Background: an optimization exercise with open tools, aiming at small area. Do not read the settings as production practice.
The RTL was checked by simulation tests, not by an equivalence proof against the original design.
Some runs may be left out. An edit can pass the tests and still lose a function that they never use.
No activity file was given, so power comes from the tool's default toggle rates.

==> flow/design.v <==
module Monster_state_calculator(m0, m1, m2, m3, m4, m5, m6, m7, m8, m9, m10, m11, x_bg, y_bg, addr_monster, monster_up_on, monster_down_on, monster_left_on, monster_right_on);
    input wire [18: 0] m0, m1, m2, m3, m4, m5, m6, m7, m8, m9, m10, m11;
    input wire [7: 0] x_bg, y_bg;
    output wire [8: 0] addr_monster;
    output wire monster_up_on, monster_down_on, monster_left_on, monster_right_on;
    parameter
        MONS_W = 20,
        MONS_H = 21,
        MONSTERS = 12;
    wire [11: 0] monster;
    wire [7: 0] x_monster, y_monster;
    wire [11: 0] addr;
    assign monster[0] = m0[0] && (x_bg >= m0[10: 3]) && (x_bg < m0[10: 3] + MONS_W) && (y_bg >= m0[18: 11]) && (y_bg < m0[18: 11] + MONS_H);
    assign monster[1] = m1[0] && (x_bg >= m1[10: 3]) && (x_bg < m1[10: 3] + MONS_W) && (y_bg >= m1[18: 11]) && (y_bg < m1[18: 11] + MONS_H);
    assign monster[2] = m2[0] && (x_bg >= m2[10: 3]) && (x_bg < m2[10: 3] + MONS_W) && (y_bg >= m2[18: 11]) && (y_bg < m2[18: 11] + MONS_H);
    assign monster[3] = m3[0] && (x_bg >= m3[10: 3]) && (x_bg < m3[10: 3] + MONS_W) && (y_bg >= m3[18: 11]) && (y_bg < m3[18: 11] + MONS_H);
    assign monster[4] = m4[0] && (x_bg >= m4[10: 3]) && (x_bg < m4[10: 3] + MONS_W) && (y_bg >= m4[18: 11]) && (y_bg < m4[18: 11] + MONS_H);
    assign monster[5] = m5[0] && (x_bg >= m5[10: 3]) && (x_bg < m5[10: 3] + MONS_W) && (y_bg >= m5[18: 11]) && (y_bg < m5[18: 11] + MONS_H);
    assign monster[6] = m6[0] && (x_bg >= m6[10: 3]) && (x_bg < m6[10: 3] + MONS_W) && (y_bg >= m6[18: 11]) && (y_bg < m6[18: 11] + MONS_H);
    assign monster[7] = m7[0] && (x_bg >= m7[10: 3]) && (x_bg < m7[10: 3] + MONS_W) && (y_bg >= m7[18: 11]) && (y_bg < m7[18: 11] + MONS_H);
    assign monster[8] = m8[0] && (x_bg >= m8[10: 3]) && (x_bg < m8[10: 3] + MONS_W) && (y_bg >= m8[18: 11]) && (y_bg < m8[18: 11] + MONS_H);
    assign monster[9] = m9[0] && (x_bg >= m9[10: 3]) && (x_bg < m9[10: 3] + MONS_W) && (y_bg >= m9[18: 11]) && (y_bg < m9[18: 11] + MONS_H);
    assign monster[10] = m10[0] && (x_bg >= m10[10: 3]) && (x_bg < m10[10: 3] + MONS_W) && (y_bg >= m10[18: 11]) && (y_bg < m10[18: 11] + MONS_H);
    assign monster[11] = m11[0] && (x_bg >= m11[10: 3]) && (x_bg < m11[10: 3] + MONS_W) && (y_bg >= m11[18: 11]) && (y_bg < m11[18: 11] + MONS_H);
    assign monster_up_on = (m0[2: 1] == 2'b00 && monster[0]) || (m1[2: 1] == 2'b00 && monster[1]) || (m2[2: 1] == 2'b00 && monster[2]) || (m3[2: 1] == 2'b00 && monster[3]) || (m4[2: 1] == 2'b00 && monster[4]) || (m5[2: 1] == 2'b00 && monster[5]) || (m6[2: 1] == 2'b00 && monster[6]) || (m7[2: 1] == 2'b00 && monster[7]) || (m8[2: 1] == 2'b00 && monster[8]) || (m9[2: 1] == 2'b00 && monster[9]) || (m10[2: 1] == 2'b00 && monster[10]) || (m11[2: 1] == 2'b00 && monster[11]);
    assign monster_down_on = (m0[2: 1] == 2'b01 && monster[0]) || (m1[2: 1] == 2'b01 && monster[1]) || (m2[2: 1] == 2'b01 && monster[2]) || (m3[2: 1] == 2'b01 && monster[3]) || (m4[2: 1] == 2'b01 && monster[4]) || (m5[2: 1] == 2'b01 && monster[5]) || (m6[2: 1] == 2'b01 && monster[6]) || (m7[2: 1] == 2'b01 && monster[7]) || (m8[2: 1] == 2'b01 && monster[8]) || (m9[2: 1] == 2'b01 && monster[9]) || (m10[2: 1] == 2'b01 && monster[10]) || (m11[2: 1] == 2'b01 && monster[11]);
    assign monster_left_on = (m0[2: 1] == 2'b10 && monster[0]) || (m1[2: 1] == 2'b10 && monster[1]) || (m2[2: 1] == 2'b10 && monster[2]) || (m3[2: 1] == 2'b10 && monster[3]) || (m4[2: 1] == 2'b10 && monster[4]) || (m5[2: 1] == 2'b10 && monster[5]) || (m6[2: 1] == 2'b10 && monster[6]) || (m7[2: 1] == 2'b10 && monster[7]) || (m8[2: 1] == 2'b10 && monster[8]) || (m9[2: 1] == 2'b10 && monster[9]) || (m10[2: 1] == 2'b10 && monster[10]) || (m11[2: 1] == 2'b10 && monster[11]);
    assign monster_right_on = (m0[2: 1] == 2'b11 && monster[0]) || (m1[2: 1] == 2'b11 && monster[1]) || (m2[2: 1] == 2'b11 && monster[2]) || (m3[2: 1] == 2'b11 && monster[3]) || (m4[2: 1] == 2'b11 && monster[4]) || (m5[2: 1] == 2'b11 && monster[5]) || (m6[2: 1] == 2'b11 && monster[6]) || (m7[2: 1] == 2'b11 && monster[7]) || (m8[2: 1] == 2'b11 && monster[8]) || (m9[2: 1] == 2'b11 && monster[9]) || (m10[2: 1] == 2'b11 && monster[10]) || (m11[2: 1] == 2'b11 && monster[11]);
    assign x_monster = ({8{monster[0]}} & (x_bg - m0[10: 3])) |
        ({8{monster[1]}} & (x_bg - m1[10: 3])) |
        ({8{monster[2]}} & (x_bg - m2[10: 3])) |
        ({8{monster[3]}} & (x_bg - m3[10: 3])) |
        ({8{monster[4]}} & (x_bg - m4[10: 3])) |
        ({8{monster[5]}} & (x_bg - m5[10: 3])) |
        ({8{monster[6]}} & (x_bg - m6[10: 3])) |
        ({8{monster[7]}} & (x_bg - m7[10: 3])) |
        ({8{monster[8]}} & (x_bg - m8[10: 3])) |
        ({8{monster[9]}} & (x_bg - m9[10: 3])) |
        ({8{monster[10]}} & (x_bg - m10[10: 3])) |
        ({8{monster[11]}} & (x_bg - m11[10: 3]));
    assign y_monster = ({8{monster[0]}} & (y_bg - m0[18: 11])) |
        ({8{monster[1]}} & (y_bg - m1[18: 11])) |
        ({8{monster[2]}} & (y_bg - m2[18: 11])) |
        ({8{monster[3]}} & (y_bg - m3[18: 11])) |
        ({8{monster[4]}} & (y_bg - m4[18: 11])) |
        ({8{monster[5]}} & (y_bg - m5[18: 11])) |
        ({8{monster[6]}} & (y_bg - m6[18: 11])) |
        ({8{monster[7]}} & (y_bg - m7[18: 11])) |
        ({8{monster[8]}} & (y_bg - m8[18: 11])) |
        ({8{monster[9]}} & (y_bg - m9[18: 11])) |
        ({8{monster[10]}} & (y_bg - m10[18: 11])) |
        ({8{monster[11]}} & (y_bg - m11[18: 11]));
    assign addr = {y_monster, 4'b0000} + {2'b00, y_monster, 2'b00} + {4'b0000, x_monster};
    assign addr_monster = addr[8: 0];
endmodule
module VGA_selector(rst, alive, clk_vga, clk_hero, clk_pace, data_bg, data_hero_main_0, data_hero_main_1, data_hero_up, data_hero_down, data_hero_left, data_hero_right, data_monster_up_0, data_monster_up_1, data_monster_down_0, data_monster_down_1, data_monster_left_0, data_monster_left_1, data_monster_right_0, data_monster_right_1, addr_bg, addr_hero, addr_monster, state_monsters, state_hero, x_ptr, y_ptr, pressing, RGB);
    input wire rst, clk_vga, clk_hero, clk_pace, alive;
    input wire pressing;
    input wire [7: 0] data_bg, data_hero_main_0, data_hero_main_1, data_hero_up, data_hero_down, data_hero_left, data_hero_right, data_monster_up_0, data_monster_up_1, data_monster_down_0, data_monster_down_1, data_monster_left_0, data_monster_left_1, data_monster_right_0, data_monster_right_1;
    input wire [227: 0] state_monsters;
    input wire [1: 0] state_hero;
    input wire [9: 0] x_ptr, y_ptr;
    output wire [15: 0] addr_bg;
    output wire [8: 0] addr_hero, addr_monster;
    output reg [7: 0] RGB;
    wire [7: 0] x_bg, y_bg;
    wire [4: 0] x_hero, y_hero;
    wire bg_on, hero_main_on, hero_up_on, hero_down_on, hero_left_on, hero_right_on;
    wire monster_up_on, monster_down_on, monster_left_on, monster_right_on, monster_on;
    parameter
        TRANSPARENT = 8'b11111100,
        LEFT = 155,
        BG_W = 330,
        BG_H = 480,
        HERO_LEFT = 72,
        HERO_UP = 112,
        HERO_W = 21,
        HERO_MAIN_H = 15,
        HERO_HORI_H = 19,
        HERO_VERT_H = 16,
        MONS_W = 20,
        MONS_H = 21,
        MONSTERS = 12;
    assign x_bg = (x_ptr - LEFT) / 2;
    assign y_bg = y_ptr / 2;
    assign x_hero = x_bg - HERO_LEFT;
    assign y_hero = y_bg - HERO_UP;
    assign addr_bg = {1'b0, y_bg, 7'b0000000} + {3'b000, y_bg, 5'b00000} + {6'b000000, y_bg, 2'b00} + {8'b00000000, y_bg} + {8'b00000000, x_bg};
    assign addr_hero = {y_hero, 4'b0000} + {2'b00, y_hero, 2'b00} + {4'b0000, y_hero} + {4'b0000, x_hero};
    assign bg_on = (x_ptr >= LEFT) && (x_ptr < LEFT + BG_W) && (y_ptr >= 0) && (y_ptr < BG_H);
    assign hero_main_on = (x_bg >= HERO_LEFT) && (x_bg < HERO_LEFT + HERO_W) && (y_bg >= HERO_UP) && (y_bg < HERO_UP + HERO_MAIN_H);
    assign hero_up_on = (x_bg >= HERO_LEFT) && (x_bg < HERO_LEFT + HERO_W) && (y_bg >= HERO_UP) && (y_bg < HERO_UP + HERO_VERT_H);
    assign hero_down_on = (x_bg >= HERO_LEFT) && (x_bg < HERO_LEFT + HERO_W) && (y_bg >= HERO_UP) && (y_bg < HERO_UP + HERO_VERT_H);
    assign hero_left_on = (x_bg >= HERO_LEFT) && (x_bg < HERO_LEFT + HERO_W) && (y_bg >= HERO_UP) && (y_bg < HERO_UP + HERO_HORI_H);
    assign hero_right_on = (x_bg >= HERO_LEFT) && (x_bg < HERO_LEFT + HERO_W) && (y_bg >= HERO_UP) && (y_bg < HERO_UP + HERO_HORI_H);
    assign monster_on = monster_up_on | monster_down_on | monster_left_on | monster_right_on;
    Monster_state_calculator monster_state_calculator(state_monsters[18: 0], state_monsters[37: 19], state_monsters[56: 38], state_monsters[75: 57], state_monsters[94: 76], state_monsters[113: 95], state_monsters[132: 114], state_monsters[151: 133], state_monsters[170: 152], state_monsters[189: 171], state_monsters[208: 190], state_monsters[227: 209], x_bg, y_bg, addr_monster, monster_up_on, monster_down_on, monster_left_on, monster_right_on);
    always @(posedge clk_vga) begin
        if (rst)
            RGB <= 8'b0;
        else if (bg_on) begin
            if (alive && monster_on) begin
                if (monster_up_on && clk_hero && data_monster_up_0 != TRANSPARENT) begin
                    RGB <= data_monster_up_0;
                end
                else if (monster_up_on && !clk_hero && data_monster_up_1 != TRANSPARENT) begin
                    RGB <= data_monster_up_1;
                end
                else if (monster_down_on && clk_hero && data_monster_down_0 != TRANSPARENT) begin
                    RGB <= data_monster_down_0;
                end
                else if (monster_down_on && !clk_hero && data_monster_down_1 != TRANSPARENT) begin
                    RGB <= data_monster_down_1;
                end
                else if (monster_left_on && clk_hero && data_monster_left_0 != TRANSPARENT) begin
                    RGB <= data_monster_left_0;
                end
                else if (monster_left_on && !clk_hero && data_monster_left_1 != TRANSPARENT) begin
                    RGB <= data_monster_left_1;
                end
                else if (monster_right_on && clk_hero && data_monster_right_0 != TRANSPARENT) begin
                    RGB <= data_monster_right_0;
                end
                else if (monster_right_on && !clk_hero && data_monster_right_1 != TRANSPARENT) begin
                    RGB <= data_monster_right_1;
                end
                else
                    RGB <= data_bg;
            end
            else if (pressing) begin
                case (state_hero)
                    2'b00: begin
                        if (hero_up_on && data_hero_up != TRANSPARENT)
                            RGB <= data_hero_up;
                        else
                            RGB <= data_bg;
                    end
                    2'b01: begin
                        if (hero_down_on && data_hero_down != TRANSPARENT)
                            RGB <= data_hero_down;
                        else
                            RGB <= data_bg;
                    end
                    2'b10: begin
                        if (hero_left_on && data_hero_left != TRANSPARENT)
                            RGB <= data_hero_left;
                        else
                            RGB <= data_bg;
                    end
                    2'b11: begin
                        if (hero_right_on && data_hero_right != TRANSPARENT)
                            RGB <= data_hero_right;
                        else
                            RGB <= data_bg;
                    end
                endcase
            end
            else if (hero_main_on && clk_hero && data_hero_main_0 != TRANSPARENT)
                RGB <= data_hero_main_0;
            else if (hero_main_on && !clk_hero && data_hero_main_1 != TRANSPARENT)
                RGB <= data_hero_main_1;
            else
                RGB <= data_bg;
        end
        else
            RGB <= 8'b0;
    end
endmodule
module VGA_generator(clk, rst, hsync, vsync, x_ptr, y_ptr, valid);
    input wire clk, rst;
    output wire vsync, hsync, valid;
    output wire [9: 0] x_ptr, y_ptr;
    reg [9: 0] x_cnt, y_cnt;
    parameter
        HPIXELS = 10'd800,
        VLINES = 10'd521,
        HBP = 10'd144,
        HFP = 10'd784,
        VBP = 10'd31,
        VFP = 10'd511;
    always @(posedge clk) begin
        if (rst)
            x_cnt <= 0;
        else if (x_cnt == HPIXELS - 1)
            x_cnt <= 0;
        else
            x_cnt <= x_cnt + 1;
    end
    always @(posedge clk) begin
        if (rst)
            y_cnt <= 0;
        else if (y_cnt == VLINES - 1)
            y_cnt <= 0;
        else if (x_cnt == HPIXELS - 1)
            y_cnt <= y_cnt + 1;
    end
    assign valid = (x_cnt > HBP) && (x_cnt < HFP) && (y_cnt > VBP) && (y_cnt < VFP);
    assign hsync = (x_cnt >= 10'd96) ? 1'b1 : 1'b0;
    assign vsync = (y_cnt >= 10'd2) ? 1'b1 : 1'b0;
    assign x_ptr = x_cnt - HBP;
    assign y_ptr = y_cnt - VBP;
endmodule
module VGA_render(valid, RGB, vga_R, vga_G, vga_B);
    input wire valid;
    input wire [7: 0] RGB;
    output wire [2: 0] vga_R, vga_G;
    output wire [1: 0] vga_B;
    assign vga_R = valid ? RGB[7: 5] : 3'b000;
    assign vga_G = valid ? RGB[4: 2] : 3'b000;
    assign vga_B = valid ? RGB[1: 0] : 2'b00;
endmodule
module Seven_seg(scanning, score, segment, an);
    input wire [1: 0] scanning;
    input wire [15: 0] score;
    output wire [7: 0] segment;
    output wire [3: 0] an;
    reg [3: 0] digit, anode;
    reg [7: 0] digit_seg;
    assign segment[7: 0] = digit_seg;
    assign an = anode;
    always @* begin
        anode <= 4'b1111;
        case (scanning)
            0: anode <= 4'b1110;
            1: anode <= 4'b1101;
            2: anode <= 4'b1011;
            3: anode <= 4'b0111;
        endcase
    end
    always @* begin
        case (scanning)
            0: digit <= score[3: 0];
            1: digit <= score[7: 4];
            2: digit <= score[11: 8];
            3: digit <= score[15: 12];
        endcase
    end
   always @* begin
        case (digit)
            4'b0000: digit_seg <= 8'b11000000;
            4'b0001: digit_seg <= 8'b11111001;
            4'b0010: digit_seg <= 8'b10100100;
            4'b0011: digit_seg <= 8'b10110000;
            4'b0100: digit_seg <= 8'b10011001;
            4'b0101: digit_seg <= 8'b10010010;
            4'b0110: digit_seg <= 8'b10000010;
            4'b0111: digit_seg <= 8'b11111000;
            4'b1000: digit_seg <= 8'b10000000;
            4'b1001: digit_seg <= 8'b10010000;
            default: digit_seg <= 8'b11111111;
        endcase
    end
endmodule
module Score_counter(clk, rst, alive, score_pulse, score);
    input wire clk, rst;
    input wire alive;
    input wire [11: 0] score_pulse;
    output reg [15: 0] score;
    wire pulse;
    reg pulse_d;
    assign pulse = |score_pulse;
    always @(posedge clk) begin
        if (rst)
            pulse_d <= 1'b0;
        else
            pulse_d <= pulse;
    end
    always @(posedge clk) begin
        if (rst || !alive) begin
            score <= 0;
        end else if (pulse && !pulse_d) begin
            if (score[3: 0] == 9) begin
                score[3: 0] <= 0;
                if (score[7: 4] == 9) begin
                    score[7: 4] <= 0;
                    if (score[11: 8] == 9) begin
                        score[11: 8] <= 0;
                        if (score[15: 12] == 9)
                            score[15: 12] <= 0;
                        else
                            score[15: 12] <= score[15: 12] + 1;
                    end else
                        score[11: 8] <= score[11: 8] + 1;
                end else
                    score[7: 4] <= score[7: 4] + 1;
            end else
                score[3: 0] <= score[3: 0] + 1;
        end
    end
endmodule
module Hero_state(clk, rst, en, btn, old_state, state);
    input wire clk, rst, en;
    input wire [3: 0] btn;
    output reg [1: 0] old_state, state;
    always @(posedge clk) begin
      if (rst) begin
        old_state <= 2'b00;
        state <= 2'b00;
      end else if (en) begin
        old_state <= state;
        case (btn)
            4'b0001: begin
                state <= 2'b00;
            end
            4'b0010: begin
                state <= 2'b01;
            end
            4'b0100: begin
                state <= 2'b10;
            end
            4'b1000: begin
                state <= 2'b11;
            end
        endcase
      end
    end
endmodule
module State_machine(clk, rst, game_tick, clk_move, state_hero, power, pressing, alive, state_monsters, toggle, score_pulse);
    input wire clk, rst, game_tick, clk_move, power, pressing;
    input wire [1: 0] state_hero;
    output reg alive, toggle;
    output reg [227: 0] state_monsters;
    output reg [MONSTERS - 1: 0] score_pulse;
    reg monsters_alive [MONSTERS - 1: 0];
    reg [1: 0] monsters_direct [MONSTERS - 1: 0];
    reg [7: 0] monsters_x [MONSTERS - 1: 0], monsters_y [MONSTERS -1: 0];
    parameter
        MONSTERS = 12,
        Y_DOWN_0 = 47,
        Y_DOWN_1 = 67,
        Y_DOWN_2 = 87,
        Y_UP_0 = 167,
        Y_UP_1 = 147,
        Y_UP_2 = 127,
        Y_HORI = 105,
        X_VERT = 73,
        X_LEFT_0 = 131,
        X_LEFT_1 = 111,
        X_LEFT_2 = 91,
        X_RIGHT_0 = 14,
        X_RIGHT_1 = 34,
        X_RIGHT_2 = 54;
    wire [1: 0] random;
    wire [11: 0] resurrect;
    reg [31: 0] cnt;
    reg [31: 0] cnt_attack;
    reg [2: 0] attack;
    reg [11: 0] die;
    reg pressed;
    reg toggled;
    reg moved;
    reg attacking;
    reg power_d;
    always @(posedge clk) begin
        if (rst) begin
            power_d <= 1'b0;
            toggle <= 1'b0;
        end else begin
            power_d <= power;
            if (power && !power_d)
                toggle <= ~toggle;
        end
    end
    always @(posedge clk) begin
      if (rst) begin
        cnt <= 0;
        attack <= 3'b100;
        alive <= 0;
        toggled <= 0;
        pressed <= 0;
        attacking <= 0;
        cnt_attack <= 0;
        moved <= 0;
      end else if (game_tick) begin
        moved <= clk_move;
        if (pressing)
            cnt <= cnt + 233;
        else
            cnt <= cnt + 1;
        toggled <= toggle;
        if (toggled != toggle) begin
            alive <= ~alive;
        end
        else
            alive <= ~(|die) & alive;
        pressed <= pressing;
        if (alive) begin
            if (pressing && !pressed) begin
                attack <= state_hero;
                attacking <= 1;
                cnt_attack <= 0;
            end else begin
                if (attacking) begin
                    if (cnt_attack == 500)
                        attacking <= 0;
                    else
                        cnt_attack <= cnt_attack + 1;
                end
            end
        end
      end
    end
    assign random = {cnt[10], cnt[9]};
    assign resurrect = {cnt[20], cnt[23], cnt[10], cnt[2], cnt[9], cnt[15], cnt[3], cnt[12], cnt[5], cnt[31], cnt[29], cnt[0]};
    genvar i;
    generate
        for (i = 0; i < MONSTERS; i = i + 1) begin
            always @(posedge clk) begin
              if (rst) begin
                state_monsters[i * 19 + 18: i * 19] <= 0;
                die[i] <= 0;
                score_pulse[i] <= 0;
              end else if (game_tick) begin
                if (!alive) begin
                    state_monsters[i * 19 + 18: i * 19] <= 0;
                    die[i] <= 0;
                end
                if (state_monsters[i * 19] == 1) begin
                    case (state_monsters[i * 19 + 2: i * 19 + 1])
                        2'b00: begin
                            if (state_monsters[i * 19 + 18: i * 19 + 11] == Y_UP_2) begin
                                if (attacking == 1'b1 && attack == 2'b01) begin
                                    state_monsters[i * 19] <= 0;
                                    score_pulse[i] <= 1;
                                end
                            end
                        end
                        2'b01: begin
                            if (state_monsters[i * 19 + 18: i * 19 + 11] == Y_DOWN_2) begin
                                if (attacking == 1'b1 && attack == 2'b00) begin
                                    state_monsters[i * 19] <= 0;
                                    score_pulse[i] <= 1;
                                end
                            end
                        end
                        2'b10: begin
                            if (state_monsters[i * 19 + 10: i * 19 + 3] == X_LEFT_2) begin
                                if (attacking == 1'b1 && attack == 2'b11) begin
                                    state_monsters[i * 19] <= 0;
                                    score_pulse[i] <= 1;
                                end
                            end
                        end
                        2'b11: begin
                            if (state_monsters[i * 19 + 10: i * 19 + 3] == X_RIGHT_2) begin
                                if (attacking == 1'b1 && attack == 2'b10) begin
                                    state_monsters[i * 19] <= 0;
                                    score_pulse[i] <= 1;
                                end
                            end
                        end
                    endcase
                end else begin
                    score_pulse[i] <= 0;
                end
                if (clk_move && !moved) begin
                    if (!state_monsters[i * 19] && resurrect[i]) begin
                        state_monsters[i * 19] <= 1'b1;
                        state_monsters[i * 19 + 2: i * 19 + 1] <= random;
                        case (random)
                            2'b00: begin
                                state_monsters[i * 19 + 10: i * 19 + 3] <= X_VERT;
                                state_monsters[i * 19 + 18: i * 19 + 11] <= Y_UP_0;
                            end
                            2'b01: begin
                                state_monsters[i * 19 + 10: i * 19 + 3] <= X_VERT;
                                state_monsters[i * 19 + 18: i * 19 + 11] <= Y_DOWN_0;
                            end
                            2'b10: begin
                                state_monsters[i * 19 + 10: i * 19 + 3] <= X_LEFT_0;
                                state_monsters[i * 19 + 18: i * 19 + 11] <= Y_HORI;
                            end
                            2'b11: begin
                                state_monsters[i * 19 + 10: i * 19 + 3] <= X_RIGHT_0;
                                state_monsters[i * 19 + 18: i * 19 + 11] <= Y_HORI;
                            end
                        endcase
                    end
                    if (state_monsters[i * 19] == 1) begin
                        case (state_monsters[i * 19 + 2: i * 19 + 1])
                            2'b00: begin
                                case (state_monsters[i * 19 + 18: i * 19 + 11])
                                    Y_UP_0: begin
                                        state_monsters[i * 19 + 18: i * 19 + 11] <= Y_UP_1;
                                    end
                                    Y_UP_1: begin
                                        state_monsters[i * 19 + 18: i * 19 + 11] <= Y_UP_2;
                                    end
                                    Y_UP_2: begin
                                        die[i] <= 1;
                                    end
                                endcase
                            end
                            2'b01: begin
                                case (state_monsters[i * 19 + 18: i * 19 + 11])
                                    Y_DOWN_0: begin
                                        state_monsters[i * 19 + 18: i * 19 + 11] <= Y_DOWN_1;
                                    end
                                    Y_DOWN_1: begin
                                        state_monsters[i * 19 + 18: i * 19 + 11] <= Y_DOWN_2;
                                    end
                                    Y_DOWN_2: begin
                                        die[i] <= 1;
                                    end
                                endcase
                            end
                            2'b10: begin
                                case (state_monsters[i * 19 + 10: i * 19 + 3])
                                    X_LEFT_0: begin
                                        state_monsters[i * 19 + 10: i * 19 + 3] <= X_LEFT_1;
                                    end
                                    X_LEFT_1: begin
                                        state_monsters[i * 19 + 10: i * 19 + 3] <= X_LEFT_2;
                                    end
                                    X_LEFT_2: begin
                                        die[i] <= 1;
                                    end
                                endcase
                            end
                            2'b11: begin
                                case (state_monsters[i * 19 + 10: i * 19 + 3])
                                    X_RIGHT_0: begin
                                        state_monsters[i * 19 + 10: i * 19 + 3] <= X_RIGHT_1;
                                    end
                                    X_RIGHT_1: begin
                                        state_monsters[i * 19 + 10: i * 19 + 3] <= X_RIGHT_2;
                                    end
                                    X_RIGHT_2: begin
                                        die[i] <= 1;
                                    end
                                endcase
                            end
                        endcase
                    end
                end
              end
            end
        end
    endgenerate
endmodule
module Sprite_roms(clk, addr_hero, addr_monster, data_hero_main_0, data_hero_main_1, data_hero_up, data_hero_down, data_hero_left, data_hero_right, data_monster_up_0, data_monster_up_1, data_monster_down_0, data_monster_down_1, data_monster_left_0, data_monster_left_1, data_monster_right_0, data_monster_right_1);
    input wire clk;
    input wire [8: 0] addr_hero, addr_monster;
    output reg [7: 0] data_hero_main_0, data_hero_main_1, data_hero_up, data_hero_down, data_hero_left, data_hero_right, data_monster_up_0, data_monster_up_1, data_monster_down_0, data_monster_down_1, data_monster_left_0, data_monster_left_1, data_monster_right_0, data_monster_right_1;
    reg [7: 0] rom_hero_main_0 [0: 511];
    reg [7: 0] rom_hero_main_1 [0: 511];
    reg [7: 0] rom_hero_up [0: 511];
    reg [7: 0] rom_hero_down [0: 511];
    reg [7: 0] rom_hero_left [0: 511];
    reg [7: 0] rom_hero_right [0: 511];
    reg [7: 0] rom_monster_up_0 [0: 511];
    reg [7: 0] rom_monster_up_1 [0: 511];
    reg [7: 0] rom_monster_down_0 [0: 511];
    reg [7: 0] rom_monster_down_1 [0: 511];
    reg [7: 0] rom_monster_left_0 [0: 511];
    reg [7: 0] rom_monster_left_1 [0: 511];
    reg [7: 0] rom_monster_right_0 [0: 511];
    reg [7: 0] rom_monster_right_1 [0: 511];
    initial begin
        $readmemh("hero_main_0.hex", rom_hero_main_0);
        $readmemh("hero_main_1.hex", rom_hero_main_1);
        $readmemh("hero_up.hex", rom_hero_up);
        $readmemh("hero_down.hex", rom_hero_down);
        $readmemh("hero_left.hex", rom_hero_left);
        $readmemh("hero_right.hex", rom_hero_right);
        $readmemh("monster_up_0.hex", rom_monster_up_0);
        $readmemh("monster_up_1.hex", rom_monster_up_1);
        $readmemh("monster_down_0.hex", rom_monster_down_0);
        $readmemh("monster_down_1.hex", rom_monster_down_1);
        $readmemh("monster_left_0.hex", rom_monster_left_0);
        $readmemh("monster_left_1.hex", rom_monster_left_1);
        $readmemh("monster_right_0.hex", rom_monster_right_0);
        $readmemh("monster_right_1.hex", rom_monster_right_1);
    end
    always @(posedge clk) begin
        data_hero_main_0 <= rom_hero_main_0[addr_hero];
        data_hero_main_1 <= rom_hero_main_1[addr_hero];
        data_hero_up <= rom_hero_up[addr_hero];
        data_hero_down <= rom_hero_down[addr_hero];
        data_hero_left <= rom_hero_left[addr_hero];
        data_hero_right <= rom_hero_right[addr_hero];
        data_monster_up_0 <= rom_monster_up_0[addr_monster];
        data_monster_up_1 <= rom_monster_up_1[addr_monster];
        data_monster_down_0 <= rom_monster_down_0[addr_monster];
        data_monster_down_1 <= rom_monster_down_1[addr_monster];
        data_monster_left_0 <= rom_monster_left_0[addr_monster];
        data_monster_left_1 <= rom_monster_left_1[addr_monster];
        data_monster_right_0 <= rom_monster_right_0[addr_monster];
        data_monster_right_1 <= rom_monster_right_1[addr_monster];
    end
endmodule
module fury(clk, rst, power, btn, game_tick, move, pace, scan, bg_data,
            segment, an, vsync, hsync, vga_R, vga_G, vga_B, Led, bg_addr);
    input wire clk, rst, power, game_tick, move, pace;
    input wire [3: 0] btn;
    input wire [1: 0] scan;
    input wire [7: 0] bg_data;
    output wire [7: 0] segment;
    output wire [3: 0] an;
    output wire vsync, hsync;
    output wire [2: 0] vga_R, vga_G;
    output wire [1: 0] vga_B;
    output wire [7: 0] Led;
    output wire [15: 0] bg_addr;
    parameter
        MONSTERS = 12;
    wire valid, pressing, alive, toggle;
    wire [MONSTERS - 1: 0] score_pulse;
    wire [15: 0] score;
    wire [9: 0] x_ptr, y_ptr;
    wire [7: 0] RGB, data_hero_main_0, data_hero_main_1, data_hero_up, data_hero_down, data_hero_left, data_hero_right, data_monster_up_0, data_monster_up_1, data_monster_down_0, data_monster_down_1, data_monster_left_0, data_monster_left_1, data_monster_right_0, data_monster_right_1;
    wire [8: 0] addr_hero, addr_monster;
    wire [1: 0] state_hero, state_hero_old;
    wire [227: 0] state_monsters;
    assign pressing = ^btn;
    assign Led = {7'b0000000, alive};
    Score_counter score_counter(
        .clk(clk),
        .rst(rst),
        .alive(alive),
        .score_pulse(score_pulse),
        .score(score)
    );
    Seven_seg seven_seg(
        .scanning(scan),
        .score(score),
        .segment(segment),
        .an(an)
    );
    State_machine state_machine(
        .clk(clk),
        .rst(rst),
        .game_tick(game_tick),
        .clk_move(move),
        .state_hero(state_hero),
        .power(power),
        .pressing(pressing),
        .alive(alive),
        .toggle(toggle),
        .state_monsters(state_monsters),
        .score_pulse(score_pulse)
    );
    Hero_state hero_state(
        .clk(clk),
        .rst(rst),
        .en(game_tick),
        .btn(btn),
        .old_state(state_hero_old),
        .state(state_hero)
    );
    VGA_generator generator(
        .clk(clk),
        .rst(rst),
        .hsync(hsync),
        .vsync(vsync),
        .x_ptr(x_ptr),
        .y_ptr(y_ptr),
        .valid(valid)
    );
    VGA_selector selector(
        rst,
        alive,
        clk,
        pace,
        game_tick,
        bg_data,
        data_hero_main_0,
        data_hero_main_1,
        data_hero_up,
        data_hero_down,
        data_hero_left,
        data_hero_right,
        data_monster_up_0,
        data_monster_up_1,
        data_monster_down_0,
        data_monster_down_1,
        data_monster_left_0,
        data_monster_left_1,
        data_monster_right_0,
        data_monster_right_1,
        bg_addr,
        addr_hero,
        addr_monster,
        state_monsters,
        state_hero,
        x_ptr,
        y_ptr,
        pressing,
        RGB
    );
    VGA_render render(valid, RGB, vga_R, vga_G, vga_B);
    Sprite_roms sprite_roms(
        .clk(clk),
        .addr_hero(addr_hero),
        .addr_monster(addr_monster),
        .data_hero_main_0(data_hero_main_0),
        .data_hero_main_1(data_hero_main_1),
        .data_hero_up(data_hero_up),
        .data_hero_down(data_hero_down),
        .data_hero_left(data_hero_left),
        .data_hero_right(data_hero_right),
        .data_monster_up_0(data_monster_up_0),
        .data_monster_up_1(data_monster_up_1),
        .data_monster_down_0(data_monster_down_0),
        .data_monster_down_1(data_monster_down_1),
        .data_monster_left_0(data_monster_left_0),
        .data_monster_left_1(data_monster_left_1),
        .data_monster_right_0(data_monster_right_0),
        .data_monster_right_1(data_monster_right_1)
    );
endmodule
==> flow/hero_down.hex <==
fc
00
00
fc
fc
00
00
00
00
00
00
00
00
00
00
fc
fc
fc
fc
fc
fc
00
d6
91
6d
00
d6
d6
d6
d6
d6
d6
d6
d6
d6
91
6d
fc
fc
fc
fc
fc
00
91
91
6d
00
91
91
91
91
91
91
91
91
91
91
6d
fc
fc
fc
fc
fc
fc
fc
fc
91
6d
00
d6
d6
d6
d6
d6
d6
d6
d6
00
6d
00
fc
fc
fc
fc
fc
fc
fc
00
6d
d6
d6
d6
d6
d6
d6
d6
d6
d6
6d
00
00
fc
fc
fc
fc
fc
fc
fc
00
6d
d6
91
91
91
91
91
91
91
91
6d
00
6d
00
fc
fc
fc
fc
fc
fc
00
6d
91
6d
6d
6d
6d
6d
6d
6d
6d
48
00
91
91
00
00
fc
fc
fc
fc
fc
00
88
88
ff
00
88
88
88
00
ff
88
db
fc
00
6d
6d
fc
fc
fc
fc
fc
00
f5
88
88
00
e2
e2
88
00
88
f5
ff
fc
fc
00
00
00
fc
fc
fc
00
00
ff
f5
fb
ff
ff
ff
ff
fb
fb
ff
ff
00
fc
fc
fc
00
fc
00
00
00
6d
00
ff
ff
ff
00
00
00
ff
ff
00
00
00
fc
fc
fc
fc
fc
ad
ad
8c
00
00
6d
00
ff
ff
ff
ff
00
00
00
88
00
fc
fc
fc
fc
fc
8c
ad
8c
00
00
6d
6d
00
00
00
00
49
6d
00
f6
00
fc
fc
fc
fc
fc
00
00
64
8c
f5
00
6c
6c
6c
00
6c
6c
6c
00
fc
fc
fc
fc
fc
fc
fc
fc
fc
00
00
f6
00
48
48
00
48
48
48
6c
00
fc
fc
fc
fc
fc
fc
fc
fc
fc
00
00
00
00
fc
fc
fc
fc
fc
fc
00
00
fc
fc
fc
fc
fc
fc
00
00
00
00
00
00
00
00
00
00
00
00
00
00
00
00
00
00
00
00
00
00
00
00
00
00
00
00
00
00
00
00
00
00
00
00
00
00
00
00
00
00
00
00
00
00
00
00
00
00
00
00
00
00
00
00
00
00
00
00
00
00
00
00
00
00
00
00
00
00
00
00
00
00
00
00
00
00
00
00
00
00
00
00
00
00
00
00
00
00
00
00
00
00
00
00
00
00
00
00
00
00
00
00
00
00
00
00
00
00
00
00
00
00
00
00
00
00
00
00
00
00
00
00
00
00
00
00
00
00
00
00
00
00
00
00
00
00
00
00
00
00
00
00
00
00
00
00
00
00
00
00
00
00
00
00
00
00
00
00
00
00
00
00
00
00
00
00
00
00
00
00
00
00
00
00
==> flow/hero_left.hex <==
fc
fc
fc
fc
fc
fc
fc
fc
fc
00
00
00
00
00
00
00
00
00
00
fc
fc
fc
fc
fc
fc
fc
fc
fc
fc
00
d6
d6
d6
d6
d6
d6
d6
d6
d6
d6
fc
fc
fc
fc
fc
fc
fc
fc
fc
00
00
91
91
91
91
91
91
91
91
00
00
00
fc
fc
fc
fc
fc
fc
fc
00
d6
d6
91
91
91
91
91
91
91
6d
00
91
6d
00
fc
fc
fc
fc
fc
00
d6
d6
6d
d6
91
91
91
91
91
91
6d
00
91
6d
00
fc
fc
fc
fc
fc
00
d6
91
6d
d6
91
91
91
91
91
91
6d
00
91
6d
00
fc
fc
fc
fc
fc
00
91
6d
6d
91
91
d6
d6
d6
d6
d6
6d
00
6d
48
00
fc
00
00
fc
fc
00
00
00
00
00
91
91
d6
d6
d6
91
00
00
00
00
00
00
8c
ad
00
fc
fc
fc
00
88
ff
00
91
91
91
91
6d
00
00
db
00
fc
00
44
8c
8c
8c
fc
00
00
00
88
f5
f5
00
00
00
00
f5
00
ff
00
fc
fc
00
64
64
8c
00
00
00
ff
ff
ff
fb
f5
ff
ff
00
00
ff
ff
fc
fc
fc
fc
00
00
44
00
f6
00
00
ff
ff
ff
ff
00
00
00
ff
ff
ff
fc
fc
fc
fc
fc
fc
00
00
88
00
ff
ff
ff
ff
00
6d
49
00
00
00
00
fc
fc
fc
fc
fc
fc
fc
fc
fc
00
00
00
6d
49
00
f6
f6
6d
6d
00
fc
fc
fc
fc
fc
fc
fc
fc
fc
fc
fc
fc
00
6d
49
00
f6
88
49
49
00
fc
fc
fc
fc
fc
fc
fc
fc
fc
fc
fc
fc
00
00
00
00
00
00
00
00
00
fc
fc
fc
fc
fc
fc
fc
fc
fc
fc
fc
fc
fc
00
48
6c
6c
6c
6c
fc
fc
fc
fc
fc
fc
fc
fc
fc
fc
fc
fc
fc
fc
6c
48
00
00
00
00
00
48
00
fc
fc
fc
fc
fc
fc
fc
fc
fc
fc
fc
fc
00
00
fc
fc
fc
fc
fc
00
00
fc
fc
fc
00
00
00
00
00
00
00
00
00
00
00
00
00
00
00
00
00
00
00
00
00
00
00
00
00
00
00
00
00
00
00
00
00
00
00
00
00
00
00
00
00
00
00
00
00
00
00
00
00
00
00
00
00
00
00
00
00
00
00
00
00
00
00
00
00
00
00
00
00
00
00
00
00
00
00
00
00
00
00
00
00
00
00
00
00
00
00
00
00
00
00
00
00
00
00
00
00
00
00
00
00
00
00
00
00
00
00
00
00
00
00
00
00
==> flow/hero_main_0.hex <==
fc
fc
fc
00
fc
fc
00
00
00
00
00
00
00
00
00
fc
fc
fc
fc
fc
fc
fc
00
b6
91
69
00
b2
d6
d6
b6
b6
d6
d6
da
b6
8c
00
fc
fc
fc
fc
fc
00
91
00
6d
00
92
00
00
00
00
00
00
00
00
69
00
fc
fc
fc
fc
fc
fc
00
fc
91
6d
00
b6
d6
d6
d6
d6
d6
d6
d6
89
00
fc
fc
fc
fc
fc
fc
00
fc
00
8c
b6
d6
92
8e
91
92
8d
91
91
00
91
00
fc
fc
fc
fc
fc
fc
fc
00
6d
b6
8d
91
91
b1
91
91
91
49
00
91
00
fc
fc
fc
fc
fc
fc
fc
00
00
00
00
00
00
00
00
00
00
00
00
00
91
91
8d
fc
fc
fc
fc
fc
fc
00
f6
88
88
a5
a6
89
88
88
88
ff
00
fc
00
00
00
fc
00
00
fc
00
00
f5
f6
f2
f6
00
69
f5
f5
f6
ff
00
fc
fc
fc
00
00
8d
8c
00
00
6d
00
ff
ff
ff
00
00
ff
ff
ff
00
6d
fc
fc
fc
fc
00
64
8c
8d
00
6d
00
00
ff
ff
ff
ff
ff
ff
00
45
8d
fc
fc
fc
fc
fc
fc
00
44
8d
00
00
6d
6d
49
44
45
6e
8d
44
f6
d6
fc
fc
fc
fc
fc
fc
fc
fc
00
6c
00
6c
6c
4c
6c
4c
4c
6c
6c
fc
fc
fc
fc
fc
fc
fc
fc
fc
fc
fc
00
00
6c
24
48
00
28
28
6d
6c
fc
fc
fc
fc
fc
fc
fc
fc
fc
fc
fc
fc
00
00
fc
fc
fc
fc
fc
00
20
fc
fc
fc
fc
fc
fc
00
00
00
00
00
00
00
00
00
00
00
00
00
00
00
00
00
00
00
00
00
00
00
00
00
00
00
00
00
00
00
00
00
00
00
00
00
00
00
00
00
00
00
00
00
00
00
00
00
00
00
00
00
00
00
00
00
00
00
00
00
00
00
00
00
00
00
00
00
00
00
00
00
00
00
00
00
00
00
00
00
00
00
00
00
00
00
00
00
00
00
00
00
00
00
00
00
00
00
00
00
00
00
00
00
00
00
00
00
00
00
00
00
00
00
00
00
00
00
00
00
00
00
00
00
00
00
00
00
00
00
00
00
00
00
00
00
00
00
00
00
00
00
00
00
00
00
00
00
00
00
00
00
00
00
00
00
00
00
00
00
00
00
00
00
00
00
00
00
00
00
00
00
00
00
00
00
00
00
00
00
00
00
00
00
00
00
00
00
00
00
00
00
00
00
00
00
==> flow/hero_main_1.hex <==
fc
fc
fc
00
fc
fc
00
00
00
00
00
00
00
00
00
fc
fc
fc
fc
fc
fc
fc
00
b5
91
69
00
d6
b6
b6
d6
b6
b6
d6
b6
d6
6c
00
fc
fc
fc
fc
fc
00
b6
91
6c
00
92
91
b1
8d
8d
91
8d
b1
91
69
00
fc
fc
fc
fc
fc
fc
00
fc
92
6d
00
d6
d6
d6
d6
d6
d6
d6
b6
6d
00
fc
fc
fc
fc
fc
fc
00
fc
00
8c
b6
d6
d6
b6
d6
d6
d6
b6
92
00
91
fc
fc
fc
fc
fc
fc
fc
fc
00
69
b6
91
91
91
92
b1
91
91
69
00
92
00
fc
fc
fc
fc
fc
fc
fc
00
6d
b2
69
6c
6d
69
69
69
6d
69
00
91
91
00
00
fc
fc
fc
fc
fc
fc
00
68
88
ff
00
6c
88
00
ff
8c
db
00
00
6d
6d
fc
fc
00
00
fc
00
00
f5
f2
f5
f6
00
8c
f1
f5
f5
ff
00
fc
fc
fc
00
00
88
b1
fc
00
00
ff
f5
fb
ff
ff
ff
ff
fa
d5
ff
00
fc
fc
fc
00
00
64
8c
6d
20
6d
00
00
ff
ff
ff
ff
ff
ff
00
48
6d
fc
fc
fc
fc
fc
00
44
6d
00
f5
00
6e
00
00
00
00
00
00
44
88
f6
fc
fc
fc
fc
fc
fc
fc
00
44
00
00
6c
8c
6d
6c
4d
4c
6c
4c
00
00
fc
fc
fc
fc
fc
fc
fc
fc
00
88
00
6d
28
29
00
24
48
4c
6c
fc
fc
fc
fc
fc
fc
fc
fc
fc
fc
fc
fc
00
00
fc
fc
fc
fc
dc
00
00
fc
fc
fc
fc
fc
fc
00
00
00
00
00
00
00
00
00
00
00
00
00
00
00
00
00
00
00
00
00
00
00
00
00
00
00
00
00
00
00
00
00
00
00
00
00
00
00
00
00
00
00
00
00
00
00
00
00
00
00
00
00
00
00
00
00
00
00
00
00
00
00
00
00
00
00
00
00
00
00
00
00
00
00
00
00
00
00
00
00
00
00
00
00
00
00
00
00
00
00
00
00
00
00
00
00
00
00
00
00
00
00
00
00
00
00
00
00
00
00
00
00
00
00
00
00
00
00
00
00
00
00
00
00
00
00
00
00
00
00
00
00
00
00
00
00
00
00
00
00
00
00
00
00
00
00
00
00
00
00
00
00
00
00
00
00
00
00
00
00
00
00
00
00
00
00
00
00
00
00
00
00
00
00
00
00
00
00
00
00
00
00
00
00
00
00
00
00
00
00
00
00
00
00
00
00
==> flow/hero_right.hex <==
fc
fc
00
00
00
00
00
00
00
00
00
00
fc
fc
fc
fc
fc
fc
fc
fc
fc
fc
fc
d6
d6
00
d6
d6
d6
d6
d6
91
00
00
fc
fc
fc
fc
fc
fc
fc
fc
fc
00
00
00
d6
d6
d6
d6
d6
91
00
49
00
00
fc
fc
fc
fc
fc
fc
fc
00
d6
d6
00
d6
00
91
91
91
00
49
6d
d6
d6
00
fc
fc
fc
fc
fc
fc
00
d6
91
00
d6
6d
00
00
00
49
6d
6d
d6
91
6d
00
fc
fc
fc
fc
fc
00
d6
91
00
d6
91
6d
00
6d
91
91
6d
d6
91
6d
00
fc
fc
fc
fc
fc
00
91
6d
00
91
91
91
91
91
91
91
6d
91
6d
6d
00
fc
fc
fc
fc
fc
00
00
00
00
00
00
00
00
00
00
00
00
00
00
00
00
fc
fc
fc
fc
fc
fc
00
db
00
88
00
db
88
88
ff
00
00
88
00
fc
fc
fc
fc
fc
fc
fc
fc
00
ff
00
f5
00
ff
88
f5
f5
f5
88
00
00
00
fc
fc
fc
00
00
fc
fc
fc
ff
ff
00
00
ff
ff
f5
fb
ff
ff
ff
00
fc
fc
fc
00
ad
8c
00
fc
fc
ff
ff
ff
00
00
00
ff
ff
ff
ff
00
00
fc
fc
00
ad
8c
44
00
fc
fc
00
00
00
00
49
6d
00
ff
ff
ff
ff
00
fc
fc
8c
8c
8c
44
00
fc
fc
fc
00
88
6d
49
6d
49
00
6d
6d
f6
f5
00
8c
64
00
00
fc
fc
fc
fc
fc
00
88
6d
49
6d
49
00
49
49
88
f6
00
44
00
fc
fc
fc
fc
fc
fc
fc
fc
00
00
00
00
00
00
00
00
00
00
00
00
fc
fc
fc
fc
fc
fc
fc
fc
fc
fc
6c
6c
6c
6c
48
00
fc
00
00
fc
fc
fc
fc
fc
fc
fc
fc
fc
fc
00
48
00
00
00
00
00
48
6c
fc
fc
fc
fc
fc
fc
fc
fc
fc
fc
fc
fc
00
00
fc
fc
fc
fc
fc
00
00
fc
fc
fc
fc
fc
fc
fc
fc
fc
00
00
00
00
00
00
00
00
00
00
00
00
00
00
00
00
00
00
00
00
00
00
00
00
00
00
00
00
00
00
00
00
00
00
00
00
00
00
00
00
00
00
00
00
00
00
00
00
00
00
00
00
00
00
00
00
00
00
00
00
00
00
00
00
00
00
00
00
00
00
00
00
00
00
00
00
00
00
00
00
00
00
00
00
00
00
00
00
00
00
00
00
00
00
00
00
00
00
00
00
00
00
00
00
00
00
00
00
00
00
00
00
00
==> flow/hero_up.hex <==
fc
fc
fc
fc
fc
fc
00
00
00
00
00
00
00
00
00
fc
fc
00
00
fc
fc
fc
fc
fc
fc
fc
d6
d6
d6
d6
d6
d6
d6
d6
d6
91
6d
d6
91
91
91
fc
fc
fc
fc
fc
fc
d6
91
91
91
91
91
91
91
91
91
6d
d6
91
6d
6d
fc
fc
fc
fc
fc
00
00
d6
d6
d6
d6
d6
d6
d6
d6
91
00
91
00
fc
00
fc
fc
fc
fc
fc
00
00
d6
d6
d6
d6
d6
d6
d6
d6
6d
00
00
fc
fc
00
fc
fc
fc
fc
00
d6
00
d6
91
91
91
91
91
91
91
6d
00
00
fc
fc
fc
fc
fc
00
00
91
91
00
91
6d
6d
6d
6d
6d
6d
6d
6d
00
00
fc
fc
fc
fc
fc
91
6d
00
fc
00
db
db
db
db
db
db
db
db
db
00
fc
fc
ad
8c
00
00
00
00
fc
fc
00
ff
ff
ff
ff
ff
ff
ff
ff
db
00
fc
00
8c
8c
00
00
fc
fc
fc
00
49
00
00
00
00
00
00
00
00
00
49
00
8c
64
00
fc
fc
fc
fc
fc
00
49
00
24
49
49
49
24
24
49
00
49
00
44
00
fc
fc
fc
fc
fc
fc
00
88
00
49
6d
6d
6d
49
49
6d
00
00
00
fc
fc
fc
fc
fc
fc
fc
fc
00
f6
00
49
6d
6d
6d
49
49
6d
00
fc
fc
fc
fc
fc
fc
fc
fc
fc
fc
fc
fc
00
6c
6c
6c
48
6c
6c
6c
00
fc
fc
fc
fc
fc
fc
fc
fc
fc
fc
fc
fc
00
6c
48
48
48
48
48
6c
00
fc
fc
fc
fc
fc
fc
fc
fc
fc
fc
fc
fc
00
00
fc
fc
fc
fc
fc
00
00
fc
fc
fc
fc
fc
fc
00
00
00
00
00
00
00
00
00
00
00
00
00
00
00
00
00
00
00
00
00
00
00
00
00
00
00
00
00
00
00
00
00
00
00
00
00
00
00
00
00
00
00
00
00
00
00
00
00
00
00
00
00
00
00
00
00
00
00
00
00
00
00
00
00
00
00
00
00
00
00
00
00
00
00
00
00
00
00
00
00
00
00
00
00
00
00
00
00
00
00
00
00
00
00
00
00
00
00
00
00
00
00
00
00
00
00
00
00
00
00
00
00
00
00
00
00
00
00
00
00
00
00
00
00
00
00
00
00
00
00
00
00
00
00
00
00
00
00
00
00
00
00
00
00
00
00
00
00
00
00
00
00
00
00
00
00
00
00
00
00
00
00
00
00
00
00
00
00
00
00
00
00
00
00
00
==> flow/monster_down_0.hex <==
fc
00
00
fc
fc
fc
fc
fc
fc
fc
fc
fc
fc
fc
fc
fc
fc
00
00
fc
00
ff
db
24
fc
24
24
24
24
24
24
24
24
24
24
fc
24
ff
ff
00
00
b6
b6
b7
da
db
db
db
db
b6
b7
db
db
db
db
ff
b7
ff
b6
00
d8
00
db
ff
ff
ff
ff
ff
ff
ff
ff
ff
ff
ff
ff
ff
ff
b6
00
d8
fc
00
ff
ff
ff
ff
ff
ff
ff
db
ff
ff
ff
ff
ff
ff
ff
92
00
fc
fc
00
ff
ff
ff
ff
ff
ff
ff
db
ff
ff
ff
ff
ff
ff
ff
b6
00
fc
fc
00
ff
ff
ff
ff
ff
ff
ff
db
ff
ff
ff
ff
ff
ff
ff
b6
00
fc
fc
00
ff
71
ff
ff
ff
ff
ff
db
db
ff
ff
ff
ff
ff
6d
b6
00
fc
fc
00
ff
92
92
92
92
db
ff
ff
ff
ff
92
92
92
92
92
b6
00
fc
fc
00
ff
ff
92
0e
00
92
92
92
92
92
0e
00
0e
92
ff
b6
00
fc
fc
00
ff
ff
ff
7b
0d
24
00
00
00
00
1b
0d
7b
ff
ff
b6
00
fc
fc
00
ff
ff
ff
ff
7f
6d
00
00
00
00
5f
7f
ff
ff
ff
b6
00
fc
fc
6c
db
db
ff
db
ff
df
20
20
20
20
a9
ff
db
ff
db
69
6c
fc
fc
fc
49
6d
db
db
ad
f2
c0
c0
c0
c0
c9
ad
db
db
6d
00
fc
fc
fc
fc
49
00
6d
6d
a9
e4
e9
e9
e9
e9
ff
a9
6d
6d
00
00
fc
fc
fc
fc
ff
24
00
24
6d
6e
72
6d
71
6e
6d
6d
24
00
24
00
fc
fc
fc
fc
db
db
00
ff
24
24
24
24
24
24
24
24
ff
00
db
00
fc
fc
fc
fc
da
da
00
ff
db
ff
db
db
db
db
ff
db
ff
00
da
24
fc
fc
fc
fc
fc
fc
00
ff
b6
72
72
92
72
72
8e
b6
ff
00
fc
fc
fc
fc
fc
fc
fc
fc
00
b6
b6
24
24
24
20
20
24
b6
b6
00
fc
fc
fc
fc
fc
fc
fc
fc
00
00
00
fc
fc
fc
fc
fc
fc
00
00
00
fc
fc
fc
fc
00
00
00
00
00
00
00
00
00
00
00
00
00
00
00
00
00
00
00
00
00
00
00
00
00
00
00
00
00
00
00
00
00
00
00
00
00
00
00
00
00
00
00
00
00
00
00
00
00
00
00
00
00
00
00
00
00
00
00
00
00
00
00
00
00
00
00
00
00
00
00
00
00
00
00
00
00
00
00
00
00
00
00
00
00
00
00
00
00
00
00
00
==> flow/monster_down_1.hex <==
fc
00
00
fc
fc
fc
fc
fc
fc
fc
fc
fc
fc
fc
fc
fc
fc
00
00
fc
24
db
db
24
fc
24
24
24
24
24
24
24
24
24
24
fc
24
db
db
24
00
db
db
b6
fe
b7
b7
b7
b6
92
b6
b7
b7
b7
b7
fe
b6
ff
db
00
b4
24
db
ff
ff
ff
ff
ff
ff
ff
ff
ff
ff
ff
ff
ff
ff
b6
24
b4
fc
00
ff
ff
ff
ff
ff
ff
ff
db
ff
ff
ff
ff
ff
ff
ff
92
00
fc
fc
00
ff
ff
ff
ff
ff
ff
ff
db
ff
ff
ff
ff
ff
ff
ff
b2
00
fc
fc
00
ff
ff
ff
ff
ff
ff
ff
db
ff
ff
ff
ff
ff
ff
ff
b6
00
fc
fc
00
ff
b6
ff
ff
ff
ff
ff
db
ff
ff
ff
ff
ff
ff
b6
b6
00
fc
fc
00
ff
6d
db
db
fb
db
db
db
ff
db
db
db
db
db
6d
b6
00
fc
fc
00
ff
ff
69
29
44
db
db
db
db
db
29
44
29
49
ff
b6
00
fc
fc
00
ff
ff
db
17
00
49
24
44
24
24
13
00
17
db
ff
b6
00
fc
fc
00
ff
ff
ff
df
1b
24
00
00
00
00
1b
1b
df
ff
ff
b6
00
fc
fc
00
ff
ff
ff
ff
bf
92
00
00
00
00
9b
bf
ff
ff
ff
b6
00
fc
fc
b4
ba
d6
ff
db
db
ff
60
60
60
60
a4
db
db
ff
d6
24
b4
fc
fc
fc
24
24
db
d6
a5
e9
e0
e0
e0
e0
d2
a5
da
db
24
00
fc
fc
fc
fc
49
00
49
49
ad
e9
ed
ed
ed
ed
ff
ad
49
49
00
00
fc
fc
fc
fc
ff
49
00
49
4d
4d
4d
4d
4d
4d
49
4d
49
00
49
00
fc
fc
fc
fc
6e
fb
00
ff
49
49
49
49
49
49
49
49
ff
00
fb
48
fc
fc
fc
fc
24
f9
00
ff
ff
b6
b6
92
92
b6
b6
ff
ff
00
f9
fd
fc
fc
fc
fc
fc
fc
00
b6
b6
24
24
24
24
24
24
b6
b6
00
fc
fc
fc
fc
fc
fc
fc
fc
00
00
00
fc
fc
fc
fc
fc
fc
00
00
00
fc
fc
fc
fc
00
00
00
00
00
00
00
00
00
00
00
00
00
00
00
00
00
00
00
00
00
00
00
00
00
00
00
00
00
00
00
00
00
00
00
00
00
00
00
00
00
00
00
00
00
00
00
00
00
00
00
00
00
00
00
00
00
00
00
00
00
00
00
00
00
00
00
00
00
00
00
00
00
00
00
00
00
00
00
00
00
00
00
00
00
00
00
00
00
00
00
00
==> flow/monster_left_0.hex <==
fc
fc
fc
fc
fc
fc
fc
fc
fc
fc
fc
fc
fc
fc
00
00
fc
fc
fc
fc
fc
fc
fc
fc
fc
00
00
00
00
00
00
00
fc
00
ff
ff
00
fc
fc
fc
fc
fc
fc
00
00
ff
ff
ff
ff
ff
ff
ff
00
00
ff
ff
00
fc
fc
fc
fc
fc
00
db
ff
ff
ff
ff
ff
ff
ff
ff
ff
ff
ff
92
00
fc
fc
fc
fc
00
db
db
db
ff
ff
ff
ff
ff
ff
ff
ff
ff
ff
00
00
00
fc
fc
fc
00
db
db
db
ff
ff
ff
ff
ff
ff
ff
ff
ff
ff
ff
ff
ff
00
fc
24
00
00
db
ff
ff
ff
ff
ff
ff
ff
ff
ff
ff
ff
ff
ff
b6
00
fc
49
00
00
db
ff
ff
ff
ff
ff
ff
ff
ff
ff
ff
ff
ff
ff
ff
b6
00
00
00
00
00
49
49
49
49
ff
ff
ff
ff
ff
ff
ff
ff
ff
ff
b6
00
00
00
00
00
17
17
49
ff
ff
ff
ff
ff
ff
ff
ff
ff
ff
ff
b6
00
fc
00
00
b6
1f
ff
ff
ff
ff
ff
ff
ff
ff
ff
ff
ff
ff
ff
b6
00
fc
fc
00
b6
b6
ff
ff
ff
ff
ff
ff
ff
ff
ff
ff
ff
ff
ff
b6
00
fc
fc
fc
ff
80
b6
b6
ff
ff
ff
ff
ff
ff
ff
ff
ff
ff
ff
b6
00
fc
fc
fc
fc
fc
80
b6
b6
ff
ff
ff
ff
ff
ff
ff
ff
ff
b6
00
fc
fc
fc
fc
fc
e0
e0
e0
b6
b6
db
db
db
db
db
db
db
b6
b6
00
fc
fc
fc
fc
00
b6
b6
b6
b6
92
00
00
00
00
00
00
00
00
00
fc
fc
fc
fc
fc
00
00
00
00
00
00
fa
db
db
ff
ff
ff
00
00
fc
fc
fc
fc
fc
fc
fc
00
db
00
ff
ff
00
db
db
ff
ff
ff
00
fc
fc
fc
fc
fc
fc
fc
fc
fc
fc
00
b6
b6
00
ff
ff
ff
ff
00
fc
fc
fc
fc
fc
fc
fc
fc
fc
fc
fc
00
00
00
00
b6
b6
b6
b6
00
fc
fc
fc
fc
fc
fc
fc
fc
fc
fc
fc
fc
fc
fc
00
00
00
00
00
00
fc
fc
fc
fc
fc
00
00
00
00
00
00
00
00
00
00
00
00
00
00
00
00
00
00
00
00
00
00
00
00
00
00
00
00
00
00
00
00
00
00
00
00
00
00
00
00
00
00
00
00
00
00
00
00
00
00
00
00
00
00
00
00
00
00
00
00
00
00
00
00
00
00
00
00
00
00
00
00
00
00
00
00
00
00
00
00
00
00
00
00
00
00
00
00
00
00
00
00
==> flow/monster_left_1.hex <==
fc
fc
fc
fc
fc
fc
fc
fc
fc
fc
fc
fc
fc
fc
00
00
fc
fc
fc
fc
fc
fc
fc
fc
fc
00
00
00
00
00
00
00
fc
00
ff
ff
00
fc
fc
fc
fc
fc
fc
00
00
ff
ff
ff
ff
ff
ff
ff
00
00
ff
ff
00
fc
fc
fc
fc
fc
00
db
ff
ff
ff
ff
ff
ff
ff
ff
ff
ff
ff
92
00
fc
fc
fc
fc
00
db
db
db
ff
ff
ff
ff
ff
ff
ff
ff
ff
ff
00
00
00
fc
fc
00
00
db
db
db
ff
ff
ff
ff
ff
ff
ff
ff
ff
00
ff
00
ff
00
fc
24
00
00
db
ff
ff
ff
ff
ff
ff
ff
ff
ff
ff
ff
ff
ff
b6
00
fc
49
00
00
db
ff
ff
ff
ff
ff
ff
ff
ff
ff
ff
ff
ff
ff
ff
b6
00
00
00
00
00
49
49
49
49
ff
ff
ff
ff
ff
ff
ff
ff
ff
ff
b6
00
00
00
00
00
17
17
49
ff
ff
ff
ff
ff
ff
ff
ff
ff
ff
ff
b6
00
fc
00
00
b6
1f
ff
ff
ff
ff
ff
ff
ff
ff
ff
ff
ff
ff
ff
b6
00
fc
fc
00
b6
b6
ff
ff
ff
ff
ff
ff
ff
ff
ff
ff
ff
ff
ff
b6
00
fc
fc
fc
ff
80
b6
b6
ff
ff
ff
ff
ff
ff
ff
ff
ff
ff
ff
b6
00
fc
fc
fc
fc
fc
80
b6
b6
ff
ff
ff
ff
ff
ff
ff
ff
ff
b6
00
fc
fc
fc
fc
fc
e0
e0
e0
b6
b6
db
00
00
00
00
00
00
00
b6
00
fc
fc
fc
fc
00
b6
b6
b6
b6
92
b6
fa
db
db
ff
ff
ff
00
00
fc
fc
fc
fc
fc
fc
fc
00
00
ff
ff
ff
fa
00
00
00
00
00
fc
fc
fc
fc
fc
fc
fc
fc
fc
fc
00
ff
ff
00
ff
ff
ff
ff
ff
fc
fc
fc
fc
fc
fc
fc
fc
fc
fc
fc
00
b6
b6
00
ff
ff
ff
ff
00
fc
fc
fc
fc
fc
fc
fc
fc
fc
fc
fc
00
00
00
00
b6
b6
b6
b6
00
fc
fc
fc
fc
fc
fc
fc
fc
fc
fc
fc
fc
fc
fc
00
00
00
00
00
00
fc
fc
fc
fc
fc
00
00
00
00
00
00
00
00
00
00
00
00
00
00
00
00
00
00
00
00
00
00
00
00
00
00
00
00
00
00
00
00
00
00
00
00
00
00
00
00
00
00
00
00
00
00
00
00
00
00
00
00
00
00
00
00
00
00
00
00
00
00
00
00
00
00
00
00
00
00
00
00
00
00
00
00
00
00
00
00
00
00
00
00
00
00
00
00
00
00
00
00
==> flow/monster_right_0.hex <==
fc
fc
fc
fc
00
00
fc
fc
fc
fc
fc
fc
fc
fc
fc
fc
fc
fc
fc
fc
fc
fc
fc
00
ff
ff
00
fc
00
00
00
00
00
00
00
fc
fc
fc
fc
fc
fc
fc
fc
00
ff
ff
00
00
ff
ff
ff
ff
ff
ff
ff
00
00
fc
fc
fc
fc
fc
fc
00
92
ff
ff
ff
ff
ff
ff
ff
ff
ff
ff
ff
db
00
fc
fc
fc
fc
00
00
00
ff
ff
ff
ff
ff
ff
ff
ff
ff
ff
db
db
db
00
fc
fc
00
ff
00
ff
00
ff
ff
ff
ff
ff
ff
ff
ff
ff
db
db
db
00
00
fc
00
96
ff
ff
ff
ff
ff
ff
ff
ff
ff
ff
ff
ff
ff
db
00
00
24
00
b6
ff
ff
ff
ff
ff
ff
ff
ff
ff
ff
ff
ff
ff
ff
db
00
00
49
00
b2
ff
ff
ff
ff
ff
ff
ff
ff
ff
ff
49
49
49
49
00
00
00
00
00
b6
ff
ff
ff
ff
ff
ff
ff
ff
ff
ff
ff
49
17
17
00
00
00
00
00
b6
ff
ff
ff
ff
ff
ff
ff
ff
ff
ff
ff
ff
ff
1f
b6
00
00
fc
00
b6
ff
ff
ff
ff
ff
ff
ff
ff
ff
ff
ff
ff
ff
b6
b6
00
fc
fc
00
b6
ff
ff
ff
ff
ff
ff
ff
ff
ff
ff
ff
b6
b6
80
ff
fc
fc
fc
fc
00
b6
ff
ff
ff
ff
ff
ff
ff
ff
ff
b6
b6
80
fc
fc
fc
fc
fc
fc
00
b6
00
00
00
00
00
00
00
db
b6
b6
e0
e0
e0
fc
fc
fc
fc
fc
fc
00
00
ff
ff
ff
db
db
fa
b6
92
b6
b6
b6
b6
00
fc
fc
fc
fc
fc
fc
fc
00
00
00
00
00
fa
ff
ff
ff
00
00
fc
fc
fc
fc
fc
fc
fc
fc
fc
fc
ff
ff
ff
ff
ff
00
ff
ff
00
fc
fc
fc
fc
fc
fc
fc
fc
fc
fc
fc
00
ff
ff
ff
ff
00
b6
b6
00
fc
fc
fc
fc
fc
fc
fc
fc
fc
fc
fc
00
b6
b6
b6
b6
00
00
00
00
fc
fc
fc
fc
fc
fc
fc
fc
fc
fc
fc
00
00
00
00
00
00
fc
fc
fc
fc
fc
fc
fc
fc
fc
00
00
00
00
00
00
00
00
00
00
00
00
00
00
00
00
00
00
00
00
00
00
00
00
00
00
00
00
00
00
00
00
00
00
00
00
00
00
00
00
00
00
00
00
00
00
00
00
00
00
00
00
00
00
00
00
00
00
00
00
00
00
00
00
00
00
00
00
00
00
00
00
00
00
00
00
00
00
00
00
00
00
00
00
00
00
00
00
00
00
00
00
==> flow/monster_right_1.hex <==
fc
fc
fc
fc
00
00
fc
fc
fc
fc
fc
fc
fc
fc
fc
fc
fc
fc
fc
fc
fc
fc
fc
00
ff
ff
00
fc
00
00
00
00
00
00
00
fc
fc
fc
fc
fc
fc
fc
fc
00
ff
ff
00
00
ff
ff
ff
ff
ff
ff
ff
00
00
fc
fc
fc
fc
fc
fc
00
92
ff
ff
ff
ff
ff
ff
ff
ff
ff
ff
ff
db
00
fc
fc
fc
fc
00
00
00
ff
ff
ff
ff
ff
ff
ff
ff
ff
ff
db
db
db
00
fc
fc
00
ff
00
ff
00
ff
ff
ff
ff
ff
ff
ff
ff
ff
db
db
db
00
00
fc
00
96
ff
ff
ff
ff
ff
ff
ff
ff
ff
ff
ff
ff
ff
db
00
00
24
00
b6
ff
ff
ff
ff
ff
ff
ff
ff
ff
ff
ff
ff
ff
ff
db
00
00
49
00
b6
ff
ff
ff
ff
ff
ff
ff
ff
ff
ff
49
49
49
49
00
00
00
00
00
b6
ff
ff
ff
ff
ff
ff
ff
ff
ff
ff
ff
49
17
17
00
00
00
00
00
b6
ff
ff
ff
ff
ff
ff
ff
ff
ff
ff
ff
ff
ff
1f
b6
00
00
fc
00
b6
ff
ff
ff
ff
ff
ff
ff
ff
ff
ff
ff
ff
ff
b6
b6
00
fc
fc
00
b6
ff
ff
ff
ff
ff
ff
ff
ff
ff
ff
ff
b6
b6
80
ff
fc
fc
fc
fc
00
b6
ff
ff
ff
ff
ff
ff
ff
ff
ff
b6
b6
80
fc
fc
fc
fc
fc
fc
00
96
b6
db
db
db
db
db
db
db
b6
b6
e0
e0
e0
fc
fc
fc
fc
fc
fc
00
00
00
00
00
00
00
00
00
92
b6
b6
b6
b6
00
fc
fc
fc
fc
fc
fc
fc
00
ff
ff
ff
db
db
00
ff
ff
00
db
00
fc
fc
fc
fc
fc
fc
fc
fc
fc
00
00
00
00
00
fa
ff
ff
00
00
fa
fc
fc
fc
fc
fc
fc
fc
fc
fc
00
ff
ff
ff
ff
00
b6
b6
00
fc
fc
fc
fc
fc
fc
fc
fc
fc
fc
fc
00
b6
b6
b6
b6
00
00
00
00
fc
fc
fc
fc
fc
fc
fc
fc
fc
fc
fc
00
00
00
00
00
00
fc
fc
fc
fc
fc
fc
fc
fc
fc
00
00
00
00
00
00
00
00
00
00
00
00
00
00
00
00
00
00
00
00
00
00
00
00
00
00
00
00
00
00
00
00
00
00
00
00
00
00
00
00
00
00
00
00
00
00
00
00
00
00
00
00
00
00
00
00
00
00
00
00
00
00
00
00
00
00
00
00
00
00
00
00
00
00
00
00
00
00
00
00
00
00
00
00
00
00
00
00
00
00
00
00
==> flow/monster_up_0.hex <==
fc
fc
fc
fc
fc
00
00
00
00
00
00
00
00
00
00
fc
fc
fc
fc
fc
fc
fc
fc
00
00
db
db
db
db
db
db
db
db
db
db
00
00
fc
fc
fc
fc
00
db
ff
ff
ff
ff
ff
db
db
db
db
ff
ff
ff
ff
ff
b6
00
fc
fc
00
ff
ff
ff
ff
ff
ff
ff
db
ff
ff
ff
ff
ff
ff
ff
b6
00
fc
fc
00
ff
ff
ff
ff
ff
ff
ff
db
ff
ff
ff
ff
ff
ff
ff
b6
00
fc
fc
00
ff
ff
ff
ff
ff
ff
ff
db
ff
ff
ff
ff
ff
ff
ff
b2
00
fc
fc
00
00
ff
ff
ff
ff
ff
ff
db
ff
ff
ff
ff
ff
ff
ff
00
00
fc
00
ff
ff
00
b6
ff
ff
ff
ff
db
ff
ff
ff
ff
ff
b6
00
ff
ff
00
00
b6
ff
ff
ff
ff
ff
ff
ff
db
ff
ff
ff
ff
ff
ff
ff
b6
b6
00
fc
00
ff
ff
ff
ff
ff
ff
ff
ff
ff
ff
ff
ff
ff
ff
ff
b6
00
fc
fc
00
ff
ff
ff
ff
ff
ff
ff
ff
ff
ff
ff
ff
ff
ff
ff
b6
00
fc
fc
00
ff
ff
ff
ff
ff
ff
ff
ff
ff
ff
ff
ff
ff
ff
ff
b6
00
fc
fc
00
ff
ff
ff
ff
ff
ff
ff
ff
ff
ff
ff
ff
ff
ff
ff
96
00
fc
fc
fc
b2
b6
ff
ff
ff
ff
ff
ff
ff
ff
ff
ff
ff
ff
b6
00
fc
fc
fc
fc
00
00
b6
ff
ff
ff
ff
ff
ff
ff
ff
ff
ff
b6
00
00
fc
fc
fc
fc
ff
ff
00
00
00
00
00
00
00
00
00
00
00
00
ff
00
fc
fc
fc
fc
db
db
00
db
db
db
db
92
b6
db
db
db
db
00
db
00
fc
fc
fc
fc
00
00
00
b6
ff
ff
ff
b6
db
ff
ff
ff
b6
00
00
fc
fc
fc
fc
fc
00
00
00
b6
ff
ff
ff
b2
db
ff
ff
ff
b6
00
00
fc
fc
fc
fc
fc
fc
fc
00
db
db
00
00
00
00
00
00
db
db
00
fc
fc
fc
fc
fc
fc
fc
fc
00
00
00
fc
fc
fc
fc
fc
fc
00
00
00
fc
fc
fc
fc
00
00
00
00
00
00
00
00
00
00
00
00
00
00
00
00
00
00
00
00
00
00
00
00
00
00
00
00
00
00
00
00
00
00
00
00
00
00
00
00
00
00
00
00
00
00
00
00
00
00
00
00
00
00
00
00
00
00
00
00
00
00
00
00
00
00
00
00
00
00
00
00
00
00
00
00
00
00
00
00
00
00
00
00
00
00
00
00
00
00
00
00
==> flow/monster_up_1.hex <==
fc
fc
fc
fc
fc
00
00
00
00
00
00
00
00
00
00
fc
fc
fc
fc
fc
fc
fc
fc
24
24
b6
b6
b6
b6
b6
b6
b6
b6
b6
b6
24
24
fc
fc
fc
fc
48
fe
92
92
ff
ff
ff
ff
ff
ff
ff
ff
ff
ff
92
92
d9
48
fc
fc
00
ff
ff
ff
ff
ff
ff
ff
db
ff
ff
ff
ff
ff
ff
ff
92
00
fc
fc
00
ff
ff
ff
ff
ff
ff
ff
db
ff
ff
ff
ff
ff
ff
ff
b6
00
fc
fc
00
b6
ff
ff
ff
ff
ff
ff
db
ff
ff
ff
ff
ff
ff
ff
6d
00
fc
fc
24
24
db
ff
ff
ff
ff
ff
db
ff
ff
ff
ff
ff
ff
db
24
00
fc
00
ff
db
24
b6
ff
ff
ff
ff
db
ff
ff
ff
ff
ff
b6
24
db
db
00
00
db
ff
b6
ff
ff
ff
ff
ff
db
ff
ff
ff
ff
ff
ff
b6
db
db
00
b4
24
ff
ff
ff
ff
ff
ff
ff
ff
ff
ff
ff
ff
ff
ff
ff
92
24
b4
fc
00
ff
ff
ff
ff
ff
ff
ff
ff
ff
ff
ff
ff
ff
ff
ff
b6
00
fc
fc
00
ff
ff
ff
ff
ff
ff
ff
ff
ff
ff
ff
ff
ff
ff
ff
b6
00
fc
fc
24
ff
ff
ff
ff
ff
ff
ff
ff
ff
ff
ff
ff
ff
ff
ff
6d
24
fc
fc
fc
92
92
ff
ff
ff
ff
ff
ff
ff
ff
ff
ff
ff
ff
92
00
fc
fc
fc
fc
00
00
b6
ff
ff
ff
ff
ff
ff
ff
ff
ff
ff
b6
00
00
fc
fc
fc
fc
92
92
24
24
24
24
24
24
24
24
24
24
24
24
92
00
fc
fc
fc
fc
49
49
00
6d
6d
6d
6d
49
6d
6d
6d
6d
6d
00
49
b4
fc
fc
fc
fc
6c
6c
00
db
ff
ff
ff
b6
ff
ff
ff
ff
db
00
6c
fc
fc
fc
fc
fc
fc
fc
00
b6
ff
92
92
49
6e
92
92
ff
b7
00
fc
fc
fc
fc
fc
fc
fc
fc
00
b6
92
24
24
24
24
24
24
96
b2
00
fc
fc
fc
fc
fc
fc
fc
fc
00
00
00
fc
fc
fc
fc
fc
fc
00
00
00
fc
fc
fc
fc
00
00
00
00
00
00
00
00
00
00
00
00
00
00
00
00
00
00
00
00
00
00
00
00
00
00
00
00
00
00
00
00
00
00
00
00
00
00
00
00
00
00
00
00
00
00
00
00
00
00
00
00
00
00
00
00
00
00
00
00
00
00
00
00
00
00
00
00
00
00
00
00
00
00
00
00
00
00
00
00
00
00
00
00
00
00
00
00
00
00
00
00
==> flow/run.sh <==
#!/bin/bash
# synth_recipe.tcl (not shown) runs the flow's synth.tcl, then flattens the netlist and writes it again
# the make line also repeats each setting of config.mk as NAME=value (left out here)
make -C /OpenROAD-flow-scripts/flow DESIGN_CONFIG=/design/flow/config.mk WORK_HOME=/design/flow/orfs CLKGATE_MAP_FILE= SYNTH_SCRIPT=/design/flow/synth_recipe.tcl finish
==> flow/config.mk <==
export PLATFORM = sky130hd
export DESIGN_NAME = fury
export DESIGN_NICKNAME = fury
export VERILOG_FILES = /design/flow/design.v
export SDC_FILE = /design/flow/constraint.sdc
export NUM_CORES = 4
export LEC_CHECK = 0
export CAP_MARGIN = 20
export CORE_MARGIN = 2
export CORE_UTILIZATION = 30
export PLACE_DENSITY = 0.5
export SLEW_MARGIN = 20
==> flow/constraint.sdc <==
create_clock -name core_clock -period 20.0 [get_ports {clk}]
set_input_delay 4.0000 -clock core_clock [delete_from_list [all_inputs] [get_ports {clk}]]
set_output_delay 4.0000 -clock core_clock [all_outputs]
set_load 0.01 [all_outputs]
run_1/met1.png
Cells faint in the background.
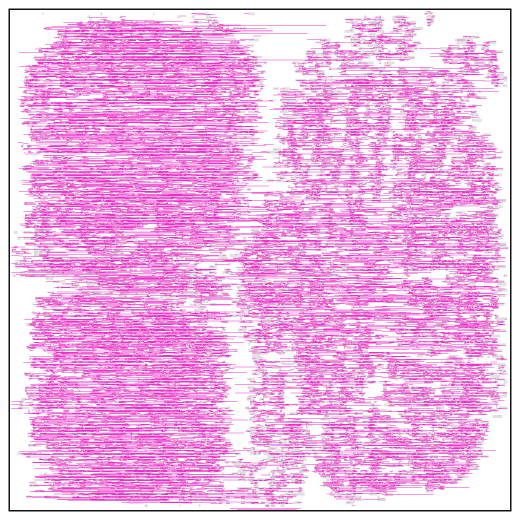
longest straight run: 118 µm
wire length on this layer: 180 mm
main direction: horizontal

run_1/met2.png
Scale bar: 100 µm. Cells faint in the background.
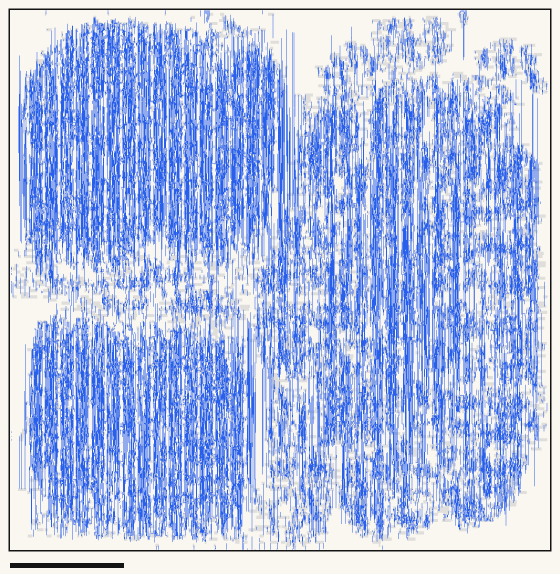
main direction: vertical
nets with wire on the layer: 8301
longest straight run: 159 µm

run_1/met3.png
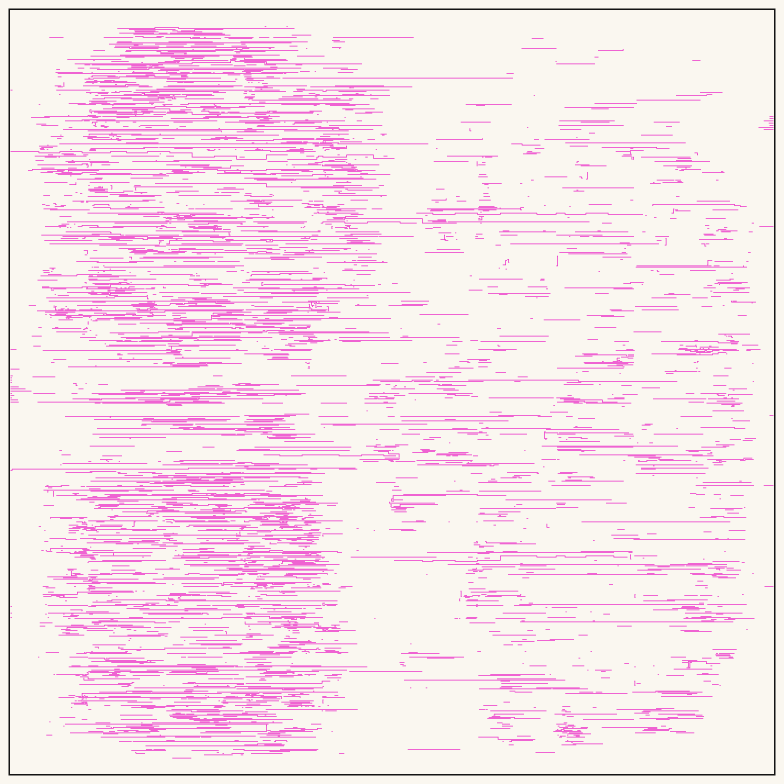
main direction: horizontal
longest straight run: 153 µm
nets with wire on the layer: 1452

==> results.txt, run 1 <==
Worst Hold End=generator.x_cnt[0]; Hold Vio Cnt, Final=0; outcome=no timing/DRC/antenna violations; Die Footprint=223700 µm²; top post-synthesis cells by count=nor2_1, a21oi_1, nand2_1; hpwl dp=325.8 mm; Crit. End Element=primary output; Max IR drop VDD=0.05072 mV; Seq area share=0.1327; max_slew headroom=0.1337; post-synthesis mux area share=0.01563; Post-Route WL=448.8 mm; Tapcell Cnt=2871; met3 wire len=44.78 mm; TritonCTS clock tree=done; ClkCell Share=0.03417; hold depth=1; initial antenna violation count=28; initial core utilization=0.3011; Synth Area in Simple Gates=0.2397; Synth Area in Adders=0.1294; Post-Synth XOR/XNOR Area=0.04611; Met2 Routed Length=185.8 mm; Core Area=219100 µm²; Final min period=11.39 ns; DP Area=70060 µm²; cell count along the critical path=25; Largest register FFs=228; Comb group=994 µW; worst-case clock buffer depth=3; worst path required time=16.00 ns; Synth Instances=9935; clk_skew=0.05129 ns; Worst-Skew Late Latency=0.73 ns; Vias=83693; GRT Total Usage=0.3831; Clk pwr share=0.408; Register-to-Register Path Depth=28; max-slew violations=0; area of the mapped netlist=65970 µm²; Synth area leader=dfxtp_1; register area share after synthesis=0.1460; Worst Hold Class=register to register; cell area power density=47.03 nW/µm²; GR peak layer=met2; Biggest Area Class=multi-input combinational cells; port buffer count=57; multi-input gate share of total cell area=0.7189; Layout area overhead=10.07%; chip height=472.9 µm; inverters=479; Setup crit end=bg_addr[15]; area of the multi-input gates=52200 µm²; total negative slack=0 ns; Post-CTS Setup Bufs=0; CTS sink cnt=481; Post-synth EDFFs=0; std cell rows=172; Setup crit start kind=register; Detail Route Antenna Nets=0; Die Wd=472.9 µm; M3 GR Usage=0.09339; Internal Power=2077 µW; via/cell ratio=6.669; Layout Cells excl Fill=12549; clock buffer count=85; # setup viols final=0; CP max stage delay=0.60 ns; DR pass1 iterations=7; first-pass GRT wire length=619.1 mm; post-synth top area share=0.1460; post-route cell area=72610 µm²; r2r setup slk=8.78 ns; Avg Cell Area, Syn=6.640 µm²; # fillers=23952; final setup margin=8.608 ns; dpl ws=9.086 ns; RR Endpoint=sprite_roms.data_monster_down_1[4]; final net count=10282; CP Data Arrival Time=7.39 ns; global route overflow=0; Clk Tree Root Cell=clkbuf_16; total power=3415 µW; WHS=0.4937 ns; CTS Buf Count=71; final-layout non-clock buffer area share=0.03932; Post-CTS Hold Fix Bufs=0; most frequent cells in the layout=nor2_1, a21oi_1, nand2_1; Non-CTS buffers=338; FMAX=87.78 MHz; CP Class=register to primary output; Max Cap Viol=0; P_leak=0.02627 µW; slowest CP cell=ha_1; vias in the first global route=77718; Residual DRC=0; Clock net power=1390 µW; Main power group=the clock network; largest cells by area after synthesis=dfxtp_1, ha_1, a21oi_1, o21ai_0, nor2_1; Met1 Wirelength=180.2 mm; cell mode on critical path=inv_1; final RePlAce weighted congestion=1.064; dpl cells=12404; WL/cell=35.76 µm; Cell variety after synth=115; leading registers by flop count=state_machine.state_monsters x228, state_machine.cnt x32, state_machine.cnt_attack x32; synth warn=7; Max Used Layer=met5
==> run 2: too many edits to list; what changed since run 1 <==
flow/design.v: 711 -> 3078 lines; modules unchanged: 1
  Monster_state_calculator: edited, 55 -> 77 lines
  VGA_selector: edited, 113 -> 57 lines
  VGA_generator: edited, 34 -> 23 lines
  VGA_render: edited, 9 -> 8 lines
  Score_counter: edited, 37 -> 35 lines
  Hero_state: edited, 27 -> 17 lines
  State_machine: edited, 223 -> 110 lines
  Sprite_roms: edited, 51 -> 2572 lines
  fury: edited, 120 -> 137 lines
==> module Score_counter as of run 2 <==
module Score_counter(clk, rst, alive, pulse, score);
    input wire clk, rst;
    input wire alive;
    input wire pulse;
    output reg [15: 0] score;
    reg pulse_d;
    always @(posedge clk) begin
        if (rst)
            pulse_d <= 1'b0;
        else
            pulse_d <= pulse;
    end
    always @(posedge clk) begin
        if (rst || !alive) begin
            score <= 0;
        end else if (pulse && !pulse_d) begin
            if (score[3: 0] == 9) begin
                score[3: 0] <= 0;
                if (score[7: 4] == 9) begin
                    score[7: 4] <= 0;
                    if (score[11: 8] == 9) begin
                        score[11: 8] <= 0;
                        if (score[15: 12] == 9)
                            score[15: 12] <= 0;
                        else
                            score[15: 12] <= score[15: 12] + 1;
                    end else
                        score[11: 8] <= score[11: 8] + 1;
                end else
                    score[7: 4] <= score[7: 4] + 1;
            end else
                score[3: 0] <= score[3: 0] + 1;
        end
    end
endmodule
==> module Hero_state as of run 2 <==
module Hero_state(clk, rst, en, btn, state);
    input wire clk, rst, en;
    input wire [3: 0] btn;
    output reg [1: 0] state;
    always @(posedge clk) begin
      if (rst)
        state <= 2'b00;
      else if (en) begin
        case (btn)
            4'b0001: state <= 2'b00;
            4'b0010: state <= 2'b01;
            4'b0100: state <= 2'b10;
            4'b1000: state <= 2'b11;
        endcase
      end
    end
endmodule
==> module State_machine as of run 2 <==
module State_machine(clk, rst, game_tick, clk_move, state_hero, power, pressing, alive, oc0, oc1, oc2, dir0, dir1, kill_pulse);
    input wire clk, rst, game_tick, clk_move, power, pressing;
    input wire [1: 0] state_hero;
    output reg alive;
    output wire oc0, oc1;           
    output wire [3: 0] oc2;         
    output reg [1: 0] dir0, dir1;
    output reg kill_pulse;          
    parameter
        MONSTERS = 12;
    reg [2: 0] mc [MONSTERS - 1: 0];
    reg [31: 0] cnt;
    reg [8: 0] cnt_attack;
    reg [1: 0] attack;
    reg toggle, toggled, pressed, moved, attacking, power_d, die;
    wire [1: 0] random = {cnt[10], cnt[9]};
    wire [11: 0] resurrect = {cnt[20], cnt[23], cnt[10], cnt[2], cnt[9], cnt[15], cnt[3], cnt[12], cnt[5], cnt[31], cnt[29], cnt[0]};
    wire mv = clk_move && !moved;
    wire [1: 0] kdir = attack ^ 2'b01;
    wire [MONSTERS - 1: 0] is0, is1;
    wire [MONSTERS - 1: 0] is2 [3: 0];
    genvar i;
    generate
        for (i = 0; i < MONSTERS; i = i + 1) begin : g
            assign is0[i] = (mc[i] == 3'b001);
            assign is1[i] = (mc[i] == 3'b010);
            assign is2[0][i] = (mc[i] == 3'b100);
            assign is2[1][i] = (mc[i] == 3'b101);
            assign is2[2][i] = (mc[i] == 3'b110);
            assign is2[3][i] = (mc[i] == 3'b111);
            wire st = |mc[i];
            wire kill = attacking && mc[i][2] && (mc[i][1: 0] == kdir);
            always @(posedge clk) begin
                if (rst)
                    mc[i] <= 3'b000;
                else if (game_tick) begin
                    if (mv && !st && resurrect[i])
                        mc[i] <= 3'b001;
                    else if (st && (!alive || kill))
                        mc[i] <= 3'b000;
                    else if (mv) begin
                        if (mc[i] == 3'b001)
                            mc[i] <= 3'b010;
                        else if (mc[i] == 3'b010)
                            mc[i] <= {1'b1, dir1};
                    end
                end
            end
        end
    endgenerate
    assign oc0 = |is0;
    assign oc1 = |is1;
    assign oc2 = {|is2[3], |is2[2], |is2[1], |is2[0]};
    always @(posedge clk) begin
        if (rst) begin
            power_d <= 1'b0;
            toggle <= 1'b0;
        end else begin
            power_d <= power;
            if (power && !power_d)
                toggle <= ~toggle;
        end
    end
    always @(posedge clk) begin
      if (rst) begin
        cnt <= 0;
        attack <= 2'b00;
        alive <= 0;
        toggled <= 0;
        pressed <= 0;
        attacking <= 0;
        cnt_attack <= 0;
        moved <= 0;
        die <= 0;
        kill_pulse <= 0;
        dir0 <= 0;
        dir1 <= 0;
      end else if (game_tick) begin
        moved <= clk_move;
        if (pressing)
            cnt <= cnt + 233;
        else
            cnt <= cnt + 1;
        toggled <= toggle;
        if (toggled != toggle)
            alive <= ~alive;
        else
            alive <= ~die & alive;
        die <= (alive & die) | (mv & (|oc2));
        kill_pulse <= attacking & oc2[kdir];
        if (mv) begin
            dir0 <= random;
            dir1 <= dir0;
        end
        pressed <= pressing;
        if (alive) begin
            if (pressing && !pressed) begin
                attack <= state_hero;
                attacking <= 1;
                cnt_attack <= 0;
            end else if (attacking) begin
                if (cnt_attack == 500)
                    attacking <= 0;
                else
                    cnt_attack <= cnt_attack + 1;
            end
        end
      end
    end
endmodule
==> module VGA_render as of run 2 <==
module VGA_render(RGB, vga_R, vga_G, vga_B);
    input wire [7: 0] RGB;
    output wire [2: 0] vga_R, vga_G;
    output wire [1: 0] vga_B;
    assign vga_R = RGB[7: 5];
    assign vga_G = RGB[4: 2];
    assign vga_B = RGB[1: 0];
endmodule
==> module VGA_generator as of run 2 <==
module VGA_generator(clk, rst, hsync, vsync, x_cnt, y_cnt);
    input wire clk, rst;
    output wire vsync, hsync;
    output reg [9: 0] x_cnt, y_cnt;
    always @(posedge clk) begin
        if (rst)
            x_cnt <= 0;
        else if (x_cnt == 10'd799)
            x_cnt <= 0;
        else
            x_cnt <= x_cnt + 1;
    end
    always @(posedge clk) begin
        if (rst)
            y_cnt <= 0;
        else if (y_cnt == 10'd520)
            y_cnt <= 0;
        else if (x_cnt == 10'd799)
            y_cnt <= y_cnt + 1;
    end
    assign hsync = (x_cnt >= 10'd96);
    assign vsync = (y_cnt >= 10'd2);
endmodule
==> module fury as of run 2 <==
module fury(clk, rst, power, btn, game_tick, move, pace, scan, bg_data,
            segment, an, vsync, hsync, vga_R, vga_G, vga_B, Led, bg_addr);
    input wire clk, rst, power, game_tick, move, pace;
    input wire [3: 0] btn;
    input wire [1: 0] scan;
    input wire [7: 0] bg_data;
    output wire [7: 0] segment;
    output wire [3: 0] an;
    output wire vsync, hsync;
    output wire [2: 0] vga_R, vga_G;
    output wire [1: 0] vga_B;
    output wire [7: 0] Led;
    output wire [15: 0] bg_addr;
    wire pressing, alive, kill_pulse;
    wire oc0, oc1;
    wire [3: 0] oc2;
    wire [1: 0] dir0, dir1, state_hero;
    wire [15: 0] score;
    wire [9: 0] x_cnt, y_cnt, offset, mon_addr;
    wire [7: 0] x_bg, y_bg, RGB, m_up, m_down, m_left, m_right, hero_pix;
    wire [2: 0] hero_img;
    wire [4: 0] hero_y, hero_x;
    wire t_up, t_down, t_left, t_right, t_hero;
    wire monster_up_on, monster_down_on, monster_left_on, monster_right_on;
    assign pressing = ^btn;
    assign Led = {7'b0000000, alive};
    Score_counter score_counter(
        .clk(clk),
        .rst(rst),
        .alive(alive),
        .pulse(kill_pulse),
        .score(score)
    );
    Seven_seg seven_seg(
        .scanning(scan),
        .score(score),
        .segment(segment),
        .an(an)
    );
    State_machine state_machine(
        .clk(clk),
        .rst(rst),
        .game_tick(game_tick),
        .clk_move(move),
        .state_hero(state_hero),
        .power(power),
        .pressing(pressing),
        .alive(alive),
        .oc0(oc0),
        .oc1(oc1),
        .oc2(oc2),
        .dir0(dir0),
        .dir1(dir1),
        .kill_pulse(kill_pulse)
    );
    Hero_state hero_state(
        .clk(clk),
        .rst(rst),
        .en(game_tick),
        .btn(btn),
        .state(state_hero)
    );
    VGA_generator generator(
        .clk(clk),
        .rst(rst),
        .hsync(hsync),
        .vsync(vsync),
        .x_cnt(x_cnt),
        .y_cnt(y_cnt)
    );
    Monster_state_calculator monster_state_calculator(
        .x_bg(x_bg),
        .y_bg(y_bg),
        .oc0(oc0),
        .oc1(oc1),
        .oc2(oc2),
        .dir0(dir0),
        .dir1(dir1),
        .offset(offset),
        .monster_up_on(monster_up_on),
        .monster_down_on(monster_down_on),
        .monster_left_on(monster_left_on),
        .monster_right_on(monster_right_on)
    );
    VGA_selector selector(
        .clk(clk),
        .rst(rst),
        .alive(alive),
        .pace(pace),
        .pressing(pressing),
        .state_hero(state_hero),
        .x_cnt(x_cnt),
        .y_cnt(y_cnt),
        .data_bg(bg_data),
        .addr_bg(bg_addr),
        .x_bg(x_bg),
        .y_bg(y_bg),
        .offset(offset),
        .mon_addr(mon_addr),
        .monster_up_on(monster_up_on),
        .monster_down_on(monster_down_on),
        .monster_left_on(monster_left_on),
        .monster_right_on(monster_right_on),
        .m_up(m_up),
        .m_down(m_down),
        .m_left(m_left),
        .m_right(m_right),
        .hero_img(hero_img),
        .hero_y(hero_y),
        .hero_x(hero_x),
        .t_up(t_up),
        .t_down(t_down),
        .t_left(t_left),
        .t_right(t_right),
        .t_hero(t_hero),
        .hero_pix(hero_pix),
        .RGB(RGB)
    );
    VGA_render render(RGB, vga_R, vga_G, vga_B);
    Sprite_roms sprite_roms(
        .mon_addr(mon_addr),
        .pace(pace),
        .hero_img(hero_img),
        .hero_y(hero_y),
        .hero_x(hero_x),
        .m_up(m_up),
        .m_down(m_down),
        .m_left(m_left),
        .m_right(m_right),
        .t_up(t_up),
        .t_down(t_down),
        .t_left(t_left),
        .t_right(t_right),
        .t_hero(t_hero),
        .hero_pix(hero_pix)
    );
endmodule
==> module VGA_selector as of run 2 <==
module VGA_selector(clk, rst, alive, pace, pressing, state_hero, x_cnt, y_cnt, data_bg, addr_bg, x_bg, y_bg, offset, mon_addr, monster_up_on, monster_down_on, monster_left_on, monster_right_on, m_up, m_down, m_left, m_right, t_up, t_down, t_left, t_right, hero_img, hero_y, hero_x, hero_pix, t_hero, RGB);
    input wire clk, rst, alive, pace, pressing;
    input wire [1: 0] state_hero;
    input wire [9: 0] x_cnt, y_cnt;
    input wire [7: 0] data_bg;
    output wire [15: 0] addr_bg;
    output wire [7: 0] x_bg, y_bg;
    input wire [9: 0] offset;
    output reg [9: 0] mon_addr;
    input wire monster_up_on, monster_down_on, monster_left_on, monster_right_on;
    input wire [7: 0] m_up, m_down, m_left, m_right, hero_pix;
    input wire t_up, t_down, t_left, t_right, t_hero;
    output wire [2: 0] hero_img;
    output wire [4: 0] hero_y, hero_x;
    output reg [7: 0] RGB;
    wire [9: 0] xb = x_cnt - 10'd299;
    wire [9: 0] yb = y_cnt - 10'd31;
    assign x_bg = xb[8: 1];
    assign y_bg = yb[8: 1];
    assign addr_bg = {1'b0, y_bg, 7'b0000000} + {3'b000, y_bg, 5'b00000} + {6'b000000, y_bg, 2'b00} + {8'b00000000, y_bg} + {8'b00000000, x_bg};
    wire bg_x = (x_cnt >= 10'd299) && (x_cnt < 10'd629);
    wire draw = bg_x && (y_cnt >= 10'd32) && (y_cnt < 10'd511);
    wire hero_in = (x_cnt >= 10'd443) && (x_cnt < 10'd485) && (y_cnt >= 10'd255) && (y_cnt < 10'd293);
    wire [9: 0] hxp = x_cnt - 10'd444;
    wire [9: 0] hyp = y_cnt - 10'd255;
    assign hero_x = hxp[5: 1];
    assign hero_y = hyp[5: 1];
    assign hero_img = pressing ? {1'b1, state_hero} : {2'b00, ~pace};
    wire monster_on = monster_up_on | monster_down_on | monster_left_on | monster_right_on;
    reg [7: 0] pix;
    always @* begin
        if (alive && monster_on) begin
            if (monster_up_on && !t_up)
                pix = m_up;
            else if (monster_down_on && !t_down)
                pix = m_down;
            else if (monster_left_on && !t_left)
                pix = m_left;
            else if (monster_right_on && !t_right)
                pix = m_right;
            else
                pix = data_bg;
        end
        else if (hero_in && !t_hero)
            pix = hero_pix;
        else
            pix = data_bg;
    end
    always @(posedge clk) begin
        if (rst || !draw)
            RGB <= 8'b0;
        else
            RGB <= pix;
    end
    always @(posedge clk)
        mon_addr <= offset;
endmodule
==> module Monster_state_calculator as of run 2 <==
module Monster_state_calculator(x_bg, y_bg, oc0, oc1, oc2, dir0, dir1, offset, monster_up_on, monster_down_on, monster_left_on, monster_right_on);
    input wire [7: 0] x_bg, y_bg;
    input wire oc0, oc1;
    input wire [3: 0] oc2;
    input wire [1: 0] dir0, dir1;
    output wire [9: 0] offset;
    output wire monster_up_on, monster_down_on, monster_left_on, monster_right_on;
    parameter
        Y_DOWN_0 = 47,
        Y_DOWN_1 = 67,
        Y_DOWN_2 = 87,
        Y_UP_0 = 167,
        Y_UP_1 = 147,
        Y_UP_2 = 127,
        Y_HORI = 105,
        X_VERT = 73,
        X_LEFT_0 = 131,
        X_LEFT_1 = 111,
        X_LEFT_2 = 91,
        X_RIGHT_0 = 14,
        X_RIGHT_1 = 34,
        X_RIGHT_2 = 54,
        MONS_W = 20,
        MONS_H = 21;
    wire [3: 0] d0, d1;
    assign d0 = {dir0 == 2'd3, dir0 == 2'd2, dir0 == 2'd1, dir0 == 2'd0};
    assign d1 = {dir1 == 2'd3, dir1 == 2'd2, dir1 == 2'd1, dir1 == 2'd0};
    wire in_v = (x_bg >= X_VERT) && (x_bg < X_VERT + MONS_W);
    wire in_h = (y_bg >= Y_HORI) && (y_bg < Y_HORI + MONS_H);
    wire up0 = oc0 && d0[0] && in_v && (y_bg >= Y_UP_0) && (y_bg < Y_UP_0 + MONS_H);
    wire up1 = oc1 && d1[0] && in_v && (y_bg >= Y_UP_1) && (y_bg < Y_UP_1 + MONS_H);
    wire up2 = oc2[0] && in_v && (y_bg >= Y_UP_2) && (y_bg < Y_UP_2 + MONS_H);
    wire dn0 = oc0 && d0[1] && in_v && (y_bg >= Y_DOWN_0) && (y_bg < Y_DOWN_0 + MONS_H);
    wire dn1 = oc1 && d1[1] && in_v && (y_bg >= Y_DOWN_1) && (y_bg < Y_DOWN_1 + MONS_H);
    wire dn2 = oc2[1] && in_v && (y_bg >= Y_DOWN_2) && (y_bg < Y_DOWN_2 + MONS_H);
    wire lf0 = oc0 && d0[2] && in_h && (x_bg >= X_LEFT_0) && (x_bg < X_LEFT_0 + MONS_W);
    wire lf1 = oc1 && d1[2] && in_h && (x_bg >= X_LEFT_1) && (x_bg < X_LEFT_1 + MONS_W);
    wire lf2 = oc2[2] && in_h && (x_bg >= X_LEFT_2) && (x_bg < X_LEFT_2 + MONS_W);
    wire rt0 = oc0 && d0[3] && in_h && (x_bg >= X_RIGHT_0) && (x_bg < X_RIGHT_0 + MONS_W);
    wire rt1 = oc1 && d1[3] && in_h && (x_bg >= X_RIGHT_1) && (x_bg < X_RIGHT_1 + MONS_W);
    wire rt2 = oc2[3] && in_h && (x_bg >= X_RIGHT_2) && (x_bg < X_RIGHT_2 + MONS_W);
    assign monster_up_on = up0 | up1 | up2;
    assign monster_down_on = dn0 | dn1 | dn2;
    assign monster_left_on = lf0 | lf1 | lf2;
    assign monster_right_on = rt0 | rt1 | rt2;
    wire vert = monster_up_on | monster_down_on;
    wire hori = monster_left_on | monster_right_on;
    wire [7: 0] xo_x_vert = x_bg - X_VERT;
    wire [7: 0] xo_x_left_0 = x_bg - X_LEFT_0;
    wire [7: 0] xo_x_left_1 = x_bg - X_LEFT_1;
    wire [7: 0] xo_x_left_2 = x_bg - X_LEFT_2;
    wire [7: 0] xo_x_right_0 = x_bg - X_RIGHT_0;
    wire [7: 0] xo_x_right_1 = x_bg - X_RIGHT_1;
    wire [7: 0] xo_x_right_2 = x_bg - X_RIGHT_2;
    wire [7: 0] yo_y_hori = y_bg - Y_HORI;
    wire [7: 0] yo_y_up_0 = y_bg - Y_UP_0;
    wire [7: 0] yo_y_up_1 = y_bg - Y_UP_1;
    wire [7: 0] yo_y_up_2 = y_bg - Y_UP_2;
    wire [7: 0] yo_y_down_0 = y_bg - Y_DOWN_0;
    wire [7: 0] yo_y_down_1 = y_bg - Y_DOWN_1;
    wire [7: 0] yo_y_down_2 = y_bg - Y_DOWN_2;
    wire [4: 0] x_monster = ({5{vert}} & xo_x_vert[4: 0]) |
        ({5{lf0}} & xo_x_left_0[4: 0]) |
        ({5{lf1}} & xo_x_left_1[4: 0]) |
        ({5{lf2}} & xo_x_left_2[4: 0]) |
        ({5{rt0}} & xo_x_right_0[4: 0]) |
        ({5{rt1}} & xo_x_right_1[4: 0]) |
        ({5{rt2}} & xo_x_right_2[4: 0]);
    wire [4: 0] y_monster = ({5{hori}} & yo_y_hori[4: 0]) |
        ({5{up0}} & yo_y_up_0[4: 0]) |
        ({5{up1}} & yo_y_up_1[4: 0]) |
        ({5{up2}} & yo_y_up_2[4: 0]) |
        ({5{dn0}} & yo_y_down_0[4: 0]) |
        ({5{dn1}} & yo_y_down_1[4: 0]) |
        ({5{dn2}} & yo_y_down_2[4: 0]);
    assign offset = {y_monster, x_monster};
endmodule
==> flow/flow/run.sh (new file) <==
#!/bin/bash
# The standard layout (standard.sh), except that synthesis maps the logic with
# an area-oriented ABC script (flow/area.abc) in place of ORFS's speed script.
# Everything else, including the registers, is the standard synthesis.
set -euo pipefail
W=$(pwd)
export FLOW_SYNTH_TCL=$W/synth_recipe.tcl
export AREA_ABC_SCRIPT=$W/flow/area.abc
bash standard.sh SYNTH_SCRIPT=$W/flow/area_synth.tcl finish > standard.log 2>&1
==> flow/flow/area.abc (new file) <==
strash
&get -n
&deepsyn -T 180
&put
dch -f
map -a
topo
stime -c
==> flow/flow/area_synth.tcl (new file) <==
# The standard flow's synthesis script (synth_recipe.tcl), with yosys's abc pass given
# the ABC script flow/area.abc instead of ORFS's mapping script.
proc abc {args} {
  set i [lsearch $args -script]
  if {$i >= 0} {
    set args [lreplace $args $i [expr {$i + 1}] -script $::env(AREA_ABC_SCRIPT)]
  }
  yosys abc {*}$args
}
source $::env(FLOW_SYNTH_TCL)
==> flow/standard.sh (new file) <==
#!/bin/bash
# synth_recipe.tcl (not shown) runs the flow's synth.tcl, then flattens the netlist and writes it again
# the make line also repeats each setting of config.mk as NAME=value (left out here)
make -C /OpenROAD-flow-scripts/flow DESIGN_CONFIG=/design/flow/config.mk WORK_HOME=/design/flow/orfs CLKGATE_MAP_FILE= SYNTH_SCRIPT=/design/flow/synth_recipe.tcl "${@:-finish}"
removed: flow/hero_down.hex
removed: flow/hero_left.hex
removed: flow/hero_main_0.hex
removed: flow/hero_main_1.hex
removed: flow/hero_right.hex
removed: flow/hero_up.hex
removed: flow/monster_down_0.hex
removed: flow/monster_down_1.hex
removed: flow/monster_left_0.hex
removed: flow/monster_left_1.hex
removed: flow/monster_right_0.hex
removed: flow/monster_right_1.hex
removed: flow/monster_up_0.hex
removed: flow/monster_up_1.hex
removed: flow/run.sh
run_2/met3.png
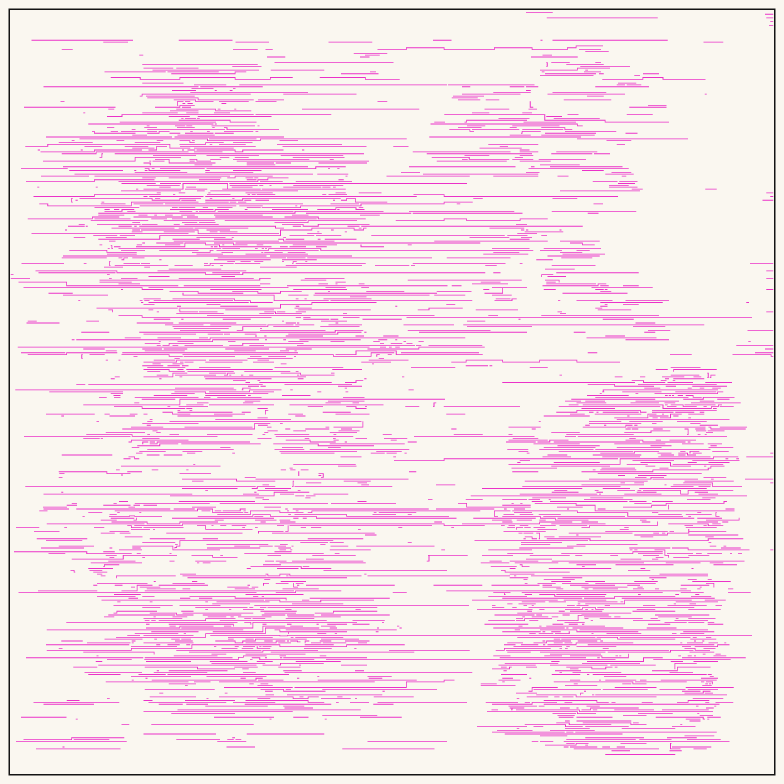
nets with wire on the layer: 969
share of all routed wire: 15%
longest straight run: 170 µm
wire length on this layer: 30.5 mm
main direction: horizontal
M3 GR Usage: 0.2663
Vias: 36729
Post-Route WL: 204.2 mm

==> run 2 against run 1 <==
  * First-iteration DRC count decreased by 44%
  * Area after synthesis down 66%
  * Global-route usage rose by 13 points
  * Worst setup slack lost 0.41 ns
  * Largest cell class unchanged
  * Final area fell by 64%
  * Worst hold slack worse by 0.031 ns
  * Power shrank 58%
  * Clock power down 76%
  * Critical path depth up 8
  * Clock skew decreased by 0.035 ns
  * Routed wire length is 54% lower
  * Still clean
  * Non-clock buffer count fell by 121
  * Highest routed layer unchanged
==> results.txt, run 2 <==
outcome=no timing/DRC/antenna violations; Die Footprint=78030 µm²; post-cts sizing count=0; area of the multi-input gates=17660 µm²; TritonCTS clock tree=done; Max Cap Viol=0; CP Data Arrival Time=7.80 ns; cell area power density=54.80 nW/µm²; Synth area leader=nor2_1; WL/cell=39.14 µm; FMAX=84.74 MHz; P_leak=0.009162 µW; Layout Cells excl Fill=5218; clk_skew=0.01601 ns; Register-to-Register Path Depth=17; Internal Power=646.5 µW; Post-CTS Hold Fix Bufs=0; synth warn=7; Clock net power=337 µW; dpl cells=5156; Final min period=11.80 ns; GRT Total Usage=0.5164; Worst Hold Class=register to register; via/cell ratio=7.039; Sequential Area=2984 µm²; ClkCell Share=0.02245; chip height=279.3 µm; global route overflow=0; inverters=581; leading registers by flop count=state_machine.mc x36, state_machine.cnt x32, score_counter.score x16; H-tree Lvls=4; Tapcell Cnt=969; largest cells by area after synthesis=nor2_1, dfxtp_1, clkinv_1, o21ai_0, a21oi_1; Residual DRC=0; worst-case clock buffer depth=2; Max Used Layer=met5; DP Area=25730 µm²; hold depth=2; Worst Hold End=state_machine.moved; Worst-Skew Late Latency=0.49 ns; WHS=0.4631 ns; Gate power share=0.551; Biggest Area Class=multi-input combinational cells; asr flop ratio synth=0; met3 wire len=30.45 mm; Cell variety after synth=52; Max IR drop VDD=0.06863 mV; cell mode on critical path=nor2_1; vias in the first global route=33839; # fillers=8586; Seq area share=0.1127; Clk Tree Root Cell=clkbuf_16; final net count=4363; slowest CP cell=dfxtp_1; CTS sink cnt=149; family with the most delay on the worst path=adder cells; final clock period utilization by the worst path=0.5900; Met2 Routed Length=78.79 mm; Post-CTS Setup Bufs=0; post-synth top area share=0.1367; FFs & Latches=149; register area share after synthesis=0.1312; GR peak layer=met2; port buffer count=57; max-slew violations=0; Synth Instances=3978; RR Endpoint=selector.RGB[5]; Worst Setup SP=generator.x_cnt[2]; post-route cell area=26480 µm²; post-synthesis mux area share=0.0004401; cell count along the critical path=33; Crit. End Element=primary output; CTS Buf Count=17; clock buffer count=18; multi-input gate count=3245; r2r setup slk=11.86 ns; Synth Area in Simple Gates=0.3150; Setup crit start kind=register; multi-input gate share of total cell area=0.6672; Initial DRC Count=7008; Die Wd=279.3 µm; Post-synth EDFFs=0; final-layout non-clock buffer area share=0.06715; DR pass1 iterations=8; largest register by flop count=state_machine.mc; Setup crit end=bg_addr[15]; area of the mapped netlist=22740 µm²; Avg Cell Area, Syn=5.717 µm²; Non-CTS buffers=217; initial antenna violation count=29; Least-Margin Pin Slew=1.338 ns; Hold Vio Cnt, Final=0; # setup viols final=0; final RePlAce weighted congestion=1.178; std cell rows=100; CP Class=register to primary output; Main power group=combinational logic; most frequent cells in the layout=nor2_1, clkinv_1, nand2_1; worst path required time=16.00 ns; Synth Area in Adders=0.07724; Post-Synth XOR/XNOR Area=0.008858; top post-synthesis cells by count=nor2_1, clkinv_1, nand2_1; final setup margin=8.199 ns; total power=1451 µW; Ant. Diodes=25; Worst-path clk slew=0.07 ns; Core Area=74700 µm²; most numerous cell in the Yosys netlist=nor2_1; Most used DFF post-synth=dfxtp_1; Clk pwr share=0.232; CP max stage delay=0.89 ns; worst r2r src=generator.x_cnt[2]; combinational family with the most area after synthesis=compound AO/OA/AOI/OAI gates; Comb group=800 µW; dpl ws=8.931 ns; Layout area overhead=16.42%; first-pass GRT wire length=280.9 mm; hpwl dp=150.9 mm; GR Util met2=0.7121; GR Util met1=0.5785; Seq power=314 µW; total negative slack=0 ns; Met1 Wirelength=71.06 mm; initial core utilization=0.3045; Detail Route Antenna Nets=0; Largest register FFs=36; max_slew headroom=0.1048; Max FO, Critical Path=21
run_2/met1.png
Cells faint in the background.
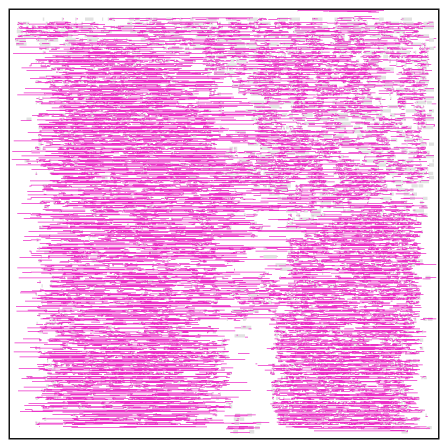
main direction: horizontal
wire length on this layer: 71.1 mm
share of all routed wire: 35%
longest straight run: 85.6 µm

## static timing again, ports no longer ideal
The flow's constraints put no driver on any port. The routed layouts listed below were extracted and timed again, unchanged, in two steps.
Step 1 assumes that a clkbuf_16 drives the clock port and a buf_2 every other input.
Step 2 adds t to the input delays and takes it off the output delays; t is the mean of the earliest and latest rising clock arrival at the registers after step 1. Input paths then give back, and output paths get back, about the clock's delay inside the block.
Three values: ideal, step 1, step 2; two values: the first two.
run | shift t [ns] | setup WS [ns] | worst setup path after step 2 | latest minus earliest clock arrival (ns)
run 1 | 0.814 | 8.608 / 8.500 / 8.785 | register to register | 0.051 / 0.052
run 2 | 0.546 | 8.199 / 8.140 / 8.686 | register to output | 0.016 / 0.016
After both steps setup and hold are still met in every run listed.
